From an optimization exercise on the open Yosys and OpenROAD flow, aimed at small area and a short achievable clock period; shortcuts taken in it are not production practice.
RTL that was checked went through simulation tests only; none was proved equivalent to the original.
The series may have gaps, and a smaller design here may also do less where the tests do not look.
Only the layout flow was run in runs 2 and 3; the RTL was not checked for function there.
No driver is modelled on the clock port, so clocking that relies on it looks cheaper here than on a real chip.
Power figures rest on the tool's default switching activity, not on a simulated workload.

[design/flow/run.sh]
#!/bin/bash
# synth_recipe.tcl (not shown) runs the flow's synth.tcl, then flattens the netlist and writes it again
# the make line also repeats each setting of config.mk as NAME=value (left out here)
make -C /OpenROAD-flow-scripts/flow DESIGN_CONFIG=/design/flow/config.mk WORK_HOME=/design/flow/orfs CLKGATE_MAP_FILE= SYNTH_SCRIPT=/design/flow/synth_recipe.tcl finish
[design/flow/config.mk]
export PLATFORM = sky130hd
export DESIGN_NAME = mips
export DESIGN_NICKNAME = mips
export VERILOG_FILES = /design/flow/design.v
export SDC_FILE = /design/flow/constraint.sdc
export NUM_CORES = 8
export LEC_CHECK = 0
export CAP_MARGIN = 20
export CORE_MARGIN = 2
export CORE_UTILIZATION = 35
export SLEW_MARGIN = 20
[design/flow/constraint.sdc]
create_clock -name core_clock -period 6.2 [get_ports {clk}]
set_input_delay 1.2400 -clock core_clock [delete_from_list [all_inputs] [get_ports {clk}]]
set_output_delay 1.2400 -clock core_clock [all_outputs]
set_load 0.01 [all_outputs]
[design/flow/design.v]
module ALU(                              
    input [31:0]  Input1,
    input [31:0]  Input2,
    input [3:0]   Ctrl,                   
    output        Zero,                   
    output reg [31:0] result
    );
    always @(*)
        case(Ctrl[3:0])
            4'b0000: result = Input1 & Input2;           
            4'b0001: result = Input1 | Input2;           
            4'b0010: result = Input1 + Input2;           
            4'b0110: result = Input1 - Input2;           
            4'b0111:                                     
               begin
                   if(Input1 < Input2)
                      result = 32'd1;
                  else result = 32'd0;
               end
            4'b1111:
                result = Input1 ^ Input2;                
            default: result = 32'b0;
        endcase
    assign Zero = (result == 0);
 endmodule
module Extender(
    input [15:0]  shortNum,                
    input [1:0]   EXTOp,                   
    output reg [31:0] result               
    );
    always@(*)
        if(EXTOp == 2'b00)                   
            result = {16'b0 , shortNum};
        else if(EXTOp == 2'b10)              
            result = {{16{shortNum[15]}},shortNum};
        else if(EXTOp == 2'b01)              
            result = {shortNum,16'b0};
        else
            result = {16'b0 , shortNum};
endmodule
module Reg_Mux(                 
	input [4:0]  R,             
	input [4:0]  W,             
	input        ctrl,          
	output reg [4:0] result
);
	always @(*)
		if(ctrl == 1'b0)
			result = R;
		else
			result = W;
endmodule
module Mux(                     
	input [31:0]  Input1,
	input [31:0]  Input2,
	input         Ctrl,
	output reg [31:0] Output
);
	always @(*)
		if(Ctrl == 1'b0)
			Output = Input1;
		else
			Output = Input2;
endmodule
module RegFile(
    input [4:0] Rreg1,                 
    input [4:0] Rreg2,                 
    input [4:0] Wreg,                  
    input [31:0] Wdata,                
    input Wenable,                     
    input clk,
    input rst,
    output [31:0] Rdata1,
    output [31:0] Rdata2
    );
    reg [31:0] Registers[31:0];        
    integer i;
    always @(posedge clk or posedge rst)
    begin
        if(rst)
            for(i=0;i<32;i=i+1)
                Registers[i] <= 32'b0;
        else if(Wenable)
            Registers[Wreg] <= Wdata;
    end
    assign Rdata1 = (Rreg1 != 0)? Registers[Rreg1] : 0;
    assign Rdata2 = (Rreg2 != 0)? Registers[Rreg2] : 0;
endmodule
module PC(NPC,PC,CLK,RST);
	input [31:2] NPC;                  
	input        CLK;
	input        RST;
	output [31:2] PC;                  
	reg [31:2] PC;
	always @(posedge CLK or posedge RST)
	begin
		if(RST)
			PC <= 30'h0c00;            
		else
			PC <= NPC;
	end
endmodule
module ALUControl(
    input [1:0] ALUop,
    input [5:0] funct,
    output reg [3:0] ALUCtrl
);
    parameter LW = 2'b00, Branch = 2'b01, R = 2'b10;
    parameter And = 4'b0000,
            Or  = 4'b0001,
            Add = 4'b0010,
            Sub = 4'b0110,
            Slt = 4'b0111,
            Nor = 4'b1111,
            Zer = 4'b1000;
    always @(*)
        begin
            if(ALUop == LW)  
                ALUCtrl = Add;
            else if(ALUop == 2'b11)  
                ALUCtrl = Or;
            else if(ALUop == Branch)
                ALUCtrl = Sub;
            else
            begin
                case(funct[3:0])
                4'b0000: ALUCtrl = Add;
                4'b0010: ALUCtrl = Sub;
                4'b0100: ALUCtrl = And;
                4'b0101: ALUCtrl = Or;
                4'b0110: ALUCtrl = Nor;      
                4'b1010: ALUCtrl = Slt;
                default: ALUCtrl = Zer;      
                endcase
            end
        end
endmodule
module Controller(
    input [31:26] Instruction,
    output reg [1:0] WB,
    output reg [2:0] M,
    output reg [3:0] EX,
    output reg [1:0] EXTOp
);
    parameter R_ = 6'b000000,
    Addi_ = 6'b001000,
    Addiu_ = 6'b001001,
    Lui_ = 6'b001111,
    Lw_ = 6'b100011,
    Sw_ = 6'b101011,
    Branch_ = 6'b000100,
    Ori_ = 6'b001101;
    always @(*)
        begin
            WB = 2'b00;
            M = 3'b000;
            EX = 4'b0000;
            EXTOp = 2'b00;
            case(Instruction)
            R_:      begin WB = 2'b01; EX = 4'b1001; end
            Addi_:   begin WB = 2'b01; EX = 4'b0010; EXTOp = 2'b10; end
            Addiu_:  begin WB = 2'b01; EX = 4'b0010; EXTOp = 2'b10; end
            Lui_:    begin WB = 2'b01; EX = 4'b1110; EXTOp = 2'b01; end
            Ori_:    begin WB = 2'b01; EX = 4'b1110; EXTOp = 2'b00; end
            Lw_:     begin WB = 2'b11; M = 3'b010; EX = 4'b0010; EXTOp = 2'b10; end
            Sw_:     begin M = 3'b100; EX = 4'b0010; EXTOp = 2'b10; end
            Branch_: begin M = 3'b001; EX = 4'b0100; EXTOp = 2'b10; end
            default: ;
            endcase
        end
endmodule
module IF_ID(
    input clk,
    input rst,
    input [31:2] PC_4_,
    input [31:0] Instructions_OUT_,
    output reg [31:2] PC_4,
    output reg [31:0] Instructions_OUT
    );
    always @(posedge clk)
        PC_4 <= PC_4_;
    always @(posedge clk or posedge rst)
        if (rst)
            Instructions_OUT <= 32'b0;           
        else
            Instructions_OUT <= Instructions_OUT_;
endmodule
module ID_EX(
    input clk,
    input rst,
    input [31:2] PC_4_,
    input [31:0] ReadData1_,
    input [31:0] ReadData2_,
    input [31:0] extended_offset_,
    input [20:16] WriteChoice1_,
    input [15:11] WriteChoice2_,
    input [1:0] WB_,
    input [2:0] M_,
    input [3:0] EX_,
    input [5:0] funct_,
    output reg [31:2] PC_4,
    output reg [31:0] ReadData1,
    output reg [31:0] ReadData2,
    output reg [31:0] extended_offset,
    output reg [20:16] WriteChoice1,
    output reg [15:11] WriteChoice2,
    output reg [1:0] WB,
    output reg [2:0] M,
    output reg RegDst,
    output reg ALUSrc,
    output reg [1:0] ALUOp,
    output reg [5:0] funct
    );
    always@(posedge clk)
    begin
        PC_4 <= PC_4_;
        ReadData1 <= ReadData1_;
        ReadData2 <= ReadData2_;
        extended_offset <= extended_offset_;
        WriteChoice1 <= WriteChoice1_;
        WriteChoice2 <= WriteChoice2_;
        funct <= funct_;
        RegDst <= EX_[0];
        ALUSrc <= EX_[1];
        ALUOp <= EX_[3:2];
    end
    always@(posedge clk or posedge rst)
        if (rst) begin
            WB <= 2'b0;
            M <= 3'b0;
        end else begin
            WB <= WB_;
            M <= M_;
        end
endmodule
module EX_MEM(
    input clk,
    input rst,
    input [31:2] PC_4,
    input [31:0] immediate,
    input Zero_,
    input [31:0] ALU_result_,
    input [31:0] ReadData2_,
    input [4:0] Write_Destination_,
    input [1:0] WB_,
    input [2:0] M_,
    output reg [31:2] Branch_dst,
    output reg Zero,
    output reg [31:0] ALU_result,
    output reg [31:0] ReadData2,
    output reg [4:0] Write_Destination,
    output reg [1:0] WB,
    output reg Branch,
    output reg MemWrite,
    output reg MemRead
);
    always @(posedge clk)
        begin
            Branch_dst <= PC_4 + immediate[29:0];    
            Zero <= Zero_;
            ALU_result <= ALU_result_;
            ReadData2 <= ReadData2_;
            Write_Destination <= Write_Destination_;
        end
    always @(posedge clk or posedge rst)
        if (rst) begin
            WB <= 2'b0;
            Branch <= 1'b0;
            MemRead <= 1'b0;
            MemWrite <= 1'b0;
        end else begin
            WB <= WB_;
            Branch <= M_[0];
            MemRead <= M_[1];
            MemWrite <= M_[2];
        end
endmodule
module MEM_WB(
    input clk,
    input rst,
    input [31:0] ReadData_,
    input [31:0] ALU_Result_,
    input [4:0] Write_Destination_,
    input [1:0] WB,
    output reg [31:0] ReadData,
    output reg [31:0] ALU_Result,
    output reg [4:0] Write_Destination,
    output reg RegWrite,
    output reg MemtoReg
    );
    always @(posedge clk)
    begin
        ReadData <= ReadData_;
        ALU_Result <= ALU_Result_;
        Write_Destination <= Write_Destination_;
        MemtoReg <= WB[1];
    end
    always @(posedge clk or posedge rst)
        if (rst)
            RegWrite <= 1'b0;
        else
            RegWrite <= WB[0];
endmodule
module DataPath(
    input CLK,
    input RST,
    output [31:0] imem_addr,
    input  [31:0] imem_rdata,
    output [31:0] dmem_addr,
    output [31:0] dmem_wdata,
    output        dmem_we,
    output        dmem_re,
    input  [31:0] dmem_rdata
    );
    wire [31:2] PC;
    wire [31:2] NPC_if;
    wire [31:2] NPC_next;
    wire [31:2] NPC_id;
    wire [31:0] Instruction_id;
    wire [31:0] ReadData1_id;
    wire [31:0] ReadData2_id;
    wire [31:0] Bigoffset_id;
    wire [1:0] WB_id;
    wire [2:0] M_id;
    wire [3:0] EX_id;
    wire [1:0] EXTOp;
    wire [31:2] NPC_ex;
    wire [31:0] ReadData1_ex;
    wire [31:0] ReadData2_ex;
    wire [31:0] Bigoffset_ex;
    wire [1:0] WB_ex;
    wire [2:0] M_ex;
    wire [5:0] funct_ex;
    wire RegDst;
    wire ALUSrc;
    wire [1:0] ALUOp;
    wire [3:0] ALUCtrl;
    wire Zero_ex;
    wire [31:0] ALU_result_ex;
    wire [31:0] ALUInput2;
    wire [4:0] RegDst_1;
    wire [4:0] RegDst_2;
    wire [4:0] WriteRegister_ex;
    wire [1:0] WB_mem;
    wire Branch;
    wire MemWrite;
    wire MemRead;
    wire PCSrc;
    wire Zero_mem;
    wire [31:2] NPC_mem;
    wire [31:0] ALU_result_mem;
    wire [31:0] ReadData2_mem;
    wire [4:0] WriteRegister_mem;
    wire [31:0] ReadData_wb;
    wire [31:0] ALU_result_wb;
    wire [31:0] WriteData_wb;
    wire [4:0] WriteRegister_wb;
    wire RegWrite;
    wire MemtoReg;
    assign NPC_if = PC + 30'd1;
    Mux30 mux_pc(.Input1(NPC_if), .Input2(NPC_mem), .Ctrl(PCSrc), .Output(NPC_next));
    PC pc(.NPC(NPC_next),.PC(PC),.CLK(CLK),.RST(RST));
    assign imem_addr = {PC, 2'b00};
    IF_ID if_id(.clk(CLK), .rst(RST), .PC_4_(NPC_if), .Instructions_OUT_(imem_rdata), .PC_4(NPC_id), .Instructions_OUT(Instruction_id));
    Controller controller(.Instruction(Instruction_id[31:26]), .WB(WB_id), .M(M_id), .EX(EX_id), .EXTOp(EXTOp));
    RegFile regfile(.Rreg1(Instruction_id[25:21]), .Rreg2(Instruction_id[20:16]), .Wreg(WriteRegister_wb), .Wdata(WriteData_wb),
                    .Wenable(RegWrite), .clk(CLK), .rst(RST), .Rdata1(ReadData1_id), .Rdata2(ReadData2_id));
    Extender extender(.shortNum(Instruction_id[15:0]), .EXTOp(EXTOp), .result(Bigoffset_id));
    ID_EX id_ex(.clk(CLK), .rst(RST), .PC_4_(NPC_id), .ReadData1_(ReadData1_id), .ReadData2_(ReadData2_id), .extended_offset_(Bigoffset_id),
                .WriteChoice1_(Instruction_id[20:16]), .WriteChoice2_(Instruction_id[15:11]), .WB_(WB_id), .M_(M_id), .EX_(EX_id),
                .funct_(Instruction_id[5:0]),
                .PC_4(NPC_ex), .ReadData1(ReadData1_ex), .ReadData2(ReadData2_ex), .extended_offset(Bigoffset_ex),
                .WriteChoice1(RegDst_1), .WriteChoice2(RegDst_2), .WB(WB_ex), .M(M_ex),
                .RegDst(RegDst), .ALUSrc(ALUSrc), .ALUOp(ALUOp), .funct(funct_ex));
    ALUControl alucontrol(.ALUop(ALUOp), .funct(funct_ex), .ALUCtrl(ALUCtrl));
    Mux mux_alu(.Input1(ReadData2_ex), .Input2(Bigoffset_ex), .Ctrl(ALUSrc), .Output(ALUInput2));
    ALU alu(.Input1(ReadData1_ex), .Input2(ALUInput2), .Ctrl(ALUCtrl), .Zero(Zero_ex), .result(ALU_result_ex));
    Reg_Mux mux_regdst(.R(RegDst_1), .W(RegDst_2), .ctrl(RegDst), .result(WriteRegister_ex));
    EX_MEM ex_mem(.clk(CLK), .rst(RST), .PC_4(NPC_ex), .immediate(Bigoffset_ex), .Zero_(Zero_ex), .ALU_result_(ALU_result_ex),
                  .ReadData2_(ReadData2_ex), .Write_Destination_(WriteRegister_ex), .WB_(WB_ex), .M_(M_ex),
                  .Branch_dst(NPC_mem), .Zero(Zero_mem), .ALU_result(ALU_result_mem), .ReadData2(ReadData2_mem),
                  .Write_Destination(WriteRegister_mem), .WB(WB_mem), .Branch(Branch), .MemWrite(MemWrite), .MemRead(MemRead));
    assign PCSrc = Branch & Zero_mem;
    assign dmem_addr = ALU_result_mem;
    assign dmem_wdata = ReadData2_mem;
    assign dmem_we = MemWrite;
    assign dmem_re = MemRead;
    MEM_WB mem_wb(.clk(CLK), .rst(RST), .ReadData_(dmem_rdata), .ALU_Result_(ALU_result_mem), .Write_Destination_(WriteRegister_mem), .WB(WB_mem),
                  .ReadData(ReadData_wb), .ALU_Result(ALU_result_wb), .Write_Destination(WriteRegister_wb), .RegWrite(RegWrite), .MemtoReg(MemtoReg));
    Mux mux_writedata(.Input1(ALU_result_wb), .Input2(ReadData_wb), .Ctrl(MemtoReg), .Output(WriteData_wb));
endmodule
module Mux30(
	input [31:2]  Input1,
	input [31:2]  Input2,
	input         Ctrl,
	output [31:2] Output
);
	assign Output = Ctrl ? Input2 : Input1;
endmodule
module mips(
    input clk,
    input rst,
    output [31:0] imem_addr,
    input  [31:0] imem_rdata,
    output [31:0] dmem_addr,
    output [31:0] dmem_wdata,
    output        dmem_we,
    output        dmem_re,
    input  [31:0] dmem_rdata
);
    DataPath datapath(.CLK(clk), .RST(rst),
        .imem_addr(imem_addr), .imem_rdata(imem_rdata),
        .dmem_addr(dmem_addr), .dmem_wdata(dmem_wdata), .dmem_we(dmem_we), .dmem_re(dmem_re),
        .dmem_rdata(dmem_rdata));
endmodule
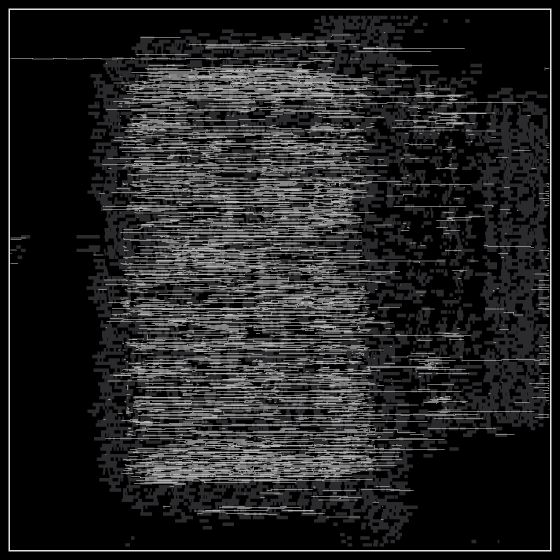
**Above:** run 1 (metal 3).
The wires run mostly horizontal. The longest straight run is 252 µm. 748 nets have wire on it. The layer carries 44.8 mm of wire. The layer holds 15% of the routed length.
met3 track demand over resource: 0.1311
total wire length after detailed routing: 303,500 µm
Vias: 58,360

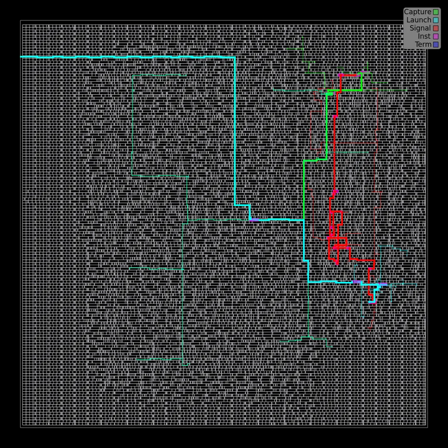
**Above:** run 1 (worst path highlighted).
clock period minus final worst setup slack: 5184 ps
final standard cell count with taps included and fillers excluded: 8,997
post-layout util: 0.4084
total negative slack for setup checks: 0 ps

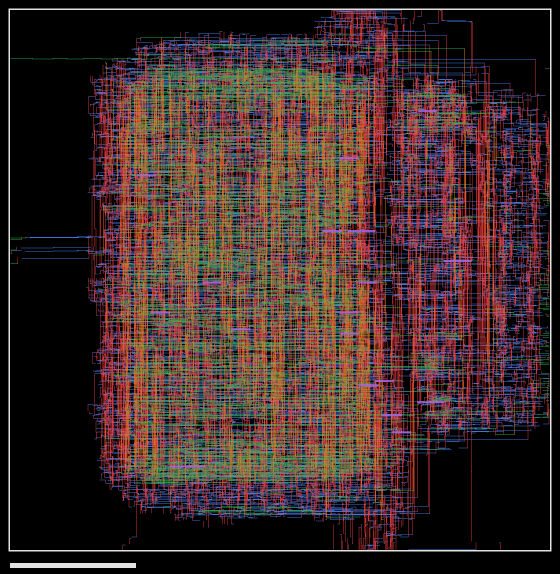
**Above:** run 1 (metal layers overlaid).
Bar = 100 µm.
Purple shows M5, wire length 277 µm. Blue shows M1, wire length 110 mm. Green shows M3, wire length 44.8 mm. Orange shows M4, wire length 22.8 mm. Red shows M2, wire length 126 mm.

==> flow_metrics.py, run 1 <==
metrics = {
    "clock_network": {
        "clock_tree_from_tritoncts": "yes",
        "cts-root-buf": "sky130_fd_sc_hd__clkbuf_16",
        "postcts_resize_cnt": 0,
        "cts_buffers": 150,
        "h_tree_depth": 4,
        "numClockSinks": 1409,
        "clk-insertion-delay-late_ps": 830,
        "cts_max_path_buffers": 3,
        "cts_hold_repair.buffers": 0,
        "post-cts-setup-buffers": 0,
        "path_clk_slew_ps": 60,
    },
    "placed_design": {
        "dp.final_hpwl_um": 175500,
        "placement.io_buffers": 161,
        "gp_weighted_congestion": 0.9385,
        "numPlacedInstances": 8691,
    },
    "power": {
        "sw_ratio": 0.3128,
        "power_mw": 24.72,
        "internal_power_mw": 16.99,
        "worst_ir_drop_vdd_v": 0.0002160,
        "power.share.clock": 0.382,
        "comb-power_mw": 4.13,
        "power_leader": "registers",
        "p_sw_mw": 7.734,
        "leakagePower_nw": 31.18,
        "total_power_density_per_cell_area_nw_per_um2": 338.2,
        "power.sequential.fraction": 0.451,
        "power.share.combinational": 0.167,
        "power.clock.total_mw": 9.44,
        "sequentialPower_mw": 11.1,
    },
    "logic_synthesis": {
        "synth-seq-area-share": 0.5307,
        "synth-seq-cells": 1409,
        "synth_warnings": 13,
        "post-synth-top-area-cell": "sky130_fd_sc_hd__dfrtp_1",
        "adder_cell_area_share_of_the_yosys_netlist": 0.02768,
        "most_frequently_used_cell_type_in_the_post_synthesis_netlist": "sky130_fd_sc_hd__dfrtp_1",
        "post_synth_and_or_nand_nor_area_fraction": 0.1285,
        "synth.top_cell.area_share": 0.4209,
        "synth_compound_area_frac": 0.2464,
        "synth_common_cells": "1,063 x sky130_fd_sc_hd__dfrtp_1, 713 x sky130_fd_sc_hd__nor2_1, 631 x sky130_fd_sc_hd__a21oi_1",
        "synth-xor-area-share": 0.009424,
        "synth_area_per_cell_um2": 9.631,
        "synthMuxAreaShare": 0.01667,
        "largest_family_of_logic_cells_by_synthesized_area": "compound AO/OA/AOI/OAI gates",
        "share_of_synthesized_registers_carrying_an_async_set_or_reset": 0.7559,
        "mappedNetlistArea_um2": 63200,
        "synth.top_cells.by_area": "sky130_fd_sc_hd__dfrtp_1 42%, sky130_fd_sc_hd__dfxtp_1 11%, sky130_fd_sc_hd__a22oi_1 7.4%",
        "synth_edf_count": 0,
        "netlist_instances": 6562,
        "synth_cell_type_count": 99,
        "ys_dominant_reg_cell": "sky130_fd_sc_hd__dfrtp_1",
    },
    "setup_path": {
        "critical_path_required_ps": 6910,
        "critPathTopFamily": "simple AND/OR/NAND/NOR gates",
        "cp_max_fo": 24,
        "cp_common_cell": "sky130_fd_sc_hd__nor4b_2",
        "r2r_cells": 14,
        "crit_path_max_incr_delay_ps": 550,
        "crit_path_class": "reg2reg",
        "r2r_slack_ps": 1020,
        "crit-reg2reg-capture": "datapath.ex_mem.Zero",
        "cp-endpoint": "datapath.ex_mem.Zero",
        "worstPathArrival_ps": 5890,
        "critPathSlowestCell": "sky130_fd_sc_hd__buf_4",
        "crit_buf_inv": 1,
        "critical_path.reg2reg.startpoint": "datapath.id_ex.ALUSrc",
        "critPathCaptureType": "flop",
        "critPathLaunch": "datapath.id_ex.ALUSrc",
        "crit_chain": "buf_4 > mux2i_1 > ha_1 > nor2b_1 > nand3_1 > a211oi_1 > nor2_1 > xnor2_1 > a221o_1 > nor4_1 > nand4b_1 > nor4b_2 > nand4bb_1 > nor4b_2",
        "logic_depth_of_the_worst_setup_path_including_buffers": 14,
        "setup.worst_path.start_class": "flop",
    },
    "drt": {
        "routedWlPerCell_um": 33.73,
        "drc": 0,
        "drt.antenna.violating_nets": 0,
        "iteration_count_of_the_initial_detailed_routing_pass": 12,
        "via_per_inst": 6.486,
        "drt_iter0_drc": 9497,
    },
    "timing": {
        "hold_viol_final": 0,
        "setup_violations": 0,
        "final.period_utilization": 0.8362,
        "grt_setup_unrepaired": "false",
        "finClkSkew_ps": 27.22,
        "slew_headroom": 0.1272,
        "max_freq_mhz": 192.9,
        "final-max-slew-violation-count": 0,
        "tightestPinTransition_ps": 1306,
    },
    "floorplanning": {
        "floorplan.die.height_um": 428.9,
        "fp.dieArea_um2": 184000,
        "core_um2": 179000,
        "ios": 164,
        "chipWidth_um": 428.9,
        "initial_core_util": 0.3530,
        "placement_rows": 155,
    },
    "cells_and_area": {
        "drive_gt1_frac": 0.09418,
        "filler_cell_count": 17260,
        "area_delta_synth_final_pct": 15.68,
        "design.final.nets": 6695,
    },
    "min_path": {
        "timing.hold.worst.class": "reg2reg",
        "min_delay_path_depth": 0,
        "min_to": "datapath.id_ex.PC_4[22]",
        "hp-start": "datapath.if_id.PC_4[22]",
    },
    "job": {
        "cap_violations": 0,
    },
    "outcome": {
        "status": "timing/DRC/antenna clean",
    },
    "global_route": {
        "largest_net_degree_at_the_start_of_global_routing": 143,
        "global_route.usage.total": 0.3202,
        "number_of_antenna_violations_at_the_first_check_in_global_routing": 31,
        "grt_first_pass_wirelength_um": 422900,
        "first_global_vias": 55410,
        "grt.overflow.total": 0,
    },
}
## run 1: metal layers
layer	GRT usage	wire (µm)	vias up
li1	-	-	23970
met3	0.1311	44790	1457
met4	0.1932	22830	36
met2	0.4646	125600	4656
met5	0.009628	277	-
met1	0.3958	110000	28240
## run 1: sequential cells by signal, summed over array words and instances (netlist names), 30 cells and up
signal and flops:
datapath.ex_mem.ALU_result 32, datapath.ex_mem.Branch_dst 30, datapath.ex_mem.ReadData2 32, datapath.id_ex.PC_4 30, datapath.id_ex.ReadData1 32, datapath.id_ex.ReadData2 32, datapath.id_ex.extended_offset 32, datapath.if_id.Instructions_OUT 32
datapath.if_id.PC_4 30, datapath.mem_wb.ALU_Result 32, datapath.mem_wb.ReadData 32, datapath.pc.PC 30, datapath.regfile.Registers 992
## run 1: layout by cell type (no fill, tap or decap), types with 118 or more instances in the layout
cell type                         netlist  layout
sky130_fd_sc_hd__a221oi_1             146     146
sky130_fd_sc_hd__a22oi_1              626     626
sky130_fd_sc_hd__inv_1                119     118
sky130_fd_sc_hd__dfxtp_1              344     342
sky130_fd_sc_hd__ha_1                 135     135
sky130_fd_sc_hd__a21oi_1              631     631
sky130_fd_sc_hd__nand4_1              119     119
sky130_fd_sc_hd__nand2_1              549     541
sky130_fd_sc_hd__nand3_1              181     181
sky130_fd_sc_hd__clkdlybuf4s50_1        0     161
sky130_fd_sc_hd__o21ai_0              508     508
sky130_fd_sc_hd__nor2_1               713     639
sky130_fd_sc_hd__clkbuf_16              0     153
sky130_fd_sc_hd__buf_4                  3     154
sky130_fd_sc_hd__a22o_1               138     138
sky130_fd_sc_hd__dfrtp_1             1063    1063
## run 1: per-stage QoR
step                instance area, µm²  utilization  setup slack (ps)  hold WS [ps]
finish                           73100       0.4084              1016         323.3
global route                     73070       0.4082             778.6         329.8
CTS                              72960       0.4076             992.1         327.8
detailed placement               67880       0.3792              1018         313.2
global placement                 67840       0.3790              1167         310.5
floorplan                        63200            -             -9726         309.6
## run 1: final cells by class
class	count	area [µm²]	area share
clock inverters	72	822.0	0.01124
diodes	27	67.56	0.0009242
clock buffers	204	4260	0.05828
well taps	2355	2947	0.04031
inverters	120	454.2	0.006213
repair buffers	330	3082	0.04216
flip-flops and latches	1409	33540	0.4589
multi-input cells	4480	27930	0.3820
**Run 1: zoomed window**

Window x 95 to 120, y 309 to 334 µm. Cells in grey, sequential cells in the stronger grey; small squares are vias.
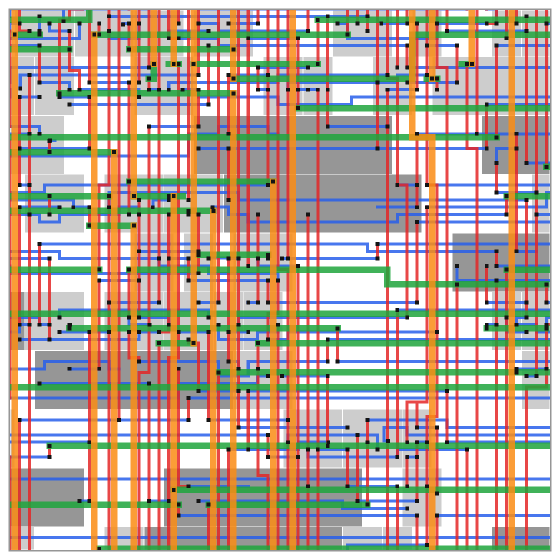

==> run 2: a larger rewrite; changed files in full <==
==> design/flow/design.v <==
module mips(
    input clk,
    input rst,
    output [31:0] imem_addr,
    input  [31:0] imem_rdata,
    output [31:0] dmem_addr,
    output [31:0] dmem_wdata,
    output        dmem_we,
    output        dmem_re,
    input  [31:0] dmem_rdata
);
    reg  [31:2] pc;
    wire [31:2] pc_inc = pc + 30'd1;
    reg  [31:0] m_res;           
    reg         m_taken;
    always @(posedge clk or posedge rst)
        if (rst) pc <= 30'h0c00;
        else     pc <= m_taken ? m_res[31:2] : pc_inc;
    assign imem_addr = {pc, 2'b00};
    reg [31:0] ir;
    reg [31:2] d_pc1;
    always @(posedge clk or posedge rst)
        if (rst) ir <= 32'b0;
        else     ir <= imem_rdata;
    always @(posedge clk)
        d_pc1 <= pc_inc;
    wire [5:0] op = ir[31:26];
    wire [4:0] rs = ir[25:21];
    wire [4:0] rt = ir[20:16];
    wire [4:0] rd = ir[15:11];
    wire [15:0] imm = ir[15:0];
    wire [3:0] fn = ir[3:0];
    wire is_r    = (op == 6'h00);
    wire is_addi = (op == 6'h08) | (op == 6'h09);
    wire is_ori  = (op == 6'h0d);
    wire is_lui  = (op == 6'h0f);
    wire is_lw   = (op == 6'h23);
    wire is_sw   = (op == 6'h2b);
    wire is_beq  = (op == 6'h04);
    wire [31:0] sext = {{16{imm[15]}}, imm};
    wire [31:2] br_tgt = d_pc1 + sext[29:0];
    wire [31:0] x_id = is_beq ? {br_tgt, 2'b00} :
                       is_ori ? {16'b0, imm} :
                       is_lui ? {imm, 16'b0} : sext;
    reg  [31:0] rf [1:31];
    reg  [31:1] rf_v;
    reg  [31:0] w_data;
    reg  [4:0]  w_dst;
    reg         w_we;
    integer i;
    always @(posedge clk)
        for (i = 1; i < 32; i = i + 1)
            if (w_we && w_dst == i) rf[i] <= w_data;
    always @(posedge clk or posedge rst)
        if (rst) rf_v <= 31'b0;
        else for (i = 1; i < 32; i = i + 1)
            if (w_we && w_dst == i) rf_v[i] <= 1'b1;
    reg [31:0] rs_val, rt_val;
    always @(*) begin
        rs_val = 32'b0;
        rt_val = 32'b0;
        for (i = 1; i < 32; i = i + 1) begin
            if (rs == i && rf_v[i]) rs_val = rs_val | rf[i];
            if (rt == i && rf_v[i]) rt_val = rt_val | rf[i];
        end
    end
    reg [31:0] e_a, e_b, e_x;
    reg [4:0]  e_dst;
    reg        e_imm, e_sub, e_arith, e_and, e_or, e_xor, e_slt, e_pass;
    reg        e_we, e_re, e_rw, e_br;
    always @(posedge clk) begin
        e_a   <= rs_val;
        e_b   <= rt_val;
        e_x   <= x_id;
        e_dst <= is_r ? rd : rt;
        e_imm <= ~is_r;
        e_sub <= is_r & ((fn == 4'b0010) | (fn == 4'b1010));
        e_arith <= (is_r & ((fn == 4'b0000) | (fn == 4'b0010))) | is_addi | is_lw | is_sw;
        e_and <= is_r & (fn == 4'b0100);
        e_or  <= (is_r & (fn == 4'b0101)) | is_ori | is_lui;
        e_xor <= is_r & (fn == 4'b0110);
        e_slt <= is_r & (fn == 4'b1010);
        e_pass <= is_beq;
    end
    always @(posedge clk or posedge rst)
        if (rst) begin
            e_we <= 1'b0; e_re <= 1'b0; e_rw <= 1'b0; e_br <= 1'b0;
        end else begin
            e_we <= is_sw;
            e_re <= is_lw;
            e_rw <= is_r | is_addi | is_ori | is_lui | is_lw;
            e_br <= is_beq;
        end
    wire [31:0] opb = e_imm ? e_x : e_b;
    wire [32:0] sum = {1'b0, e_a} + {1'b0, opb ^ {32{e_sub}}} + {32'b0, e_sub};
    wire        ltu = ~sum[32];
    wire [31:0] res = ({32{e_arith}} & sum[31:0]) |
                      ({32{e_and}} & (e_a & opb)) |
                      ({32{e_or}}  & (e_a | opb)) |
                      ({32{e_xor}} & (e_a ^ opb)) |
                      {31'b0, e_slt & ltu} |
                      ({32{e_pass}} & e_x);
    wire        eq = (e_a == e_b);
    reg [31:0] m_sd;
    reg [4:0]  m_dst;
    reg        m_we, m_re, m_rw;
    always @(posedge clk) begin
        m_res <= res;
        m_sd  <= e_b;
        m_dst <= e_dst;
    end
    always @(posedge clk or posedge rst)
        if (rst) begin
            m_we <= 1'b0; m_re <= 1'b0; m_rw <= 1'b0; m_taken <= 1'b0;
        end else begin
            m_we <= e_we; m_re <= e_re; m_rw <= e_rw; m_taken <= e_br & eq;
        end
    assign dmem_addr  = m_res;
    assign dmem_wdata = m_sd;
    assign dmem_we    = m_we;
    assign dmem_re    = m_re;
    always @(posedge clk) begin
        w_data <= m_re ? dmem_rdata : m_res;
        w_dst  <= m_dst;
    end
    always @(posedge clk or posedge rst)
        if (rst) w_we <= 1'b0;
        else     w_we <= m_rw;
endmodule
==> design/flow/config.mk <==
export PLATFORM = sky130hd
export DESIGN_NAME = mips
export DESIGN_NICKNAME = mips
export VERILOG_FILES = /design/flow/design.v
export SDC_FILE = /design/flow/constraint.sdc
export NUM_CORES = 8
export LEC_CHECK = 0
export ABC_CLOCK_PERIOD_IN_PS = 2600
export CAP_MARGIN = 20
export CORE_MARGIN = 2
export CORE_UTILIZATION = 35
export SETUP_SLACK_MARGIN = 3.5
export SLEW_MARGIN = 20
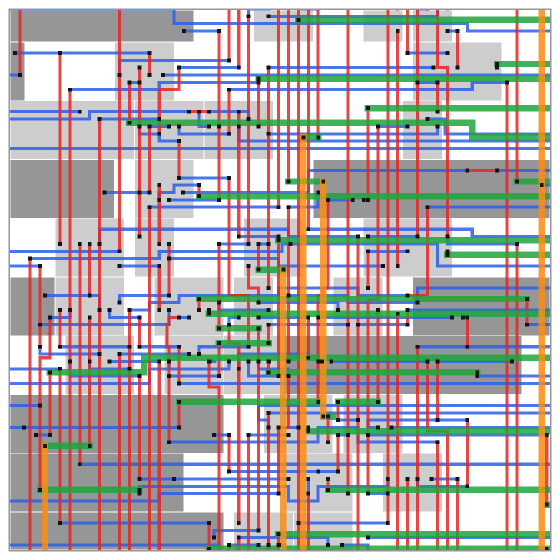
**Above:** run 2 (zoomed window).
Window x 89 to 114, y 292 to 317 µm. Cells in grey, sequential cells in the stronger grey; small squares are vias.
Orange shows M4. Green shows M3. Blue shows M1. Red shows M2.
34 logic cells have their middle in the window. Sequential cells in the window: 7. Netlist names of flops here include `rf` (7). Most frequent: a22oi_1 (10), edfxtp_1 (7).

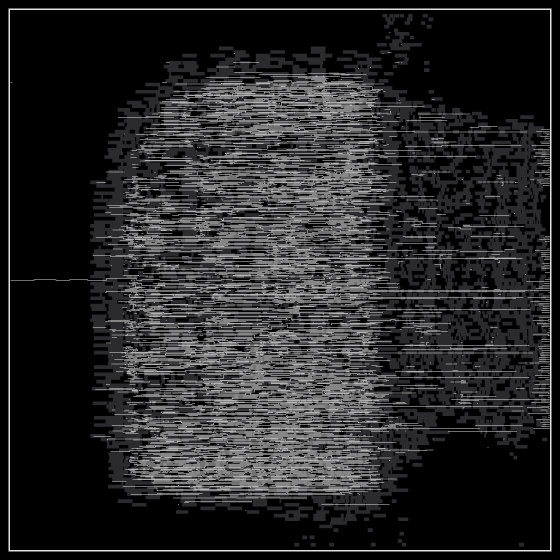
**Above:** run 2 (metal 3).
The wires run mostly horizontal. The layer carries 50.3 mm of wire. The longest straight run is 263 µm. 1,032 nets have wire on it. The layer holds 18% of the routed length.

==> run 2 against run 1 <==
Still clean. Die area decreased by 11%. Routed wire length decreased by 9.6%. Clock skew increased by 20 ps. Synthesized cell count decreased by 38%. Hold slack improved by 3.2 ps. Maximum frequency increased by 61%. Via count decreased by 19%. Cell count decreased by 25%. Count of clock-buffer cells in the layout decreased by 19. Largest cell class unchanged.
==> flow_metrics.py, run 2 <==
metrics = {
    "outcome": {
        "status": "timing/DRC/antenna clean",
    },
    "logic_synthesis": {
        "synth_edf_count": 992,
        "ys_dominant_reg_cell": "sky130_fd_sc_hd__edfxtp_1",
        "synth.top_cells.by_area": "sky130_fd_sc_hd__edfxtp_1 53%, sky130_fd_sc_hd__dfxtp_1 8.7%, sky130_fd_sc_hd__a22oi_1 7.7%",
        "synth_common_cells": "992 x sky130_fd_sc_hd__edfxtp_1, 580 x sky130_fd_sc_hd__a22oi_1, 265 x sky130_fd_sc_hd__clkbuf_1",
        "share_of_synthesized_registers_carrying_an_async_set_or_reset": 0.07618,
        "mappedNetlistArea_um2": 56420,
        "most_frequently_used_cell_type_in_the_post_synthesis_netlist": "sky130_fd_sc_hd__edfxtp_1",
        "synth_warnings": 2,
        "synth-seq-area-share": 0.6602,
        "synth-seq-cells": 1339,
        "netlist_instances": 4101,
        "synth_cell_type_count": 72,
        "synth_area_per_cell_um2": 13.76,
        "post-synth-top-area-cell": "sky130_fd_sc_hd__edfxtp_1",
        "synth.top_cell.area_share": 0.5280,
    },
    "power": {
        "worst_ir_drop_vdd_v": 0.0003048,
        "total_power_density_per_cell_area_nw_per_um2": 292.7,
        "leakagePower_nw": 25.12,
    },
    "placed_design": {
        "gp_weighted_congestion": 0.9681,
        "post_placement_worst_setup_slack_ps": 2033,
        "dp.final_hpwl_um": 143000,
        "placement.io_buffers": 161,
    },
    "floorplanning": {
        "fp.dieArea_um2": 164400,
        "floorplan.die.height_um": 405.5,
        "ios": 164,
        "initial_core_util": 0.3518,
        "placement_rows": 147,
        "chipWidth_um": 405.5,
        "core_um2": 160400,
    },
    "timing": {
        "finClkSkew_ps": 47.08,
        "final.period_utilization": 0.5193,
        "slew_headroom": 0.1975,
        "setup_violations": 0,
        "hold_viol_final": 0,
        "grt_setup_unrepaired": "true",
        "tightestPinTransition_ps": 1202,
        "postLayoutSetupSlackWorst_ps": 2980,
        "min_period_ps": 3220,
        "fin_tns_setup_ps": 0,
        "final-max-slew-violation-count": 0,
        "max_freq_mhz": 310.6,
    },
    "clock_network": {
        "cts_hold_repair.buffers": 0,
        "clock_tree_from_tritoncts": "yes",
        "cts_max_path_buffers": 3,
        "cts-root-buf": "sky130_fd_sc_hd__clkbuf_16",
        "path_clk_slew_ps": 60,
        "numClockSinks": 1339,
        "h_tree_depth": 4,
        "clk-insertion-delay-late_ps": 810,
        "cts_buffers": 138,
    },
    "cells_and_area": {
        "multiInputGateArea_um2": 19500,
        "finish.utilization": 0.4334,
        "filler_cell_count": 14370,
        "commonest_cells_after_routing_fill_and_taps_aside": "992 x sky130_fd_sc_hd__edfxtp_1, 580 x sky130_fd_sc_hd__a22oi_1, 256 x sky130_fd_sc_hd__buf_4, 246 x sky130_fd_sc_hd__nand3_1, 214 x sky130_fd_sc_hd__dfxtp_1",
        "most_frequent_standard_cell_in_the_layout_excluding_fill_and_tap_cells": "sky130_fd_sc_hd__edfxtp_1",
        "design.final.nets": 4648,
        "register_bank_with_the_most_flops": "rf",
        "layout.area.seq_um2": 37350,
        "drive_gt1_frac": 0.2266,
        "largest_reg_flops": 992,
        "area_delta_synth_final_pct": 23.21,
    },
    "setup_path": {
        "crit_path_max_incr_delay_ps": 460,
        "critPathSlowestCell": "sky130_fd_sc_hd__or4_1",
        "crit_path_class": "reg2reg",
        "critPathTopFamily": "simple AND/OR/NAND/NOR gates",
        "cp_common_cell": "sky130_fd_sc_hd__or4_1",
        "critPathCaptureType": "flop",
        "critPathLaunch": "e_imm",
        "cp_max_fo": 6,
        "critical_path.reg2reg.startpoint": "e_imm",
        "critical_path_required_ps": 6920,
        "r2r_cells": 14,
        "setup.worst_path.start_class": "flop",
        "worstPathArrival_ps": 3940,
        "crit_chain": "buf_4 > buf_12 > mux2i_4 > xnor2_1 > ha_1 > a21o_1 > nand2_1 > a21oi_2 > or4_1 > a31oi_2 > o21ai_4 > nor4b_4 > or4_1 > nand3_1",
        "crit-reg2reg-capture": "m_res[29]",
        "crit_buf_inv": 2,
        "r2r_slack_ps": 2980,
        "logic_depth_of_the_worst_setup_path_including_buffers": 14,
        "cp-endpoint": "m_res[29]",
    },
    "min_path": {
        "timing.hold.worst.class": "reg2reg",
        "min_delay_path_depth": 0,
        "hp-start": "e_dst[2]",
    },
    "drt": {
        "drt.antenna.violating_nets": 0,
        "iteration_count_of_the_initial_detailed_routing_pass": 14,
        "drc": 0,
        "drt_iter0_drc": 11250,
        "via_per_inst": 6.961,
    },
    "global_route": {
        "first_global_vias": 43800,
        "grt_first_pass_wirelength_um": 360600,
        "grt.overflow.total": 0,
        "largest_net_degree_at_the_start_of_global_routing": 58,
        "number_of_antenna_violations_at_the_first_check_in_global_routing": 31,
    },
    "job": {
        "cap_violations": 0,
    },
}
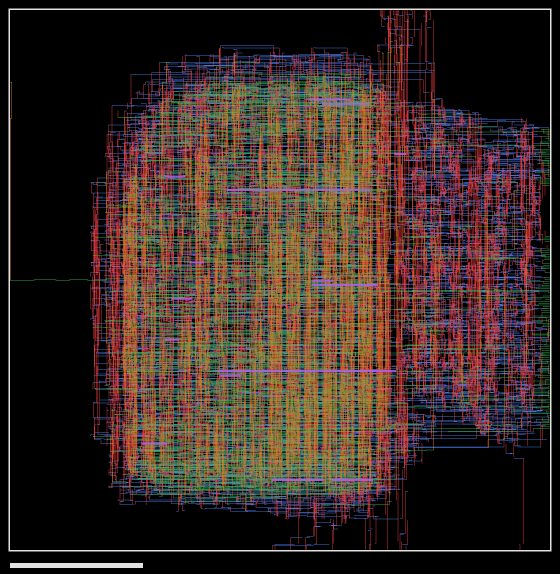
**Above:** run 2 (metal layers overlaid).
Bar = 100 µm.
Purple shows M5, wire length 516 µm. Orange shows M4, wire length 26.3 mm. Green shows M3, wire length 50.3 mm. Red shows M2, wire length 109 mm. Blue shows M1, wire length 88.0 mm.
wire per inst: 40.52 µm
GRT Total Usage: 0.3198
Vias: 47,110
total wire length after detailed routing: 274,200 µm

run 2: cell count changes after synthesis, moves of 242 or more:
cell,change
sky130_fd_sc_hd__clkbuf_1,-242
sky130_fd_sc_hd__edfxtp_1,+992
sky130_fd_sc_hd__nand2_1,-445
sky130_fd_sc_hd__nor2_1,-639
sky130_fd_sc_hd__o21ai_0,-428
sky130_fd_sc_hd__a21oi_1,-563
sky130_fd_sc_hd__dfrtp_1,-963
run 2: per-stage QoR:
step	std cells	instance area [µm²]	power [mW]	hold WS (ps)
global placement	6234	60980	11.46	311.3
CTS	6641	68000	20.14	325.6
detailed placement	6236	61040	11.46	312.1
finish	6768	69520	20.35	326.4
global route	6745	69460	20.79	331.4
floorplan	4102	56650	10.88	309.6
run 2: per-layer routing:
metal,part of all wire,track usage,up-vias
li1,-,-,17420
met1,0.32,0.3658,22600
met2,0.40,0.4497,5403
met3,0.18,0.1797,1664
met4,0.096,0.2204,30
met5,0.0019,0.01189,-
run 2: worst min-delay path by stage:
stage | endpoint | slack (ps)
after CTS | m_dst[1] | 330
after floorplan | m_dst[0] | 310
after detailed placement | m_dst[3] | 310
after global placement | m_dst[3] | 310
final | m_dst[2] | 330
after global routing | m_dst[4] | 330
run 2: logic make-up after synthesis:
logic type,synth area share
buf+inv,0.02634
mux,0.01958
compound gates,0.1741
fa+ha+maj,0.02843
other cells,0.00006646
simple gates,0.06954
xor+xnor,0.02173
flops,0.6602
run 2: repair_timing:
item,in CTS,in global routing
endpoints found under the setup margin,432,170
buffers inserted,138,86
cloned,10,4
pin swaps,77,69
resized for setup,455,183
run 2: where the power goes:
part | leakage (nW) | switching, mW | internal (mW) | total, mW
sequential | 12.7 | 0.318 | 9.81 | 10.1
combinational | 10.2 | 0.859 | 0.683 | 1.54
clock | 2.27 | 3.73 | 4.95 | 8.68
run 2: final cells by class:
type,count,share of cell area
tap,2160,0.03888
clock buffer,185,0.05578
sequential,1339,0.5373
inverter,92,0.005022
multi-input combinational,2384,0.2805
timing repair buffer,500,0.06962
clock inverter,72,0.01163
antenna,36,0.001296
**Run 2: worst path highlighted**

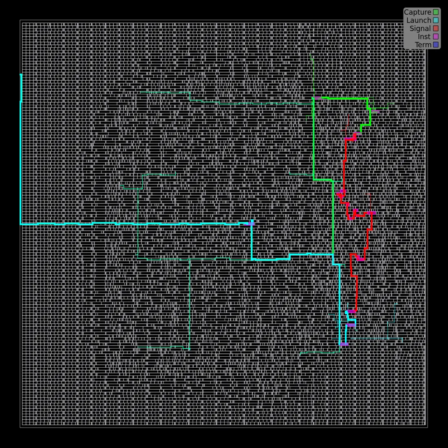

--- run 3 (changed files replaced; the others as in run 2) ---
removed: design/flow/run.sh
==> design/flow/design.v <==
module mips(
    input clk,
    input rst,
    output [31:0] imem_addr,
    input  [31:0] imem_rdata,
    output [31:0] dmem_addr,
    output [31:0] dmem_wdata,
    output        dmem_we,
    output        dmem_re,
    input  [31:0] dmem_rdata
);
    integer i;
    reg  [31:2] pc;
    wire [31:2] pc_inc = pc + 30'd1;
    reg  [31:0] m_res;           
    reg         m_taken;
    always @(posedge clk or posedge rst)
        if (rst) pc <= 30'h0c00;
        else     pc <= m_taken ? m_res[31:2] : pc_inc;
    assign imem_addr = {pc, 2'b00};
    reg [31:0] ir;
    reg [31:2] d_pc1;
    reg [3:0]  d_rs_lo, d_rt_lo;
    reg [7:0]  d_rs_hi, d_rt_hi;
    always @(posedge clk or posedge rst)
        if (rst) ir <= 32'b0;
        else     ir <= imem_rdata;
    always @(posedge clk) begin
        d_pc1 <= pc_inc;
        for (i = 0; i < 4; i = i + 1) begin
            d_rs_lo[i] <= (imem_rdata[22:21] == i);
            d_rt_lo[i] <= (imem_rdata[17:16] == i);
        end
        for (i = 0; i < 8; i = i + 1) begin
            d_rs_hi[i] <= (imem_rdata[25:23] == i);
            d_rt_hi[i] <= (imem_rdata[20:18] == i);
        end
    end
    wire [5:0] op = ir[31:26];
    wire [4:0] rt = ir[20:16];
    wire [4:0] rd = ir[15:11];
    wire [15:0] imm = ir[15:0];
    wire [3:0] fn = ir[3:0];
    wire is_r    = (op == 6'h00);
    wire is_addi = (op == 6'h08) | (op == 6'h09);
    wire is_ori  = (op == 6'h0d);
    wire is_lui  = (op == 6'h0f);
    wire is_lw   = (op == 6'h23);
    wire is_sw   = (op == 6'h2b);
    wire is_beq  = (op == 6'h04);
    wire r_sub   = is_r & ((fn == 4'b0010) | (fn == 4'b1010));
    wire [31:0] sext = {{16{imm[15]}}, imm};
    wire [31:2] br_tgt = d_pc1 + sext[29:0];
    wire [31:0] x_id = is_beq ? {br_tgt, 2'b00} :
                       is_ori ? {16'b0, imm} :
                       is_lui ? {imm, 16'b0} : sext;
    reg  [31:0] rf [1:31];
    reg  [31:1] rf_v;
    reg  [31:0] w_data;
    reg  [3:0]  w_lo;            
    reg  [7:0]  w_hi;            
    wire [31:1] w_en;
    genvar g;
    generate for (g = 1; g < 32; g = g + 1) begin : wr
        assign w_en[g] = w_lo[g % 4] & w_hi[g / 4];
        always @(posedge clk)
            if (w_en[g]) rf[g] <= w_data;
    end endgenerate
    always @(posedge clk or posedge rst)
        if (rst) rf_v <= 31'b0;
        else     rf_v <= rf_v | w_en;
    reg [31:0] rs_val, rt_val;
    always @(*) begin
        rs_val = 32'b0;
        rt_val = 32'b0;
        for (i = 1; i < 32; i = i + 1) begin
            rs_val = rs_val | ({32{d_rs_lo[i % 4] & d_rs_hi[i / 4] & rf_v[i]}} & rf[i]);
            rt_val = rt_val | ({32{d_rt_lo[i % 4] & d_rt_hi[i / 4] & rf_v[i]}} & rf[i]);
        end
    end
    wire [31:0] opb_id = r_sub ? ~rt_val : (is_r ? rt_val : x_id);
    reg [31:0] e_a, e_b, e_o;
    reg [4:0]  e_dst;
    reg        e_sub, e_arith, e_and, e_or, e_xor, e_slt, e_pass;
    reg        e_we, e_re, e_rw, e_br;
    always @(posedge clk) begin
        e_a   <= rs_val;
        e_b   <= rt_val;
        e_o   <= opb_id;
        e_dst <= is_r ? rd : rt;
        e_sub <= r_sub;
        e_arith <= (is_r & ((fn == 4'b0000) | (fn == 4'b0010))) | is_addi | is_lw | is_sw;
        e_and <= is_r & (fn == 4'b0100);
        e_or  <= (is_r & (fn == 4'b0101)) | is_ori | is_lui;
        e_xor <= is_r & (fn == 4'b0110);
        e_slt <= is_r & (fn == 4'b1010);
        e_pass <= is_beq;
    end
    always @(posedge clk or posedge rst)
        if (rst) begin
            e_we <= 1'b0; e_re <= 1'b0; e_rw <= 1'b0; e_br <= 1'b0;
        end else begin
            e_we <= is_sw;
            e_re <= is_lw;
            e_rw <= is_r | is_addi | is_ori | is_lui | is_lw;
            e_br <= is_beq;
        end
    wire [32:0] sum = {1'b0, e_a} + {1'b0, e_o} + {32'b0, e_sub};
    wire        ltu = ~sum[32];
    wire [31:0] res = ({32{e_arith}} & sum[31:0]) |
                      ({32{e_and}} & (e_a & e_o)) |
                      ({32{e_or}}  & (e_a | e_o)) |
                      ({32{e_xor}} & (e_a ^ e_o)) |
                      {31'b0, e_slt & ltu} |
                      ({32{e_pass}} & e_o);
    wire        eq = (e_a == e_b);
    reg [31:0] m_sd;
    reg [4:0]  m_dst;
    reg        m_we, m_re, m_rw;
    always @(posedge clk) begin
        m_res <= res;
        m_sd  <= e_b;
        m_dst <= e_dst;
    end
    always @(posedge clk or posedge rst)
        if (rst) begin
            m_we <= 1'b0; m_re <= 1'b0; m_rw <= 1'b0; m_taken <= 1'b0;
        end else begin
            m_we <= e_we; m_re <= e_re; m_rw <= e_rw; m_taken <= e_br & eq;
        end
    assign dmem_addr  = m_res;
    assign dmem_wdata = m_sd;
    assign dmem_we    = m_we;
    assign dmem_re    = m_re;
    always @(posedge clk) begin
        w_data <= m_re ? dmem_rdata : m_res;
        for (i = 0; i < 4; i = i + 1)
            w_lo[i] <= (m_dst[1:0] == i);
    end
    always @(posedge clk or posedge rst)
        if (rst) w_hi <= 8'b0;
        else for (i = 0; i < 8; i = i + 1)
            w_hi[i] <= m_rw & (m_dst[4:2] == i);
endmodule
==> design/flow/flow/run.sh <==
#!/bin/bash
set -euo pipefail
bash standard.sh MATCH_CELL_FOOTPRINT=0 finish > flow_make.log 2>&1
==> design/flow/standard.sh <==
#!/bin/bash
# synth_recipe.tcl (not shown) runs the flow's synth.tcl, then flattens the netlist and writes it again
# the make line also repeats each setting of config.mk as NAME=value (left out here)
make -C /OpenROAD-flow-scripts/flow DESIGN_CONFIG=/design/flow/config.mk WORK_HOME=/design/flow/orfs CLKGATE_MAP_FILE= SYNTH_SCRIPT=/design/flow/synth_recipe.tcl "${@:-finish}"
==> design/flow/config.mk <==
export PLATFORM = sky130hd
export DESIGN_NAME = mips
export DESIGN_NICKNAME = mips
export VERILOG_FILES = /design/flow/design.v
export SDC_FILE = /design/flow/constraint.sdc
export NUM_CORES = 8
export LEC_CHECK = 0
export ABC_CLOCK_PERIOD_IN_PS = 2500
export CAP_MARGIN = 20
export CORE_MARGIN = 2
export CORE_UTILIZATION = 35
export SETUP_SLACK_MARGIN = 3.7
export SLEW_MARGIN = 20
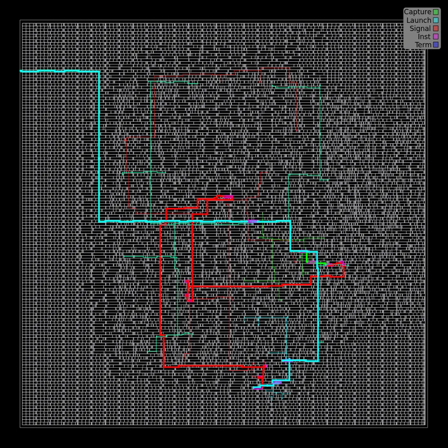
**Above:** run 3 (worst path highlighted).
post-layout util: 0.4390
final standard cell count with taps included and fillers excluded: 6,822
clock period minus final worst setup slack: 2859 ps
smallest setup slack after layout: 3341 ps

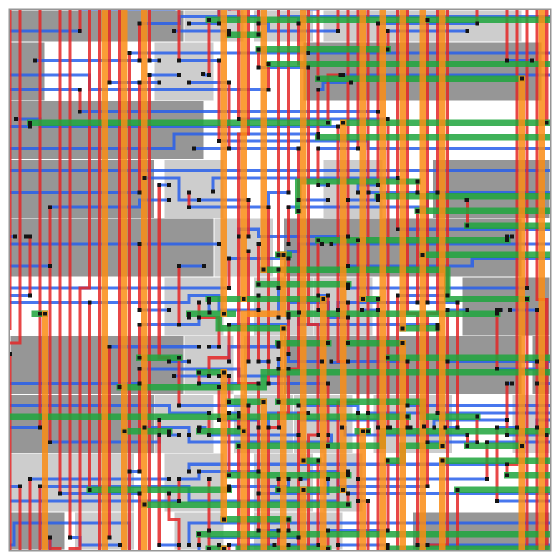
**Above:** run 3 (zoomed window).
Window x 89 to 114, y 292 to 317 µm. Cells in grey, sequential cells in the stronger grey; small squares are vias.
Blue shows M1. Red shows M2. Orange shows M4. Green shows M3.
35 logic cells have their middle in the window. Most frequent: a22oi_1 (15), edfxtp_1 (10). Sequential cells in the window: 11. Netlist names of flops here include `rf` (10), `w_data` (1).

==> run 3 against run 2 <==
Still clean on timing, DRC and antenna. Critical path depth fell by 6. Register-to-register slack improved by 360 ps. First-iteration DRC count rose by 14%. Sequential cell count rose by 24. Count of clock-buffer cells in the layout rose by 11. Synthesized area rose by 0.16%. Largest cell class unchanged.
==> flow_metrics.py, run 3 <==
metrics = {
    "outcome": {
        "status": "timing/DRC/antenna clean",
    },
    "logic_synthesis": {
        "share_of_synthesized_registers_carrying_an_async_set_or_reset": 0.07630,
        "synth-seq-cells": 1363,
        "post_synth_and_or_nand_nor_area_fraction": 0.07541,
        "mappedNetlistArea_um2": 56510,
        "most_frequently_used_cell_type_in_the_post_synthesis_netlist": "sky130_fd_sc_hd__edfxtp_1",
        "largest_family_of_logic_cells_by_synthesized_area": "compound AO/OA/AOI/OAI gates",
        "synth_cell_type_count": 78,
        "ys_dominant_reg_cell": "sky130_fd_sc_hd__edfxtp_1",
        "adder_cell_area_share_of_the_yosys_netlist": 0.02187,
        "synth_warnings": 2,
        "synth_edf_count": 992,
        "synth_area_per_cell_um2": 13.64,
        "synth-seq-area-share": 0.6678,
        "synthMuxAreaShare": 0.01346,
        "post-synth-top-area-cell": "sky130_fd_sc_hd__edfxtp_1",
        "synth_compound_area_frac": 0.1800,
        "synth.top_cell.area_share": 0.5271,
        "synth.top_cells.by_area": "sky130_fd_sc_hd__edfxtp_1 53%, sky130_fd_sc_hd__dfxtp_1 9.5%, sky130_fd_sc_hd__a22oi_1 8.6%",
        "synth-xor-area-share": 0.01457,
        "synth_common_cells": "992 x sky130_fd_sc_hd__edfxtp_1, 646 x sky130_fd_sc_hd__a22oi_1, 267 x sky130_fd_sc_hd__dfxtp_1",
        "netlist_instances": 4142,
    },
    "timing": {
        "tightestPinTransition_ps": 1297,
        "max_freq_mhz": 349.8,
        "finClkSkew_ps": 44.34,
        "setup_violations": 0,
        "hold_viol_final": 0,
        "hold_slack_ps": 331.1,
        "fin_tns_setup_ps": 0,
        "slew_headroom": 0.1350,
        "grt_setup_unrepaired": "true",
        "final.period_utilization": 0.4611,
        "final-max-slew-violation-count": 0,
    },
    "power": {
        "total_power_density_per_cell_area_nw_per_um2": 299.2,
        "power_mw": 21.07,
        "worst_ir_drop_vdd_v": 0.0003187,
        "leakagePower_nw": 25.43,
    },
    "cells_and_area": {
        "commonest_cells_after_routing_fill_and_taps_aside": "992 x sky130_fd_sc_hd__edfxtp_1, 633 x sky130_fd_sc_hd__a22oi_1, 244 x sky130_fd_sc_hd__buf_4, 203 x sky130_fd_sc_hd__nand3_1, 189 x sky130_fd_sc_hd__dfxtp_1",
        "filler_cell_count": 14140,
        "drive_gt1_frac": 0.2653,
        "most_frequent_standard_cell_in_the_layout_excluding_fill_and_tap_cells": "sky130_fd_sc_hd__edfxtp_1",
        "area_delta_synth_final_pct": 24.58,
        "design.final.nets": 4693,
        "final_non_filler_cell_area_um2": 70400,
        "register_bank_with_the_most_flops": "rf",
        "largest_reg_flops": 992,
    },
    "global_route": {
        "gr-max-usage-layer": "met2",
        "gr-usage-met2": 0.4528,
        "global_route.usage.total": 0.3283,
        "met1_usage": 0.3800,
        "first_global_vias": 44520,
        "grt_first_pass_wirelength_um": 370000,
        "grt.overflow.total": 0,
        "number_of_antenna_violations_at_the_first_check_in_global_routing": 30,
        "largest_net_degree_at_the_start_of_global_routing": 59,
    },
    "job": {
        "cap_violations": 0,
    },
    "setup_path": {
        "worstPathArrival_ps": 3530,
        "critical_path_required_ps": 6870,
        "critPathTopFamily": "simple AND/OR/NAND/NOR gates",
        "crit_path_class": "reg2reg",
        "r2r_slack_ps": 3340,
        "crit_chain": "and3_4 > buf_4 > clkbuf_16 > a22oi_2 > nand3_2 > or4_4 > a222oi_1 > mux2i_1",
        "crit_buf_inv": 2,
        "setup.worst_path.start_class": "flop",
        "critPathCaptureType": "flop",
        "crit_path_max_incr_delay_ps": 630,
        "critPathSlowestCell": "sky130_fd_sc_hd__or4_4",
        "cp_max_fo": 16,
    },
    "drt": {
        "iteration_count_of_the_initial_detailed_routing_pass": 13,
        "vias": 48710,
        "via_per_inst": 7.141,
        "drc": 0,
        "drt_iter0_drc": 12800,
        "routedWlPerCell_um": 41.86,
        "drt.antenna.violating_nets": 0,
    },
    "clock_network": {
        "clock_tree_from_tritoncts": "yes",
        "clk-insertion-delay-late_ps": 830,
        "cts_buffers": 141,
        "cts_max_path_buffers": 3,
        "cts-root-buf": "sky130_fd_sc_hd__clkbuf_16",
        "numClockSinks": 1363,
        "path_clk_slew_ps": 60,
        "h_tree_depth": 4,
    },
    "floorplanning": {
        "core_um2": 160400,
        "ios": 164,
        "fp.dieArea_um2": 164700,
        "chipWidth_um": 405.8,
        "initial_core_util": 0.3524,
        "placement_rows": 147,
        "floorplan.die.height_um": 405.8,
    },
    "placed_design": {
        "gp_weighted_congestion": 0.9639,
        "post_placement_worst_setup_slack_ps": 2566,
        "dp.final_hpwl_um": 139600,
        "numPlacedInstances": 6269,
        "placedInstanceArea_um2": 60680,
        "placement.io_buffers": 161,
    },
    "min_path": {
        "timing.hold.worst.class": "reg2reg",
    },
}
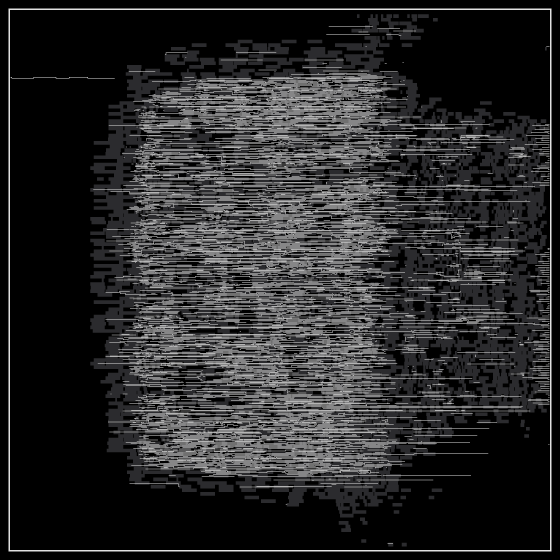
**Above:** run 3 (metal 3).
The layer holds 19% of the routed length. The longest straight run is 230 µm.
total wire length after detailed routing: 285,600 µm
met3 track demand over resource: 0.1783

run 3: cell types whose count changed in the layout (fill, tap and decap cells not counted), sizes merged, moves of 26 or more:
cell,before,now
a21oi,68,94
a221oi,181,143
a22o,167,134
a22oi,580,646
and2,9,37
buf,343,435
clkbuf,193,225
clkdlybuf4s15,57,0
ha,125,94
mux2i,32,4
nand2,104,133
nand3,250,207
nand4,47,91
run 3: worst register-to-register path, cell delays in order, from the launching register on:
cell and delay, ps:
sky130_fd_sc_hd__dfrtp_1 550, sky130_fd_sc_hd__and3_4 260, sky130_fd_sc_hd__buf_4 210, sky130_fd_sc_hd__clkbuf_16 280, sky130_fd_sc_hd__a22oi_2 250, sky130_fd_sc_hd__nand3_2 100, sky130_fd_sc_hd__or4_4 630, sky130_fd_sc_hd__a222oi_1 310
sky130_fd_sc_hd__mux2i_1 140
run 3: kinds of logic after synthesis:
family	Yosys count
AO/OA/AOI/OAI	1342
XOR/XNOR	94
adder cells (fa/ha/maj)	97
buffers and inverters	396
flip-flops	1363
multiplexers	68
other	1
AND/OR/NAND/NOR	781
run 3: cell type report:
cell class                 instances  area (µm²)  area share
sequential                      1363       37960      0.5391
multi-input combinational       2392       19120      0.2715
timing repair buffer             529        5361     0.07615
clock buffer                     196        4074     0.05787
tap                             2160        2703     0.03839
clock inverter                    65       752.0     0.01068
inverter                         102       400.4    0.005687
antenna                           14       35.03   0.0004976
timing repair inverter             1       5.005  0.00007109
run 3: final timing paths:
path | start | to | cells past startpoint
hold / removal | e_dst[0] | m_dst[0] | 0
min in group asynchronous | rst | e_rw | 3
setup / recovery | rf_v[17] | e_o[5] | 8
max in group asynchronous | rst | ir[15] | 3
hold reg to reg | e_dst[0] | m_dst[0] | 0
setup reg to reg | rf_v[17] | e_o[5] | 8
run 3: power breakdown:
| part | total [mW] | switching, mW | internal, mW |
|---|---|---|---|
| registers | 10.4 | 0.353 | 10.0 |
| clock network | 8.93 | 3.76 | 5.17 |
| logic | 1.77 | 1.01 | 0.758 |
run 3: what timing repair did:
item                                    4_1_cts  5_1_grt
hold buffers                                  0        0
gates cloned                                 12        8
setup buffers                               206       52
pin swaps                                   138      125
endpoints found under the setup margin      224      162
resized for setup                           749      225
endpoints found under the hold margin         0        0
run 3: routing by layer:
layer,up-vias,routed length (µm)
li1,17620,-
met1,23420,90470
met3,1814,52840
met2,5821,111600
met4,43,29770
met5,-,827
**Run 3: metal layers overlaid**

Bar = 100 µm.
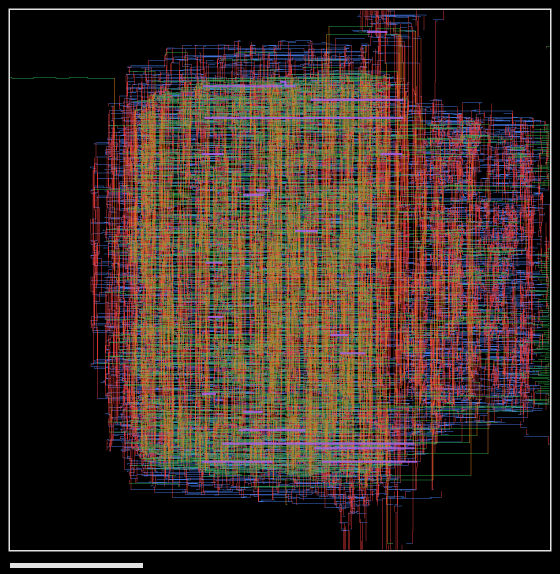

## Run 4: files that changed since run 3, shown whole
==> design/flow/design.v <==
module mips(
    input clk,
    input rst,
    output [31:0] imem_addr,
    input  [31:0] imem_rdata,
    output [31:0] dmem_addr,
    output [31:0] dmem_wdata,
    output        dmem_we,
    output        dmem_re,
    input  [31:0] dmem_rdata
);
    integer i;
    reg  [31:2] pc;
    wire [31:2] pc_inc = pc + 30'd1;
    reg  [31:0] m_res;           
    reg         m_taken;
    always @(posedge clk or posedge rst)
        if (rst) pc <= 30'h0c00;
        else     pc <= m_taken ? m_res[31:2] : pc_inc;
    assign imem_addr = {pc, 2'b00};
    reg  [31:0] rf [1:31];
    reg  [31:1] rf_v;
    wire [31:1] w_en;
    wire [31:0] w_data;
    genvar g;
    generate for (g = 1; g < 32; g = g + 1) begin : wr
        always @(posedge clk)
            if (w_en[g]) rf[g] <= w_data;
    end endgenerate
    always @(posedge clk or posedge rst)
        if (rst) rf_v <= 31'b0;
        else     rf_v <= rf_v | w_en;
    reg [31:0] rs_val, rt_val;
    always @(*) begin
        rs_val = 32'b0;
        rt_val = 32'b0;
        for (i = 1; i < 32; i = i + 1) begin
            rs_val = rs_val | ({32{(imem_rdata[25:21] == i) & rf_v[i]}} & rf[i]);
            rt_val = rt_val | ({32{(imem_rdata[20:16] == i) & rf_v[i]}} & rf[i]);
        end
    end
    wire [5:0] f_op = imem_rdata[31:26];
    wire       f_r  = (f_op == 6'h00);
    wire       f_sub = f_r & ((imem_rdata[3:0] == 4'b0010) | (imem_rdata[3:0] == 4'b1010));
    reg [31:26] d_op;
    reg [20:0]  d_ir;            
    reg [31:0]  d_a, d_b;        
    reg [31:2]  d_pc1;           
    reg         d_r, d_rn, d_zx, d_hi, d_sx, d_bq;
    always @(posedge clk or posedge rst)
        if (rst) d_op <= 6'h02;  
        else     d_op <= f_op;
    always @(posedge clk) begin
        d_ir  <= imem_rdata[20:0];
        d_a   <= rs_val;
        d_b   <= rt_val;
        d_pc1 <= pc_inc;
        d_r   <= f_r & ~f_sub;                                   
        d_rn  <= f_sub;                                          
        d_zx  <= (f_op == 6'h0d);                                
        d_hi  <= (f_op == 6'h0f);                                
        d_sx  <= (f_op == 6'h08) | (f_op == 6'h09) | (f_op == 6'h23) | (f_op == 6'h2b);  
        d_bq  <= (f_op == 6'h04);                                
    end
    wire [5:0]  op  = d_op;
    wire [4:0]  rt  = d_ir[20:16];
    wire [4:0]  rd  = d_ir[15:11];
    wire [15:0] imm = d_ir[15:0];
    wire [3:0]  fn  = d_ir[3:0];
    wire is_r    = (op == 6'h00);
    wire is_addi = (op == 6'h08) | (op == 6'h09);
    wire is_ori  = (op == 6'h0d);
    wire is_lui  = (op == 6'h0f);
    wire is_lw   = (op == 6'h23);
    wire is_sw   = (op == 6'h2b);
    wire is_beq  = (op == 6'h04);
    wire r_sub   = is_r & ((fn == 4'b0010) | (fn == 4'b1010));
    wire [31:0] sext = {{16{imm[15]}}, imm};
    wire [31:0] opa = d_bq ? {d_pc1, 2'b00} : d_a;
    wire [31:0] opb = ({32{d_r}}  & d_b) |
                      ({32{d_rn}} & ~d_b) |
                      ({32{d_zx}} & {16'b0, imm}) |
                      ({32{d_hi}} & {imm, 16'b0}) |
                      ({32{d_sx}} & sext) |
                      ({32{d_bq}} & {sext[29:0], 2'b00});
    reg [31:0] e_p, e_g, e_b;
    reg [4:0]  e_dst;
    reg        e_sub, e_arith, e_and, e_or, e_xor, e_slt;
    reg        e_we, e_re, e_rw, e_taken;
    always @(posedge clk) begin
        e_p   <= opa ^ opb;
        e_g   <= opa & opb;
        e_b   <= d_b;
        e_dst <= is_r ? rd : rt;
        e_sub <= r_sub;
        e_arith <= (is_r & ((fn == 4'b0000) | (fn == 4'b0010))) | is_addi | is_lw | is_sw | is_beq;
        e_and <= is_r & (fn == 4'b0100);
        e_or  <= (is_r & (fn == 4'b0101)) | is_ori | is_lui;
        e_xor <= is_r & (fn == 4'b0110);
        e_slt <= is_r & (fn == 4'b1010);
    end
    always @(posedge clk or posedge rst)
        if (rst) begin
            e_we <= 1'b0; e_re <= 1'b0; e_rw <= 1'b0; e_taken <= 1'b0;
        end else begin
            e_we <= is_sw;
            e_re <= is_lw;
            e_rw <= is_r | is_addi | is_ori | is_lui | is_lw;
            e_taken <= is_beq & (d_a == d_b);
        end
    wire [32:0] pg_g [0:6];
    wire [32:0] pg_p [0:6];
    assign pg_g[0] = {e_g, e_sub};
    assign pg_p[0] = {e_p, 1'b0};
    genvar lv, bt;
    generate for (lv = 0; lv < 6; lv = lv + 1) begin : ks
        for (bt = 0; bt < 33; bt = bt + 1) begin : b
            if (bt >= (1 << lv)) begin : op
                assign pg_g[lv+1][bt] = pg_g[lv][bt] | (pg_p[lv][bt] & pg_g[lv][bt - (1 << lv)]);
                assign pg_p[lv+1][bt] = pg_p[lv][bt] & pg_p[lv][bt - (1 << lv)];
            end else begin : pass
                assign pg_g[lv+1][bt] = pg_g[lv][bt];
                assign pg_p[lv+1][bt] = pg_p[lv][bt];
            end
        end
    end endgenerate
    wire [32:0] c = pg_g[6];     
    wire [31:0] sum = e_p ^ c[31:0];
    wire        ltu = ~c[32];
    wire [31:0] res = ({32{e_arith}} & sum) |
                      ({32{e_and}} & e_g) |
                      ({32{e_or}}  & (e_p | e_g)) |
                      ({32{e_xor}} & e_p) |
                      {31'b0, e_slt & ltu};
    reg [31:0] m_sd;
    reg [4:0]  m_dst;
    reg        m_we, m_re, m_rw;
    reg        m_mtr;            
    always @(posedge clk) begin
        m_mtr <= e_re;
        m_res <= res;
        m_sd  <= e_b;
        m_dst <= e_dst;
    end
    always @(posedge clk or posedge rst)
        if (rst) begin
            m_we <= 1'b0; m_re <= 1'b0; m_rw <= 1'b0; m_taken <= 1'b0;
        end else begin
            m_we <= e_we; m_re <= e_re; m_rw <= e_rw; m_taken <= e_taken;
        end
    assign dmem_addr  = m_res;
    assign dmem_wdata = m_sd;
    assign dmem_we    = m_we;
    assign dmem_re    = m_re;
    assign w_data = m_mtr ? dmem_rdata : m_res;
    generate for (g = 1; g < 32; g = g + 1) begin : we
        assign w_en[g] = m_rw & (m_dst == g);
    end endgenerate
endmodule
==> design/flow/flow/run.sh <==
#!/bin/bash
# The standard layout (standard.sh: standard synthesis, ORFS steps), with
#  - sizing not restricted to the same cell footprint,
#  - port buffers of a small plain buffer type (the resizer may still size them),
#  - a clock tree with larger sink clusters and no dummy loads.
# make's full output goes to flow_make.log here; ORFS keeps each step's log under orfs/logs.
set -euo pipefail
bash standard.sh \
  MATCH_CELL_FOOTPRINT=0 \
  "BUFFER_PORTS_ARGS=-buffer_cell sky130_fd_sc_hd__buf_2" \
  "CTS_ARGS=-sink_clustering_enable -repair_clock_nets -dont_use_dummy_load -sink_clustering_size 20 -sink_clustering_max_diameter 80" \
  finish > flow_make.log 2>&1
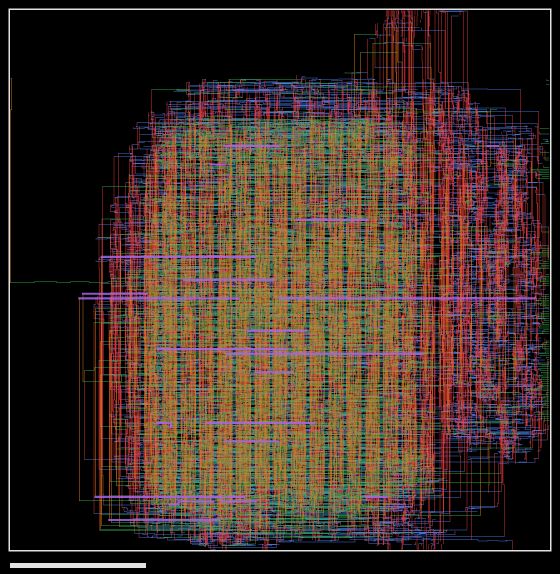
**Above:** run 4 (metal layers overlaid).
Bar = 100 µm.
Blue shows M1, wire length 93.9 mm. Green shows M3, wire length 58.4 mm. Purple shows M5, wire length 1,350 µm. Red shows M2, wire length 119 mm. Orange shows M4, wire length 39.0 mm.

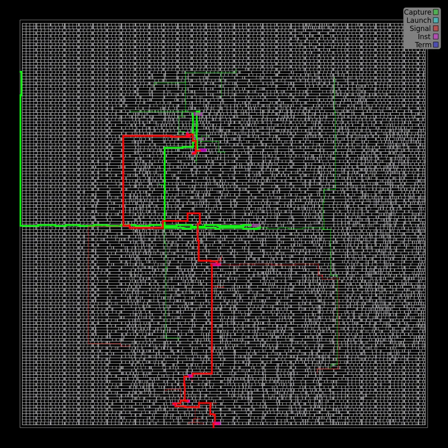
**Above:** run 4 (worst path highlighted).
final standard cell count with taps included and fillers excluded: 6,413
clock period minus final worst setup slack: 2713 ps
post-layout util: 0.4458

==> run 4 against run 3 <==
Critical endpoint is now d_b[29]. Routed wire length grew 9.0%. Total power shrank 21%. Clock skew grew 47 ps. Cell count shrank 6.0%. Sequential power is essentially flat. Sequential share of layout area grew 1.0 points. First-iteration DRC count grew 9.4%. Utilization grew 0.68 points. Largest power group unchanged. Global-route usage grew 3.7 points. Critical path depth is the same.
==> flow_metrics.py, run 4 <==
metrics = {
    "logic_synthesis": {
        "synth.top_cell.area_share": 0.5491,
        "synth-seq-area-share": 0.6937,
        "ys_dominant_reg_cell": "sky130_fd_sc_hd__edfxtp_1",
        "synth_cell_type_count": 66,
        "synth_common_cells": "992 x sky130_fd_sc_hd__edfxtp_1, 584 x sky130_fd_sc_hd__a22oi_1, 298 x sky130_fd_sc_hd__dfxtp_1",
        "netlist_instances": 3782,
        "post-synth-top-area-cell": "sky130_fd_sc_hd__edfxtp_1",
        "most_frequently_used_cell_type_in_the_post_synthesis_netlist": "sky130_fd_sc_hd__edfxtp_1",
        "synth.top_cells.by_area": "sky130_fd_sc_hd__edfxtp_1 55%, sky130_fd_sc_hd__dfxtp_1 11%, sky130_fd_sc_hd__a22oi_1 8.1%",
        "synth_area_per_cell_um2": 14.35,
        "synth_warnings": 2,
        "synth-seq-cells": 1365,
        "mappedNetlistArea_um2": 54250,
        "share_of_synthesized_registers_carrying_an_async_set_or_reset": 0.05495,
        "synth_edf_count": 992,
    },
    "outcome": {
        "status": "timing/DRC/antenna clean",
    },
    "power": {
        "leakagePower_nw": 25.09,
        "total_power_density_per_cell_area_nw_per_um2": 243.9,
        "power_mw": 16.75,
        "worst_ir_drop_vdd_v": 0.0002262,
    },
    "placed_design": {
        "placement.io_buffers": 161,
        "post_placement_worst_setup_slack_ps": 2321,
        "dp.final_hpwl_um": 143300,
        "gp_weighted_congestion": 0.9351,
    },
    "cells_and_area": {
        "design.final.nets": 4414,
        "commonest_cells_after_routing_fill_and_taps_aside": "992 x sky130_fd_sc_hd__edfxtp_1, 499 x sky130_fd_sc_hd__a22oi_1, 329 x sky130_fd_sc_hd__buf_4, 266 x sky130_fd_sc_hd__dfxtp_1, 261 x sky130_fd_sc_hd__nand3_1",
        "layout.area.seq_um2": 37730,
        "filler_cell_count": 13320,
        "largest_reg_flops": 992,
        "drive_gt1_frac": 0.3261,
        "register_bank_with_the_most_flops": "rf",
        "most_frequent_standard_cell_in_the_layout_excluding_fill_and_tap_cells": "sky130_fd_sc_hd__edfxtp_1",
        "multiInputGateArea_um2": 17910,
        "area_delta_synth_final_pct": 26.57,
    },
    "global_route": {
        "global_route.usage.total": 0.3651,
        "grt_first_pass_wirelength_um": 386000,
        "largest_net_degree_at_the_start_of_global_routing": 49,
        "number_of_antenna_violations_at_the_first_check_in_global_routing": 41,
        "grt.overflow.total": 0,
        "first_global_vias": 41970,
    },
    "timing": {
        "final-max-slew-violation-count": 0,
        "hold_viol_final": 0,
        "postLayoutSetupSlackWorst_ps": 3487,
        "max_freq_mhz": 368.6,
        "setup_violations": 0,
        "final.period_utilization": 0.4376,
        "fin_tns_setup_ps": 0,
        "slew_headroom": 0.2124,
        "tightestPinTransition_ps": 1181,
        "grt_setup_unrepaired": "true",
    },
    "clock_network": {
        "cts-root-buf": "sky130_fd_sc_hd__clkbuf_16",
        "clock_tree_from_tritoncts": "yes",
        "path_clk_slew_ps": 80,
        "cts_hold_repair.buffers": 0,
        "numClockSinks": 1365,
        "h_tree_depth": 3,
        "cts_buffers": 80,
        "cts_max_path_buffers": 3,
    },
    "drt": {
        "via_per_inst": 7.642,
        "drt.antenna.violating_nets": 0,
        "drt_iter0_drc": 14010,
        "iteration_count_of_the_initial_detailed_routing_pass": 23,
        "route.final.wire_length_um": 311100,
        "vias": 49010,
        "routedWlPerCell_um": 48.52,
        "drc": 0,
    },
    "floorplanning": {
        "ios": 164,
        "chipWidth_um": 397.7,
        "placement_rows": 144,
        "initial_core_util": 0.3522,
        "core_um2": 154000,
        "floorplan.die.height_um": 397.7,
        "fp.dieArea_um2": 158200,
    },
    "setup_path": {
        "setup.worst_path.start_class": "input port",
        "crit-reg2reg-capture": "d_b[9]",
        "r2r_cells": 5,
        "critical_path_required_ps": 6760,
        "critPathCaptureType": "flop",
        "worstPathArrival_ps": 3280,
        "critPathSlowestCell": "sky130_fd_sc_hd__or4_1",
        "r2r_slack_ps": 3660,
        "crit_chain": "buf_12 > and3b_2 > buf_4 > and3_4 > clkbuf_16 > a222oi_1 > nand3_1 > or4_1",
        "crit_path_max_incr_delay_ps": 520,
        "cp_max_fo": 9,
        "crit_path_class": "in2reg",
        "critical_path.reg2reg.startpoint": "rf_v[16]",
    },
    "min_path": {
        "hp-start": "e_b[24]",
        "min_delay_path_depth": 0,
        "timing.hold.worst.class": "reg2reg",
        "min_to": "m_sd[24]",
    },
    "job": {
        "cap_violations": 0,
    },
}
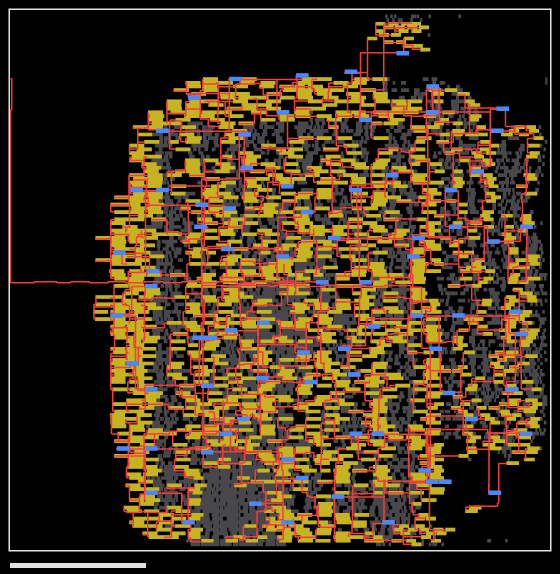
**Above:** run 4 (routed clock nets over the placement).
Bar = 100 µm.
Red shows clock wires, length 15,200 µm. Blue shows clock-net drivers, count 80. Yellow shows flip-flops, count 1,365.
There are 81 routed clock nets. Position of the flops: spread over the die.
Layout Skew: 91.41 ps
power consumed by the clock network: 5.34 mW
power share of the clock group: 0.319
Clk Latency, worst-skew pair: 760 ps

run 4: cells by family (layout without fill, tap and decap cells):
group	count (synthesis)	after routing	synth area share
xor gates and xnor gates	63	63	0.01017
buffers and inverters	309	828	0.02152
AOI/OAI and AO/OA	1140	1140	0.1673
other	1	59	0.00006912
and+or+nand+nor	740	750	0.07283
DFF	1365	1365	0.6937
muxes	130	130	0.02657
adders and majority gates	34	34	0.007841
run 4: cell type report:
| type | instances | share of cell area |
|---|---|---|
| Antenna cell | 57 | 0.002077 |
| Clock buffer | 80 | 0.02915 |
| Inverter | 19 | 0.001093 |
| Multi-Input combinational cell | 2119 | 0.2609 |
| Sequential cell | 1365 | 0.5495 |
| Tap cell | 2044 | 0.03724 |
| Timing Repair Buffer | 729 | 0.1200 |
run 4: worst max-delay path by stage:
stage	start	endpoint	slack, ps	cells past startpoint
2_1_floorplan	imem_rdata[19]	d_b[6]	3320	8
3_3_place_gp	imem_rdata[19]	d_b[1]	2360	8
3_5_place_dp	imem_rdata[19]	d_b[1]	2320	8
4_1_cts	pc[12]	imem_addr[12]	3560	1
5_1_grt	imem_rdata[19]	d_b[29]	3530	8
6_report	imem_rdata[19]	d_b[29]	3490	8
run 4: metal layers:
metal / vias to the layer above / track usage / share of wire
li1: 16640 / - / -
met1: 23320 / 0.4026 / 0.30
met2: 6517 / 0.5008 / 0.38
met3: 2480 / 0.2221 / 0.19
met4: 42 / 0.2892 / 0.13
met5: - / 0.01483 / 0.0043
run 4: where the power goes:
group / internal [mW] / switching, mW
Clock: 2.30 / 3.04
Combinational: 0.427 / 0.636
Sequential: 9.98 / 0.361
Total: 12.7 / 4.04
run 4: critical path: cells and delay by family:
| family | cells | cell delay, ps |
|---|---|---|
| buffers and inverters | 3 | 510 |
| AO/OA/AOI/OAI | 1 | 360 |
| AND/OR/NAND/NOR | 4 | 1140 |
run 4: stage by stage:
step,utilization,cells,cell area [µm²],hold WS [ps]
after floorplan,-,3783,56310,309.6
after global placement,0.3818,5813,58810,311.5
after detailed placement,0.3821,5815,58860,312.1
after CTS,0.4252,6157,65510,327.7
after global routing,0.4450,6365,68550,329.2
final,0.4458,6413,68670,319.3
run 4: what timing repair did:
action / 4_1_cts / 5_1_grt
cloned: 45 / 29
resized for setup: 431 / 184
endpoints found under the hold margin: 0 / 0
pin swaps: 119 / 166
setup buffers: 217 / 170
setup endpoints to repair: 432 / 187
**Run 4: metal 3**

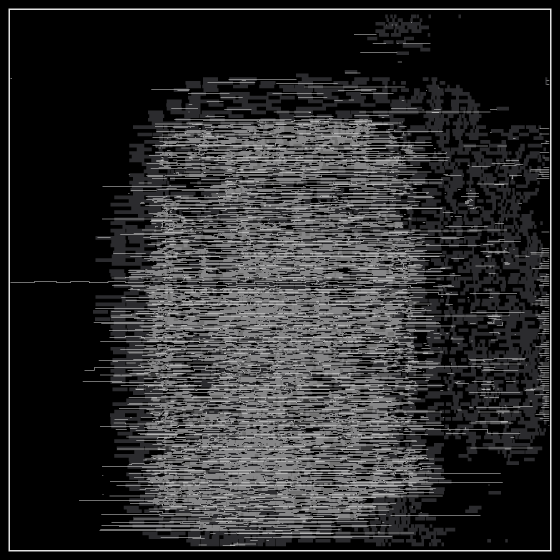

--- run 5 (changed files replaced; the others as in run 4) ---
==> design/flow/design.v <==
module mips(
    input clk,
    input rst,
    output [31:0] imem_addr,
    input  [31:0] imem_rdata,
    output [31:0] dmem_addr,
    output [31:0] dmem_wdata,
    output        dmem_we,
    output        dmem_re,
    input  [31:0] dmem_rdata
);
    integer i;
    reg  [31:2] pc_x;
    wire [31:2] pc = pc_x ^ 30'h0c00;
    wire [31:2] pc_inc = pc + 30'd1;
    reg  [31:0] m_res;           
    reg         m_taken;
    always @(posedge clk or posedge rst)
        if (rst) pc_x <= 30'b0;
        else     pc_x <= (m_taken ? m_res[31:2] : pc_inc) ^ 30'h0c00;
    assign imem_addr = {pc, 2'b00};
    reg  [31:0] rf [1:31];
    reg  [31:1] rf_v;
    wire [31:1] w_en;
    wire [31:0] w_data;
    genvar g;
    generate for (g = 1; g < 32; g = g + 1) begin : wr
        always @(posedge clk)
            if (w_en[g]) rf[g] <= w_data;
    end endgenerate
    always @(posedge clk or posedge rst)
        if (rst) rf_v <= 31'b0;
        else     rf_v <= rf_v | w_en;
    reg [31:0] rs_val, rt_val;
    always @(*) begin
        rs_val = 32'b0;
        rt_val = 32'b0;
        for (i = 1; i < 32; i = i + 1) begin
            rs_val = rs_val | ({32{(imem_rdata[25:21] == i) & rf_v[i]}} & rf[i]);
            rt_val = rt_val | ({32{(imem_rdata[20:16] == i) & rf_v[i]}} & rf[i]);
        end
    end
    wire [5:0] f_op   = imem_rdata[31:26];
    wire [3:0] f_fn   = imem_rdata[3:0];
    wire       f_r    = (f_op == 6'h00);
    wire       f_addi = (f_op == 6'h08) | (f_op == 6'h09);
    wire       f_ori  = (f_op == 6'h0d);
    wire       f_lui  = (f_op == 6'h0f);
    wire       f_lw   = (f_op == 6'h23);
    wire       f_sw   = (f_op == 6'h2b);
    wire       f_beq  = (f_op == 6'h04);
    wire       f_sub  = f_r & ((f_fn == 4'b0010) | (f_fn == 4'b1010));
    reg [31:0]  d_a, d_b;        
    reg [31:2]  d_pc1;           
    reg [15:0]  d_imm;
    reg [4:0]   d_dst;           
    reg         d_r, d_rn, d_zx, d_hi, d_sx;     
    reg         d_arith, d_and, d_or, d_xor, d_slt;
    reg         d_we, d_re, d_rw, d_bq;          
    always @(posedge clk) begin
        d_a     <= rs_val;
        d_b     <= rt_val;
        d_pc1   <= pc_inc;
        d_imm   <= imem_rdata[15:0];
        d_dst   <= f_r ? imem_rdata[15:11] : imem_rdata[20:16];
        d_r     <= f_r & ~f_sub;                     
        d_rn    <= f_sub;                            
        d_zx    <= f_ori;                            
        d_hi    <= f_lui;                            
        d_sx    <= f_addi | f_lw | f_sw;             
        d_arith <= (f_r & ((f_fn == 4'b0000) | (f_fn == 4'b0010))) | f_addi | f_lw | f_sw | f_beq;
        d_and   <= f_r & (f_fn == 4'b0100);
        d_or    <= (f_r & (f_fn == 4'b0101)) | f_ori | f_lui;
        d_xor   <= f_r & (f_fn == 4'b0110);
        d_slt   <= f_r & (f_fn == 4'b1010);
    end
    always @(posedge clk or posedge rst)
        if (rst) begin
            d_we <= 1'b0; d_re <= 1'b0; d_rw <= 1'b0; d_bq <= 1'b0;
        end else begin
            d_we <= f_sw;
            d_re <= f_lw;
            d_rw <= f_r | f_addi | f_ori | f_lui | f_lw;
            d_bq <= f_beq;                           
        end
    wire [15:0] imm  = d_imm;
    wire [31:0] sext = {{16{imm[15]}}, imm};
    wire [31:0] opa = d_bq ? {d_pc1, 2'b00} : d_a;
    wire [31:0] opb = ({32{d_r}}  & d_b) |
                      ({32{d_rn}} & ~d_b) |
                      ({32{d_zx}} & {16'b0, imm}) |
                      ({32{d_hi}} & {imm, 16'b0}) |
                      ({32{d_sx}} & sext) |
                      ({32{d_bq}} & {sext[29:0], 2'b00});
    reg [31:0] e_p, e_g, e_b;
    reg [4:0]  e_dst;
    reg        e_sub, e_arith, e_and, e_or, e_xor, e_slt;
    reg        e_we, e_re, e_rw, e_taken;
    always @(posedge clk) begin
        e_p   <= opa ^ opb;
        e_g   <= {opa[31:1] & opb[31:1], (opa[0] & opb[0]) | ((opa[0] ^ opb[0]) & d_rn)};
        e_b   <= d_b;
        e_dst <= d_dst;
        e_sub <= d_rn;
        e_arith <= d_arith;
        e_and <= d_and;
        e_or  <= d_or;
        e_xor <= d_xor;
        e_slt <= d_slt;
    end
    always @(posedge clk or posedge rst)
        if (rst) begin
            e_we <= 1'b0; e_re <= 1'b0; e_rw <= 1'b0; e_taken <= 1'b0;
        end else begin
            e_we <= d_we;
            e_re <= d_re;
            e_rw <= d_rw;
            e_taken <= d_bq & (d_a == d_b);
        end
    wire [31:0] pg_g [0:5];
    wire [31:0] pg_p [0:5];
    assign pg_g[0] = e_g;
    assign pg_p[0] = e_p;
    genvar lv, bt;
    generate for (lv = 0; lv < 5; lv = lv + 1) begin : ks
        for (bt = 0; bt < 32; bt = bt + 1) begin : b
            if (bt >= (1 << lv)) begin : op
                assign pg_g[lv+1][bt] = pg_g[lv][bt] | (pg_p[lv][bt] & pg_g[lv][bt - (1 << lv)]);
                assign pg_p[lv+1][bt] = pg_p[lv][bt] & pg_p[lv][bt - (1 << lv)];
            end else begin : pass
                assign pg_g[lv+1][bt] = pg_g[lv][bt];
                assign pg_p[lv+1][bt] = pg_p[lv][bt];
            end
        end
    end endgenerate
    wire [32:0] c = {pg_g[5], e_sub};    
    wire [31:0] sum = e_p ^ c[31:0];
    wire        ltu = ~c[32];
    wire [31:0] res = ({32{e_arith}} & sum) |
                      ({32{e_and}} & e_g) |
                      ({32{e_or}}  & (e_p | e_g)) |
                      ({32{e_xor}} & e_p) |
                      {31'b0, e_slt & ltu};
    reg [31:0] m_sd;
    reg [3:0]  m_wlo;            
    reg [7:0]  m_whi;            
    reg        m_we, m_re;
    reg        m_mtr;            
    always @(posedge clk) begin
        m_mtr <= e_re;
        m_res <= res;
        m_sd  <= e_b;
        for (i = 0; i < 4; i = i + 1)
            m_wlo[i] <= (e_dst[1:0] == i);
    end
    always @(posedge clk or posedge rst)
        if (rst) begin
            m_we <= 1'b0; m_re <= 1'b0; m_whi <= 8'b0; m_taken <= 1'b0;
        end else begin
            m_we <= e_we; m_re <= e_re; m_taken <= e_taken;
            for (i = 0; i < 8; i = i + 1)
                m_whi[i] <= e_rw & (e_dst[4:2] == i);
        end
    assign dmem_addr  = m_res;
    assign dmem_wdata = m_sd;
    assign dmem_we    = m_we;
    assign dmem_re    = m_re;
    assign w_data = m_mtr ? dmem_rdata : m_res;
    generate for (g = 1; g < 32; g = g + 1) begin : we
        assign w_en[g] = m_wlo[g % 4] & m_whi[g / 4];
    end endgenerate
endmodule
==> design/flow/flow/run.sh <==
#!/bin/bash
# Layout flow: standard.sh (standard synthesis and ORFS steps) run in
# three parts so that the setup-repair target differs per stage:
#  - synthesis, floorplan, placement: no extra setup margin (no early upsizing
#    before the wires are known),
#  - CTS and everything after: repair aiming for SETUP_MARGIN ns of slack, with
#    extra repair passes after CTS (post_cts.tcl).
# Other changes from the standard flow: sizing not restricted to the same cell
# footprint, small plain port buffers (resized as needed), lower placement
# density, and a clock tree with larger sink clusters and no dummy loads.
# Each make's full output goes to a log here; ORFS keeps each step's log
# under orfs/logs.
set -euo pipefail
SETUP_MARGIN=3.55
here=$(pwd)
common=(
  MATCH_CELL_FOOTPRINT=0
  "BUFFER_PORTS_ARGS=-buffer_cell sky130_fd_sc_hd__buf_2"
  PLACE_DENSITY=0.5
  "CTS_ARGS=-sink_clustering_enable -repair_clock_nets -dont_use_dummy_load -sink_clustering_size 20 -sink_clustering_max_diameter 80"
  POST_CTS_TCL="$here/flow/post_cts.tcl"
)
bash standard.sh "${common[@]}" SETUP_SLACK_MARGIN=0 place > flow_make_place.log 2>&1
bash standard.sh "${common[@]}" SETUP_SLACK_MARGIN=$SETUP_MARGIN cts > flow_make_cts.log 2>&1
bash standard.sh "${common[@]}" SETUP_SLACK_MARGIN=$SETUP_MARGIN finish > flow_make_finish.log 2>&1
==> design/flow/flow/post_cts.tcl <==
# extra setup-repair passes after the standard CTS repair: each pass often
# finds improvements the previous one stopped short of
for {set i 0} {$i < 4} {incr i} {
  set before [sta::worst_slack -max]
  repair_timing_helper -setup
  set after [sta::worst_slack -max]
  puts "post-CTS repair pass $i: WNS $before -> $after"
  if {$after - $before < 0.005} { break }
}
set result [catch { detailed_placement } msg]
if { $result != 0 } {
  error "Detailed placement failed after the extra repair: $msg"
}
check_placement -verbose
==> design/flow/config.mk <==
export PLATFORM = sky130hd
export DESIGN_NAME = mips
export DESIGN_NICKNAME = mips
export VERILOG_FILES = /design/flow/design.v
export SDC_FILE = /design/flow/constraint.sdc
export NUM_CORES = 8
export LEC_CHECK = 0
export CAP_MARGIN = 20
export CORE_MARGIN = 2
export CORE_UTILIZATION = 35
export SLEW_MARGIN = 20
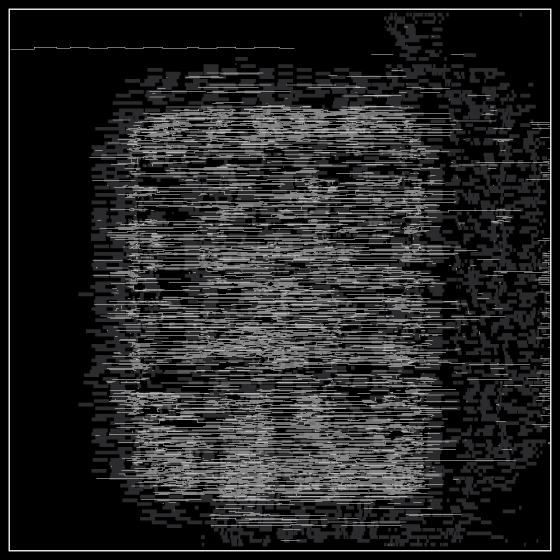
**Above:** run 5 (metal 3).
1,000 nets have wire on it. The layer holds 16% of the routed length.

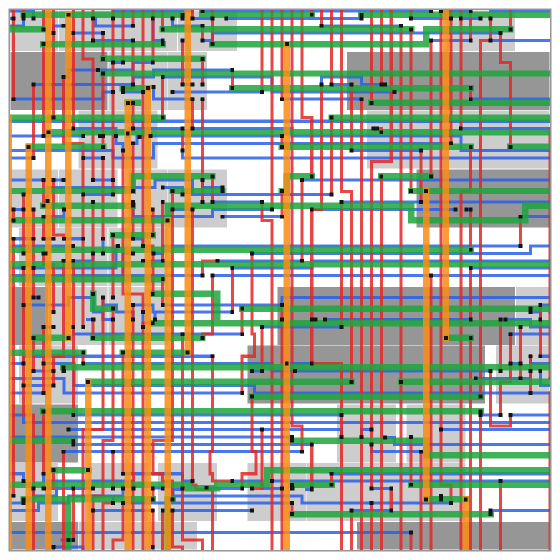
**Above:** run 5 (zoomed window).
Window x 87 to 112, y 287 to 312 µm. Cells in grey, sequential cells in the stronger grey; small squares are vias.
Blue shows M1. Orange shows M4. Red shows M2. Green shows M3.
31 logic cells have their middle in the window. Netlist names of flops here include `rf` (4). Most frequent: a22oi_1 (13), edfxtp_1 (4). Sequential cells in the window: 4.

==> run 5 against run 4 <==
Still clean on timing, DRC and antenna. Utilization fell by 3.8 points. Sequential power about the same. Total power is essentially flat. Register-to-register slack got worse by 50 ps. Maximum frequency shrank 0.82%. Critical path type unchanged. Largest power group unchanged.
==> flow_metrics.py, run 5 <==
metrics = {
    "outcome": {
        "status": "timing/DRC/antenna clean",
    },
    "logic_synthesis": {
        "synth_common_cells": "992 x sky130_fd_sc_hd__edfxtp_1, 573 x sky130_fd_sc_hd__a22oi_1, 301 x sky130_fd_sc_hd__dfxtp_1",
        "synth_warnings": 2,
        "ys_dominant_reg_cell": "sky130_fd_sc_hd__edfxtp_1",
        "synth_edf_count": 992,
        "post-synth-top-area-cell": "sky130_fd_sc_hd__edfxtp_1",
        "synth_cell_type_count": 69,
        "mappedNetlistArea_um2": 54670,
        "synth.top_cells.by_area": "sky130_fd_sc_hd__edfxtp_1 54%, sky130_fd_sc_hd__dfxtp_1 11%, sky130_fd_sc_hd__a22oi_1 7.9%",
        "synth-seq-cells": 1373,
        "most_frequently_used_cell_type_in_the_post_synthesis_netlist": "sky130_fd_sc_hd__edfxtp_1",
        "synth-seq-area-share": 0.6917,
        "netlist_instances": 3798,
        "synth.top_cell.area_share": 0.5449,
        "share_of_synthesized_registers_carrying_an_async_set_or_reset": 0.05827,
        "synth_area_per_cell_um2": 14.39,
    },
    "cells_and_area": {
        "most_frequent_standard_cell_in_the_layout_excluding_fill_and_tap_cells": "sky130_fd_sc_hd__edfxtp_1",
        "register_bank_with_the_most_flops": "rf",
        "area_delta_synth_final_pct": 15.96,
        "filler_cell_count": 14160,
        "final_non_filler_cell_area_um2": 63400,
        "largest_reg_flops": 992,
        "design.final.nets": 4134,
        "drive_gt1_frac": 0.2250,
        "commonest_cells_after_routing_fill_and_taps_aside": "992 x sky130_fd_sc_hd__edfxtp_1, 570 x sky130_fd_sc_hd__a22oi_1, 282 x sky130_fd_sc_hd__dfxtp_1, 265 x sky130_fd_sc_hd__nand3_1, 199 x sky130_fd_sc_hd__buf_4",
    },
    "clock_network": {
        "clock_tree_from_tritoncts": "yes",
        "path_clk_slew_ps": 80,
        "clk-insertion-delay-late_ps": 760,
        "numClockSinks": 1373,
    },
    "global_route": {
        "largest_net_degree_at_the_start_of_global_routing": 50,
        "number_of_antenna_violations_at_the_first_check_in_global_routing": 26,
        "grt_first_pass_wirelength_um": 364700,
        "global_route.usage.total": 0.3414,
        "gr-usage-met2": 0.5093,
        "grt_util_met3": 0.1395,
        "gr-max-usage-layer": "met2",
        "grt.overflow.total": 0,
        "met1_usage": 0.4005,
        "first_global_vias": 40120,
    },
    "drt": {
        "drc": 0,
        "route.final.wire_length_um": 284000,
        "drt.antenna.violating_nets": 0,
        "vias": 44010,
        "via_per_inst": 7.204,
        "iteration_count_of_the_initial_detailed_routing_pass": 10,
        "routedWlPerCell_um": 46.49,
        "drt_iter0_drc": 10480,
    },
    "floorplanning": {
        "initial_core_util": 0.3512,
        "chipWidth_um": 399.2,
        "placement_rows": 145,
        "fp.dieArea_um2": 159400,
        "ios": 164,
        "floorplan.die.height_um": 399.2,
        "core_um2": 155700,
    },
    "power": {
        "worst_ir_drop_vdd_v": 0.0002084,
        "leakagePower_nw": 23.11,
        "power_mw": 16.74,
        "total_power_density_per_cell_area_nw_per_um2": 264.1,
    },
    "timing": {
        "grt_setup_unrepaired": "true",
        "final.period_utilization": 0.4412,
        "max_freq_mhz": 365.5,
        "final-max-slew-violation-count": 0,
        "hold_viol_final": 0,
        "setup_violations": 0,
        "slew_headroom": 0.09778,
        "tightestPinTransition_ps": 1353,
        "postLayoutSetupSlackWorst_ps": 3464,
        "fin_tns_setup_ps": 0,
        "finClkSkew_ps": 71.16,
    },
    "setup_path": {
        "critPathTopFamily": "simple AND/OR/NAND/NOR gates",
        "cp_max_fo": 33,
        "crit-reg2reg-capture": "m_res[0]",
        "critical_path_required_ps": 6780,
        "critPathCaptureType": "flop",
        "setup.worst_path.start_class": "input port",
        "critical_path.reg2reg.startpoint": "e_g[0]",
        "crit_chain": "buf_2 > and2_4 > and3_2 > buf_12 > a22o_1 > a221oi_2 > nand3_1 > or4_1",
        "critPathSlowestCell": "sky130_fd_sc_hd__or4_1",
        "r2r_cells": 9,
        "crit_path_class": "in2reg",
        "r2r_slack_ps": 3610,
        "worstPathArrival_ps": 3320,
        "crit_buf_inv": 2,
        "crit_path_max_incr_delay_ps": 530,
    },
    "placed_design": {
        "placement.io_buffers": 161,
        "dp.final_hpwl_um": 148500,
        "post_placement_worst_setup_slack_ps": 2336,
        "gp_weighted_congestion": 0.9210,
        "placedInstanceArea_um2": 57970,
    },
    "min_path": {
        "timing.hold.worst.class": "reg2reg",
        "min_to": "m_sd[11]",
        "hp-start": "e_b[11]",
        "min_delay_path_depth": 0,
    },
    "job": {
        "cap_violations": 0,
    },
}
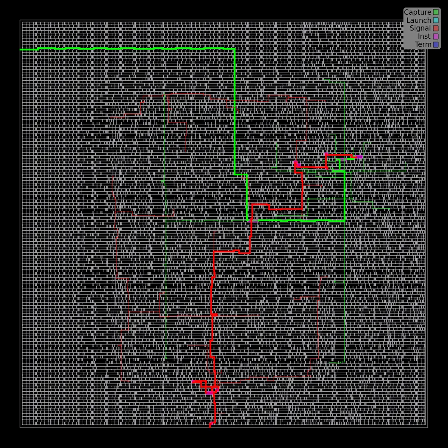
**Above:** run 5 (worst path highlighted).
clock period minus final worst setup slack: 2736 ps
final standard cell count with taps included and fillers excluded: 6,109

## run 5: cell count changes after synthesis, sizes merged, moves of 6 or more
cell | before | now
a21o | 16 | 24
a21oi | 36 | 42
a22oi | 584 | 573
and2 | 7 | 36
buf | 38 | 78
clkbuf | 252 | 242
dfrtp | 72 | 80
nand2 | 100 | 69
nand4 | 46 | 39
nor2 | 75 | 43
o21ai | 32 | 41
## run 5: area by class of cell
cell class / instances / area [µm²] / area share
flip-flops and latches: 1373 / 37850 / 0.5971
multi-input cells: 2085 / 16300 / 0.2571
repair buffers: 468 / 4478 / 0.07064
well taps: 2058 / 2575 / 0.04062
clock buffers: 82 / 2052 / 0.03237
inverters: 24 / 92.59 / 0.001460
diodes: 19 / 47.55 / 0.0007500
## run 5: kinds of logic after synthesis
| logic type | share of synthesized area |
|---|---|
| DFF | 0.6917 |
| AOI/OAI and AO/OA | 0.1666 |
| and+or+nand+nor | 0.07170 |
| xor gates and xnor gates | 0.01009 |
| muxes | 0.02589 |
| buffers and inverters | 0.02609 |
| adders and majority gates | 0.007782 |
| other | 0.00006860 |
## run 5: metal layers
layer	wire length (µm)	share of wire
met1	92650	0.33
met2	119900	0.42
met3	44990	0.16
met4	26270	0.092
met5	253	0.00089
## run 5: how the worst max path moves through the flow
stage                    to      startpoint  slack (ps)  depth (start not counted)
floorplan              d_bq             rst        2910                          1
global placement    d_a[24]  imem_rdata[25]        2320                          8
detailed placement  d_a[20]  imem_rdata[25]        2340                          8
global route        d_b[15]  imem_rdata[17]        3480                          8
finish              d_b[31]  imem_rdata[16]        3460                          8
## run 5: report_power, final
part / total (mW) / internal (mW) / switching [mW] / leakage (nW)
combinational: 0.908 / 0.337 / 0.570 / 9.11
sequential: 10.4 / 10.1 / 0.359 / 13.0
clock: 5.40 / 2.35 / 3.04 / 1.01
total: 16.7 / 12.8 / 3.97 / 23.1
## run 5: through the flow
step,hold slack (ps),utilization,cells
2_1_floorplan,309.6,-,3799
3_5_place_dp,312.1,0.3724,5830
5_1_grt,333.3,0.4070,6091
6_report,315.6,0.4073,6109
3_3_place_gp,311.8,0.3723,5828
**Run 5: metal layers overlaid**

Bar = 100 µm.
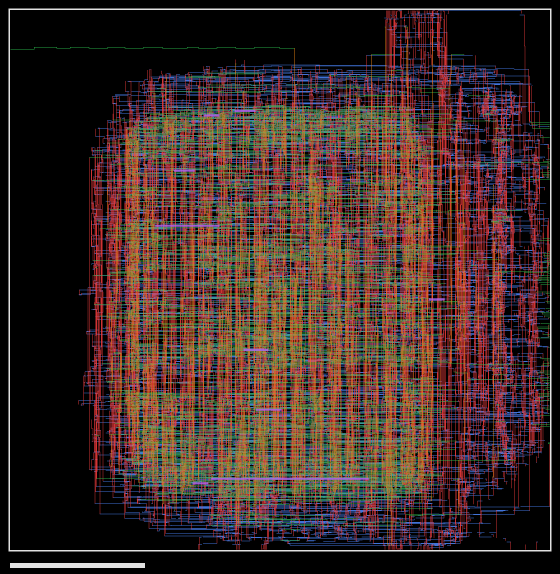

==> run 6: changes to the inputs <==
--- a/design/flow/design.v
+++ b/design/flow/design.v
@@ -33,9 +33,13 @@
         else     rf_v <= rf_v | w_en;
-    reg [31:0] rs_val, rt_val;
+    reg [31:0] rs_lo, rs_hi, rt_lo, rt_hi;
     always @(*) begin
-        rs_val = 32'b0;
-        rt_val = 32'b0;
-        for (i = 1; i < 32; i = i + 1) begin
-            rs_val = rs_val | ({32{(imem_rdata[25:21] == i) & rf_v[i]}} & rf[i]);
-            rt_val = rt_val | ({32{(imem_rdata[20:16] == i) & rf_v[i]}} & rf[i]);
+        rs_lo = 32'b0; rs_hi = 32'b0;
+        rt_lo = 32'b0; rt_hi = 32'b0;
+        for (i = 1; i < 17; i = i + 1) begin
+            rs_lo = rs_lo | ({32{(imem_rdata[25:21] == i) & rf_v[i]}} & rf[i]);
+            rt_lo = rt_lo | ({32{(imem_rdata[20:16] == i) & rf_v[i]}} & rf[i]);
+        end
+        for (i = 17; i < 32; i = i + 1) begin
+            rs_hi = rs_hi | ({32{(imem_rdata[25:21] == i) & rf_v[i]}} & rf[i]);
+            rt_hi = rt_hi | ({32{(imem_rdata[20:16] == i) & rf_v[i]}} & rf[i]);
         end
@@ -52,3 +56,3 @@
     wire       f_sub  = f_r & ((f_fn == 4'b0010) | (f_fn == 4'b1010));
-    reg [31:0]  d_a, d_b;        
+    reg [31:0]  d_a0, d_a1, d_b0, d_b1;  
     reg [31:2]  d_pc1;           
@@ -60,4 +64,6 @@
     always @(posedge clk) begin
-        d_a     <= rs_val;
-        d_b     <= rt_val;
+        d_a0    <= rs_lo;
+        d_a1    <= rs_hi;
+        d_b0    <= rt_lo;
+        d_b1    <= rt_hi;
         d_pc1   <= pc_inc;
@@ -85,2 +91,4 @@
         end
+    wire [31:0] d_a = d_a0 | d_a1;
+    wire [31:0] d_b = d_b0 | d_b1;
     wire [15:0] imm  = d_imm;
--- a/design/flow/flow/run.sh
+++ b/design/flow/flow/run.sh
@@ -3,6 +3,8 @@
 # three parts so that the setup-repair target differs per stage:
-#  - synthesis, floorplan, placement: no extra setup margin (no early upsizing
+#  - synthesis, floorplan, placement: no extra setup margin (no upsizing
 #    before the wires are known),
-#  - CTS and everything after: repair aiming for SETUP_MARGIN ns of slack, with
-#    extra repair passes after CTS (post_cts.tcl).
+#  - CTS and everything after: repair aiming for SETUP_MARGIN ns of slack,
+#    with extra repair passes after CTS (post_cts.tcl). During the CTS and
+#    global-route repairs the input delay is raised by 0.1 ns
+#    (tighten_inputs.tcl) and put back afterwards (restore_inputs.tcl).
 # Other changes from the standard flow: sizing not restricted to the same cell
@@ -13,4 +15,4 @@
 set -euo pipefail
-SETUP_MARGIN=3.55
-here=$(pwd)
+SETUP_MARGIN=3.6
+f=$(pwd)/flow
 common=(
@@ -20,3 +22,6 @@
   "CTS_ARGS=-sink_clustering_enable -repair_clock_nets -dont_use_dummy_load -sink_clustering_size 20 -sink_clustering_max_diameter 80"
-  POST_CTS_TCL="$here/flow/post_cts.tcl"
+  PRE_CTS_TCL="$f/tighten_inputs.tcl"
+  POST_CTS_TCL="$f/post_cts.tcl"
+  PRE_GLOBAL_ROUTE_TCL="$f/tighten_inputs.tcl"
+  POST_GLOBAL_ROUTE_TCL="$f/restore_inputs.tcl"
 )
--- a/design/flow/flow/post_cts.tcl
+++ b/design/flow/flow/post_cts.tcl
@@ -1,3 +1,3 @@
-# extra setup-repair passes after the standard CTS repair: each pass often
-# finds improvements the previous one stopped short of
+# Extra setup-repair passes after the standard CTS repair: each pass often
+# finds improvements the previous one stopped short of.
 for {set i 0} {$i < 4} {incr i} {
@@ -14 +14,2 @@
 check_placement -verbose
+source [file join [file dirname [info script]] restore_inputs.tcl]
==> design/flow/flow/restore_inputs.tcl (new file) <==
# The design's input delay (20% of the 6.2 ns period), as in constraint.sdc.
set_input_delay 1.24 -clock core_clock [delete_from_list [all_inputs] [get_ports clk]]
==> design/flow/flow/tighten_inputs.tcl (new file) <==
# Sourced before a step's timing repair: ask for 0.1 ns more on the paths
# from the inputs than the constraints do (the register-read paths from
# imem_rdata lose about that much once routed). restore_inputs.tcl puts the
# constraint back before the step writes its SDC.
set_input_delay 1.34 -clock core_clock [delete_from_list [all_inputs] [get_ports clk]]
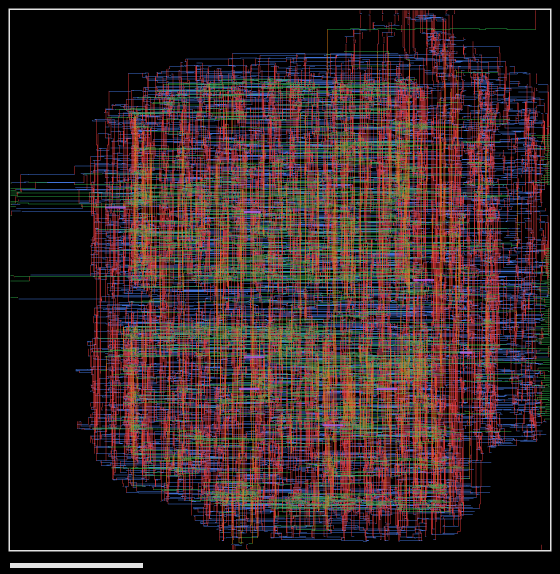
**Above:** run 6 (metal layers overlaid).
Bar = 100 µm.
Green shows M3, wire length 33.2 mm. Purple shows M5, wire length 101 µm. Orange shows M4, wire length 13,200 µm. Blue shows M1, wire length 89.6 mm. Red shows M2, wire length 103 mm.

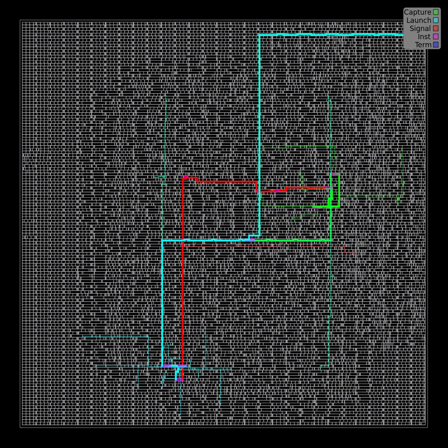
**Above:** run 6 (worst path highlighted).
post-layout util: 0.3918
smallest setup slack after layout: 3551 ps
final standard cell count with taps included and fillers excluded: 6,126

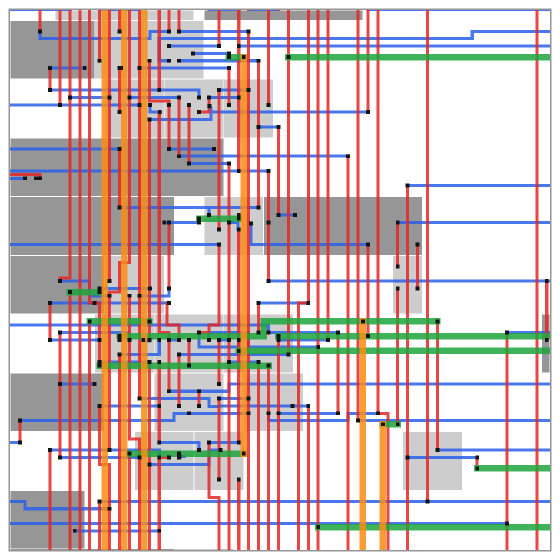
**Above:** run 6 (zoomed window).
Window x 89 to 114, y 291 to 316 µm. Cells in grey, sequential cells in the stronger grey; small squares are vias.
Red shows M2. Blue shows M1. Green shows M3. Orange shows M4.
Sequential cells in the window: 3. Most frequent: a22oi_1 (8). Netlist names of flops here include `rf` (2), `d_b1` (1). 19 logic cells have their middle in the window.

==> run 6 against run 5 <==
Clock power increased by 2%. Register-to-register slack got worse by 60 ps. Non-clock buffer count decreased by 128. Critical endpoint is now e_taken. Highest routed layer unchanged.
==> flow_metrics.py, run 6 <==
metrics = {
    "logic_synthesis": {
        "synth_cell_type_count": 71,
        "synth.top_cell.area_share": 0.5299,
        "synth-seq-area-share": 0.6955,
        "largest_family_of_logic_cells_by_synthesized_area": "compound AO/OA/AOI/OAI gates",
        "synthMuxAreaShare": 0.01605,
        "mappedNetlistArea_um2": 56220,
        "adder_cell_area_share_of_the_yosys_netlist": 0.007567,
        "synth_common_cells": "992 x sky130_fd_sc_hd__edfxtp_1, 365 x sky130_fd_sc_hd__dfxtp_1, 321 x sky130_fd_sc_hd__a221oi_1, 321 x sky130_fd_sc_hd__a22o_1, 272 x sky130_fd_sc_hd__a22oi_1",
        "post_synth_and_or_nand_nor_area_fraction": 0.07004,
        "synth_edf_count": 992,
        "ys_dominant_reg_cell": "sky130_fd_sc_hd__edfxtp_1",
        "synth_compound_area_frac": 0.1712,
        "post-synth-top-area-cell": "sky130_fd_sc_hd__edfxtp_1",
        "synth.top_cells.by_area": "sky130_fd_sc_hd__edfxtp_1 53%, sky130_fd_sc_hd__dfxtp_1 13%, sky130_fd_sc_hd__a221oi_1 5.0%",
        "synth-seq-cells": 1437,
        "netlist_instances": 3930,
        "synth-xor-area-share": 0.009815,
        "share_of_synthesized_registers_carrying_an_async_set_or_reset": 0.05567,
        "most_frequently_used_cell_type_in_the_post_synthesis_netlist": "sky130_fd_sc_hd__edfxtp_1",
        "synth_area_per_cell_um2": 14.30,
        "synth_warnings": 2,
    },
    "timing": {
        "final.period_utilization": 0.4273,
        "hold_slack_ps": 331.0,
        "setup_violations": 0,
        "final-max-slew-violation-count": 0,
        "fin_tns_setup_ps": 0,
        "tightestPinTransition_ps": 1316,
        "min_period_ps": 2649,
        "slew_headroom": 0.1158,
        "finClkSkew_ps": 54.61,
        "max_freq_mhz": 377.4,
        "hold_viol_final": 0,
    },
    "floorplanning": {
        "floorplan.die.height_um": 404.8,
        "ios": 164,
        "chipWidth_um": 404.8,
        "initial_core_util": 0.3513,
        "core_um2": 160000,
        "fp.dieArea_um2": 163800,
        "placement_rows": 147,
    },
    "power": {
        "power.share.combinational": 0.062,
        "power.sequential.fraction": 0.621,
        "power.share.clock": 0.317,
        "total_power_density_per_cell_area_nw_per_um2": 276.2,
        "sw_ratio": 0.2350,
        "worst_ir_drop_vdd_v": 0.0002106,
        "power_mw": 17.32,
        "leakagePower_nw": 22.22,
        "internal_power_mw": 13.25,
        "p_sw_mw": 4.070,
    },
    "drt": {
        "routedWlPerCell_um": 39.08,
        "drt_iter0_drc": 8036,
        "vias": 40940,
        "drc": 0,
        "drt.antenna.violating_nets": 0,
        "via_per_inst": 6.683,
        "route.final.wire_length_um": 239400,
        "iteration_count_of_the_initial_detailed_routing_pass": 7,
    },
    "cells_and_area": {
        "drive_gt1_frac": 0.1777,
        "area_delta_synth_final_pct": 11.54,
        "most_frequent_standard_cell_in_the_layout_excluding_fill_and_tap_cells": "sky130_fd_sc_hd__edfxtp_1",
        "design.final.nets": 4138,
        "layout.area.seq_um2": 39170,
        "commonest_cells_after_routing_fill_and_taps_aside": "992 x sky130_fd_sc_hd__edfxtp_1, 344 x sky130_fd_sc_hd__dfxtp_1, 321 x sky130_fd_sc_hd__a22o_1, 320 x sky130_fd_sc_hd__a221oi_1, 272 x sky130_fd_sc_hd__a22oi_1",
        "multiInputGateArea_um2": 16120,
        "filler_cell_count": 14800,
        "final_non_filler_cell_area_um2": 62700,
        "largest_reg_flops": 992,
        "register_bank_with_the_most_flops": "rf",
    },
    "setup_path": {
        "crit_buf_inv": 0,
        "critical_path_required_ps": 6780,
        "crit_chain": "nor2_1 > xor2_1 > nor4_2 > nand4_1 > nor4_2",
        "critPathTopFamily": "simple AND/OR/NAND/NOR gates",
        "crit_path_max_incr_delay_ps": 670,
        "critPathSlowestCell": "sky130_fd_sc_hd__nor2_1",
        "cp_max_fo": 4,
        "worstPathArrival_ps": 3230,
        "critPathCaptureType": "flop",
        "crit_path_class": "reg2reg",
        "cp_common_cell": "sky130_fd_sc_hd__nor4_2",
        "setup.worst_path.start_class": "flop",
    },
    "clock_network": {
        "numClockSinks": 1437,
        "clk-insertion-delay-late_ps": 730,
        "clock_tree_from_tritoncts": "yes",
        "path_clk_slew_ps": 80,
    },
    "global_route": {
        "largest_net_degree_at_the_start_of_global_routing": 53,
        "grt.overflow.total": 0,
        "first_global_vias": 38610,
        "global_route.usage.total": 0.2797,
        "number_of_antenna_violations_at_the_first_check_in_global_routing": 20,
        "grt_first_pass_wirelength_um": 317500,
    },
    "outcome": {
        "status": "timing/DRC/antenna clean",
    },
    "placed_design": {
        "placement.io_buffers": 161,
        "gp_weighted_congestion": 0.9139,
        "dp.final_hpwl_um": 137700,
        "post_placement_worst_setup_slack_ps": 2509,
        "numPlacedInstances": 5947,
        "placedInstanceArea_um2": 59140,
    },
    "min_path": {
        "timing.hold.worst.class": "reg2reg",
    },
    "job": {
        "cap_violations": 0,
    },
}
-- run 6: cell types whose count changed in the layout (fill, tap and decap cells not counted), moves of 55 or more --
cell and change:
sky130_fd_sc_hd__a221oi_1 +204, sky130_fd_sc_hd__a22o_1 +157, sky130_fd_sc_hd__nand3_1 -219, sky130_fd_sc_hd__a22oi_1 -298
sky130_fd_sc_hd__nand4_1 +105, sky130_fd_sc_hd__nor2_1 +58, sky130_fd_sc_hd__dfxtp_1 +62, sky130_fd_sc_hd__nand2_1 +58
sky130_fd_sc_hd__or4_1 -55, sky130_fd_sc_hd__and3_1 +57
-- run 6: kinds of logic after synthesis --
| kind of cell | count (synthesis) |
|---|---|
| buffers and inverters | 407 |
| other | 1 |
| multiplexers | 82 |
| AND/OR/NAND/NOR | 736 |
| adder cells (fa/ha/maj) | 34 |
| AO/OA/AOI/OAI | 1170 |
| flip-flops | 1437 |
| XOR/XNOR | 63 |
-- run 6: worst paths after layout --
kind / to / slack (ps) / from / cells past startpoint
setup / recovery: e_taken / 3550 / d_b0[11] / 5
hold / removal: e_or / 330 / d_or / 0
setup reg to reg: e_taken / 3550 / d_b0[11] / 5
hold reg to reg: e_or / 330 / d_or / 0
max in group asynchronous: rf_v[22] / 4600 / rst / 3
min in group asynchronous: pc_x[10] / 560 / rst / 2
-- run 6: layout make-up --
| type | count | share of cell area |
|---|---|---|
| tap | 2086 | 0.04163 |
| clock buffer | 85 | 0.03392 |
| timing repair buffer | 340 | 0.03781 |
| sequential | 1437 | 0.6247 |
| inverter | 78 | 0.004709 |
| antenna | 4 | 0.0001596 |
| multi-input combinational | 2096 | 0.2571 |
-- run 6: per-layer routing --
metal / global-route usage / vias to the layer above / part of all wire
met1: 0.3678 / 20600 / 0.37
met3: 0.08076 / 693 / 0.14
li1: - / 16070 / -
met2: 0.4214 / 3557 / 0.43
met5: 0 / - / 0.00042
met4: 0.1391 / 16 / 0.055
-- run 6: power by group through the flow --
stage,Sequential [mW],Combinational [mW],Clock (mW)
6_report,10.8,1.07,5.49
2_1_floorplan,10.8,0.536,0
3_3_place_gp,10.9,0.964,0
3_5_place_dp,10.9,0.967,0
**Run 6: routed clock nets over the placement**

Bar = 100 µm.
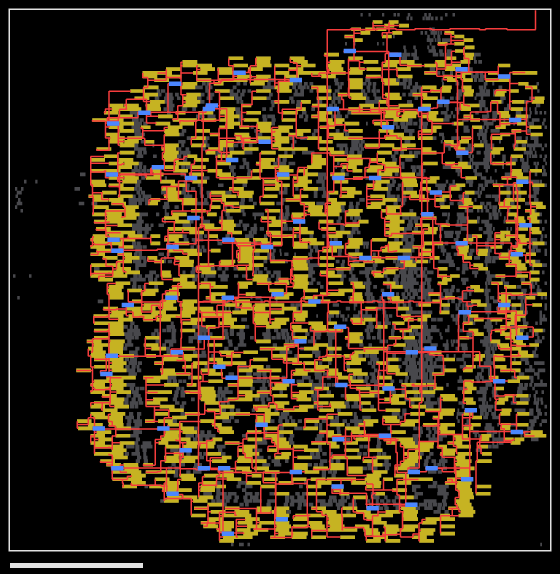

==> run 7: changes to the inputs <==
--- a/design/flow/design.v
+++ b/design/flow/design.v
@@ -146,7 +146,6 @@
     wire        ltu = ~c[32];
-    wire [31:0] res = ({32{e_arith}} & sum) |
-                      ({32{e_and}} & e_g) |
-                      ({32{e_or}}  & (e_p | e_g)) |
-                      ({32{e_xor}} & e_p) |
-                      {31'b0, e_slt & ltu};
+    wire [31:0] lres = ({32{e_and}} & e_g) |
+                       ({32{e_or}}  & (e_p | e_g)) |
+                       ({32{e_xor}} & e_p) |
+                       {31'b0, e_slt & ltu};
     reg [31:0] m_sd;
@@ -156,5 +155,9 @@
     reg        m_mtr;            
+    reg [31:0] m_lres;           
+    reg        m_ar;             
     always @(posedge clk) begin
         m_mtr <= e_re;
-        m_res <= res;
+        m_res <= sum;
+        m_lres <= lres;
+        m_ar  <= e_arith;
         m_sd  <= e_b;
@@ -175,3 +178,3 @@
     assign dmem_re    = m_re;
-    assign w_data = m_mtr ? dmem_rdata : m_res;
+    assign w_data = m_mtr ? dmem_rdata : (({32{m_ar}} & m_res) | m_lres);
     generate for (g = 1; g < 32; g = g + 1) begin : we
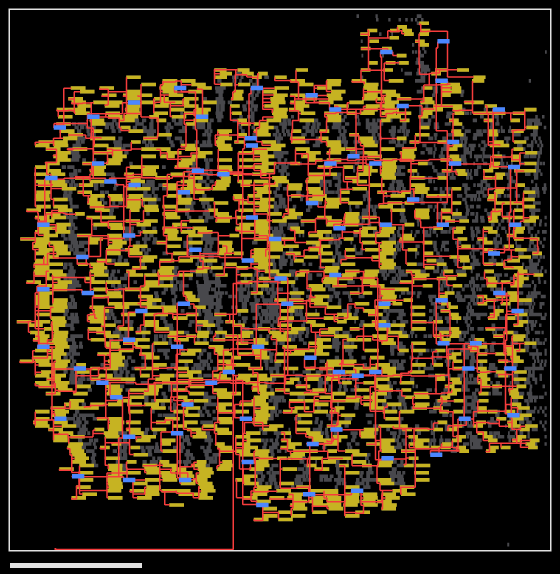
**Above:** run 7 (routed clock nets over the placement).
Bar = 100 µm.
Red shows clock wires, length 16,300 µm. Blue shows clock-net drivers, count 89. Yellow shows flip-flops, count 1,470.
Position of the flops: spread over the die.

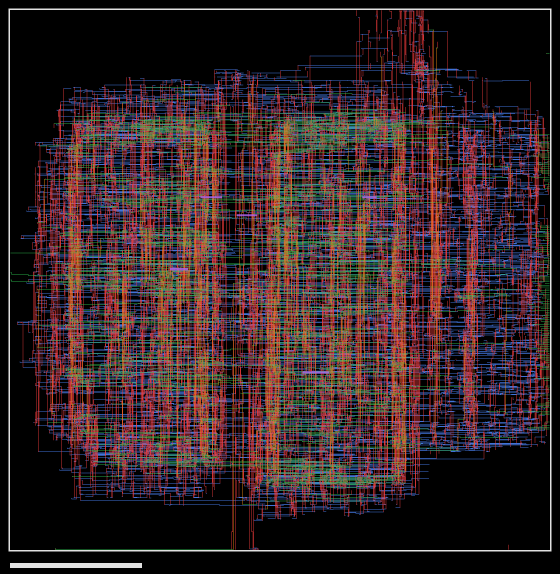
**Above:** run 7 (metal layers overlaid).
Bar = 100 µm.
Blue shows M1, wire length 88.7 mm. Green shows M3, wire length 29.4 mm. Orange shows M4, wire length 12,500 µm. Red shows M2, wire length 98.2 mm. Purple shows M5, wire length 68.1 µm.

==> run 7 against run 6 <==
Still clean. Cell count grew 2.5%. Clock power grew 3%. Synthesized area grew 1.9%. Hold slack lost 12 ps. Maximum frequency grew 1.8%. First-iteration DRC count shrank 10%. Sequential cell count grew 33. Global-route usage shrank 1.5 points.
==> flow_metrics.py, run 7 <==
metrics = {
    "min_path": {
        "min_to": "e_re",
        "min_delay_path_depth": 0,
        "hp-start": "d_re",
        "timing.hold.worst.class": "reg2reg",
    },
    "job": {
        "cap_violations": 0,
    },
    "logic_synthesis": {
        "synth_cell_type_count": 82,
        "synth-seq-area-share": 0.6941,
        "synth_compound_area_frac": 0.1718,
        "synth_common_cells": "992 x sky130_fd_sc_hd__edfxtp_1, 398 x sky130_fd_sc_hd__dfxtp_1, 349 x sky130_fd_sc_hd__a22o_1",
        "synth.top_cell.area_share": 0.5200,
        "synth.top_cells.by_area": "sky130_fd_sc_hd__edfxtp_1 52%, sky130_fd_sc_hd__dfxtp_1 14%, sky130_fd_sc_hd__a22o_1 5.3%",
        "synth-seq-cells": 1470,
        "post-synth-top-area-cell": "sky130_fd_sc_hd__edfxtp_1",
        "synth_edf_count": 992,
        "share_of_synthesized_registers_carrying_an_async_set_or_reset": 0.05442,
        "synth_area_per_cell_um2": 14.25,
        "ys_dominant_reg_cell": "sky130_fd_sc_hd__edfxtp_1",
        "post_synth_and_or_nand_nor_area_fraction": 0.07162,
    },
    "placed_design": {
        "placedInstanceArea_um2": 60500,
        "dp.final_hpwl_um": 131500,
    },
    "global_route": {
        "grt.overflow.total": 0,
        "first_global_vias": 39270,
        "number_of_antenna_violations_at_the_first_check_in_global_routing": 15,
        "global_route.usage.total": 0.2643,
        "grt_first_pass_wirelength_um": 311200,
    },
    "power": {
        "total_power_density_per_cell_area_nw_per_um2": 278.3,
        "power_mw": 17.72,
        "leakagePower_nw": 22.52,
        "worst_ir_drop_vdd_v": 0.0002340,
    },
    "clock_network": {
        "path_clk_slew_ps": 90,
        "clk-insertion-delay-late_ps": 740,
    },
    "drt": {
        "met2RoutedLength_um": 98180,
        "iteration_count_of_the_initial_detailed_routing_pass": 9,
        "via_per_inst": 6.503,
        "dr_wl_met3_um": 29350,
        "highest-signal-layer": "met5",
        "drt.antenna.violating_nets": 0,
        "vias": 40840,
    },
    "cells_and_area": {
        "register_bank_with_the_most_flops": "rf",
        "largest_reg_flops": 992,
        "commonest_cells_after_routing_fill_and_taps_aside": "992 x sky130_fd_sc_hd__edfxtp_1, 395 x sky130_fd_sc_hd__dfxtp_1, 349 x sky130_fd_sc_hd__a22o_1, 320 x sky130_fd_sc_hd__a221oi_1, 275 x sky130_fd_sc_hd__a22oi_1",
        "area_delta_synth_final_pct": 11.13,
        "design.final.nets": 4197,
        "final_non_filler_cell_area_um2": 63660,
        "most_frequent_standard_cell_in_the_layout_excluding_fill_and_tap_cells": "sky130_fd_sc_hd__edfxtp_1",
        "filler_cell_count": 15240,
    },
    "setup_path": {
        "cp_max_fo": 3,
        "critical_path_required_ps": 6770,
        "setup.worst_path.start_class": "flop",
        "critical_path.reg2reg.startpoint": "d_b0[3]",
        "crit_path_class": "reg2reg",
        "r2r_cells": 6,
    },
    "timing": {
        "hold_viol_final": 0,
        "setup_violations": 0,
        "final.period_utilization": 0.4198,
        "finClkSkew_ps": 61.57,
        "slew_headroom": 0.2522,
        "tightestPinTransition_ps": 1117,
    },
    "floorplanning": {
        "chipWidth_um": 408.6,
        "initial_core_util": 0.3523,
        "fp.dieArea_um2": 166900,
        "core_um2": 162600,
        "ios": 164,
    },
    "outcome": {
        "status": "timing/DRC/antenna clean",
    },
}
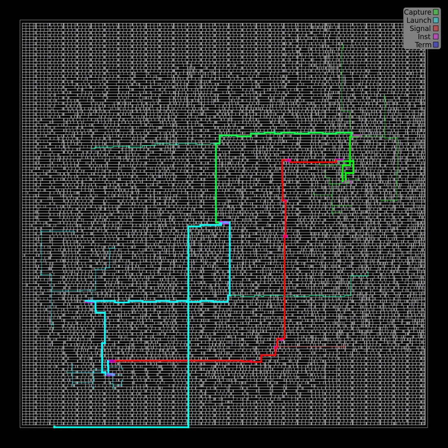
**Above:** run 7 (worst path highlighted).
final standard cell count with taps included and fillers excluded: 6,280
clock period minus final worst setup slack: 2603 ps
smallest setup slack after layout: 3597 ps
post-layout util: 0.3915

-- run 7: critical path, stage by stage, from the launching register on --
cell                      delay, ps
sky130_fd_sc_hd__dfxtp_1        420
sky130_fd_sc_hd__nor2_1         480
sky130_fd_sc_hd__xnor2_1        190
sky130_fd_sc_hd__nand4_1        250
sky130_fd_sc_hd__nor4_2         380
sky130_fd_sc_hd__nand4_1        220
sky130_fd_sc_hd__nor4_2         500
-- run 7: report_power, final --
group | switching [mW] | leakage (nW) | internal [mW]
logic | 0.667 | 7.51 | 0.374
registers | 0.321 | 13.9 | 10.7
clock network | 3.12 | 1.10 | 2.54
-- run 7: how the worst max path moves through the flow --
stage / from / endpoint / depth (start not counted)
floorplan: rst / d_bq / 1
global placement: imem_rdata[16] / d_b1[30] / 7
detailed placement: imem_rdata[16] / d_b1[30] / 7
finish: d_b0[3] / e_taken / 6
-- run 7: per-layer routing --
metal	global-route usage	vias up
li1	-	16340
met1	0.3525	20380
met2	0.3933	3329
met3	0.07928	780
met4	0.1251	10
met5	0	-
-- run 7: cell type report --
| type | count | area [µm²] | share of cell area |
|---|---|---|---|
| multi-input cells | 2136 | 16380 | 0.2573 |
| inverters | 79 | 299.0 | 0.004698 |
| repair buffers | 321 | 2220 | 0.03487 |
| flip-flops and latches | 1470 | 39780 | 0.6250 |
| clock buffers | 89 | 2227 | 0.03499 |
| diodes | 10 | 25.02 | 0.0003931 |
| well taps | 2175 | 2721 | 0.04275 |
-- run 7: stage by stage --
step                setup slack (ps)  std cells
finish                          3597       6280
global placement                2435       6131
detailed placement              2438       6131
floorplan                       2908       4021
-- run 7: kinds of logic after synthesis --
| group | count (synthesis) |
|---|---|
| fa+ha+maj | 34 |
| mux | 52 |
| other cells | 1 |
| compound gates | 1220 |
| xor+xnor | 85 |
| buf+inv | 424 |
| simple gates | 734 |
| flops | 1470 |

==> layout pictures side by side <==
Routed clock nets over the placement.
Bar = 100 µm.
panel A
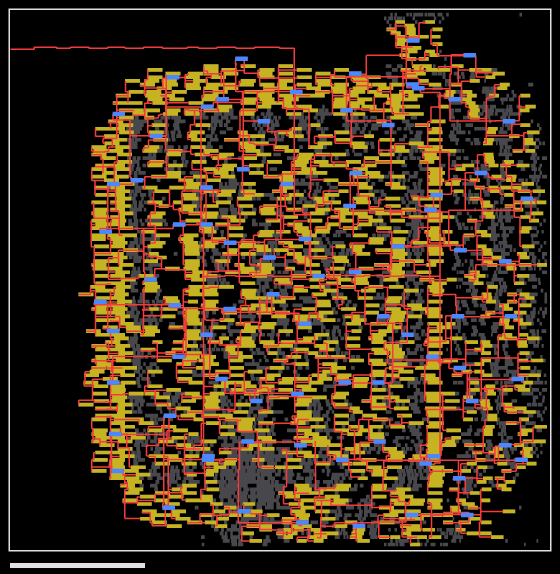
panel B
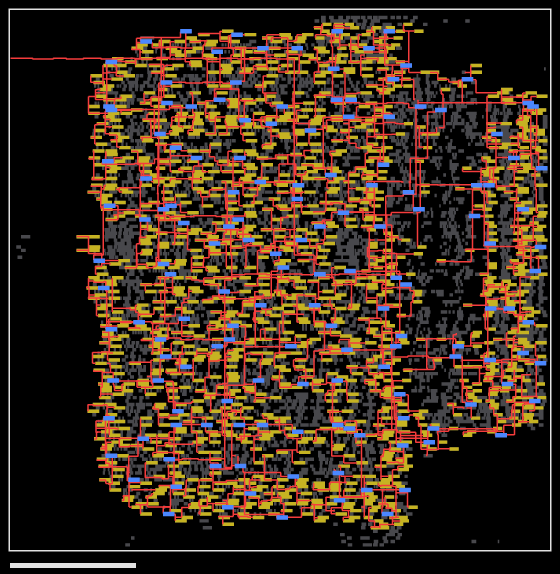
| from | picture |
|---|---|
| run 5 | panel A |
| run 1 | panel B |

static timing again, ports no longer ideal:
In the flow no input, the clock included, has a driving cell. The finished layouts below were timed again as built, in two steps. Step 1: set_driving_cell puts a clkbuf_16 on clk and a buf_2 on each other input, an assumption about the parent block. Step 2 adds t to the input delays and takes it off the output delays; t is the mean of the earliest and latest rising clock arrival at the registers after step 1. Input paths then give back, and output paths get back, about the clock's delay inside the block. a / b / c = ideal / step 1 / step 2; a / b = the first two.
| run | t (ns) | slack for setup (ns) | hold slack, ns | worst setup path after step 2 | latest minus earliest clock arrival (ns) |
|---|---|---|---|---|---|
| run 1 | 0.903 | 1.016 / 1.016 / 1.016 | 0.323 / 0.323 / 0.323 | register to register | 0.034 / 0.033 |
| run 2 | 0.869 | 2.980 / 2.980 / 2.980 | 0.326 / 0.326 / 0.326 | register to register | 0.050 / 0.051 |
| run 3 | 0.895 | 3.341 / 3.341 / 3.341 | 0.331 / 0.331 / 0.331 | register to register | 0.047 / 0.047 |
| run 4 | 0.781 | 3.487 / 3.501 / 2.726 | 0.319 / 0.319 / 0.319 | input to register | 0.129 / 0.129 |
| run 5 | 0.795 | 3.464 / 3.476 / 2.733 | 0.316 / 0.316 / 0.316 | input to register | 0.107 / 0.106 |
| run 6 | 0.778 | 3.551 / 3.540 / 2.909 | 0.331 / 0.331 / 0.331 | input to register | 0.072 / 0.072 |
| run 7 | 0.775 | 3.597 / 3.535 / 2.760 | 0.319 / 0.319 / 0.319 | input to register | 0.086 / 0.085 |
After both steps setup and hold are still met in every run listed. The setup slack of run 7, which loses most, moves by -0.062 ns with the drivers and by -0.837 ns with both steps.
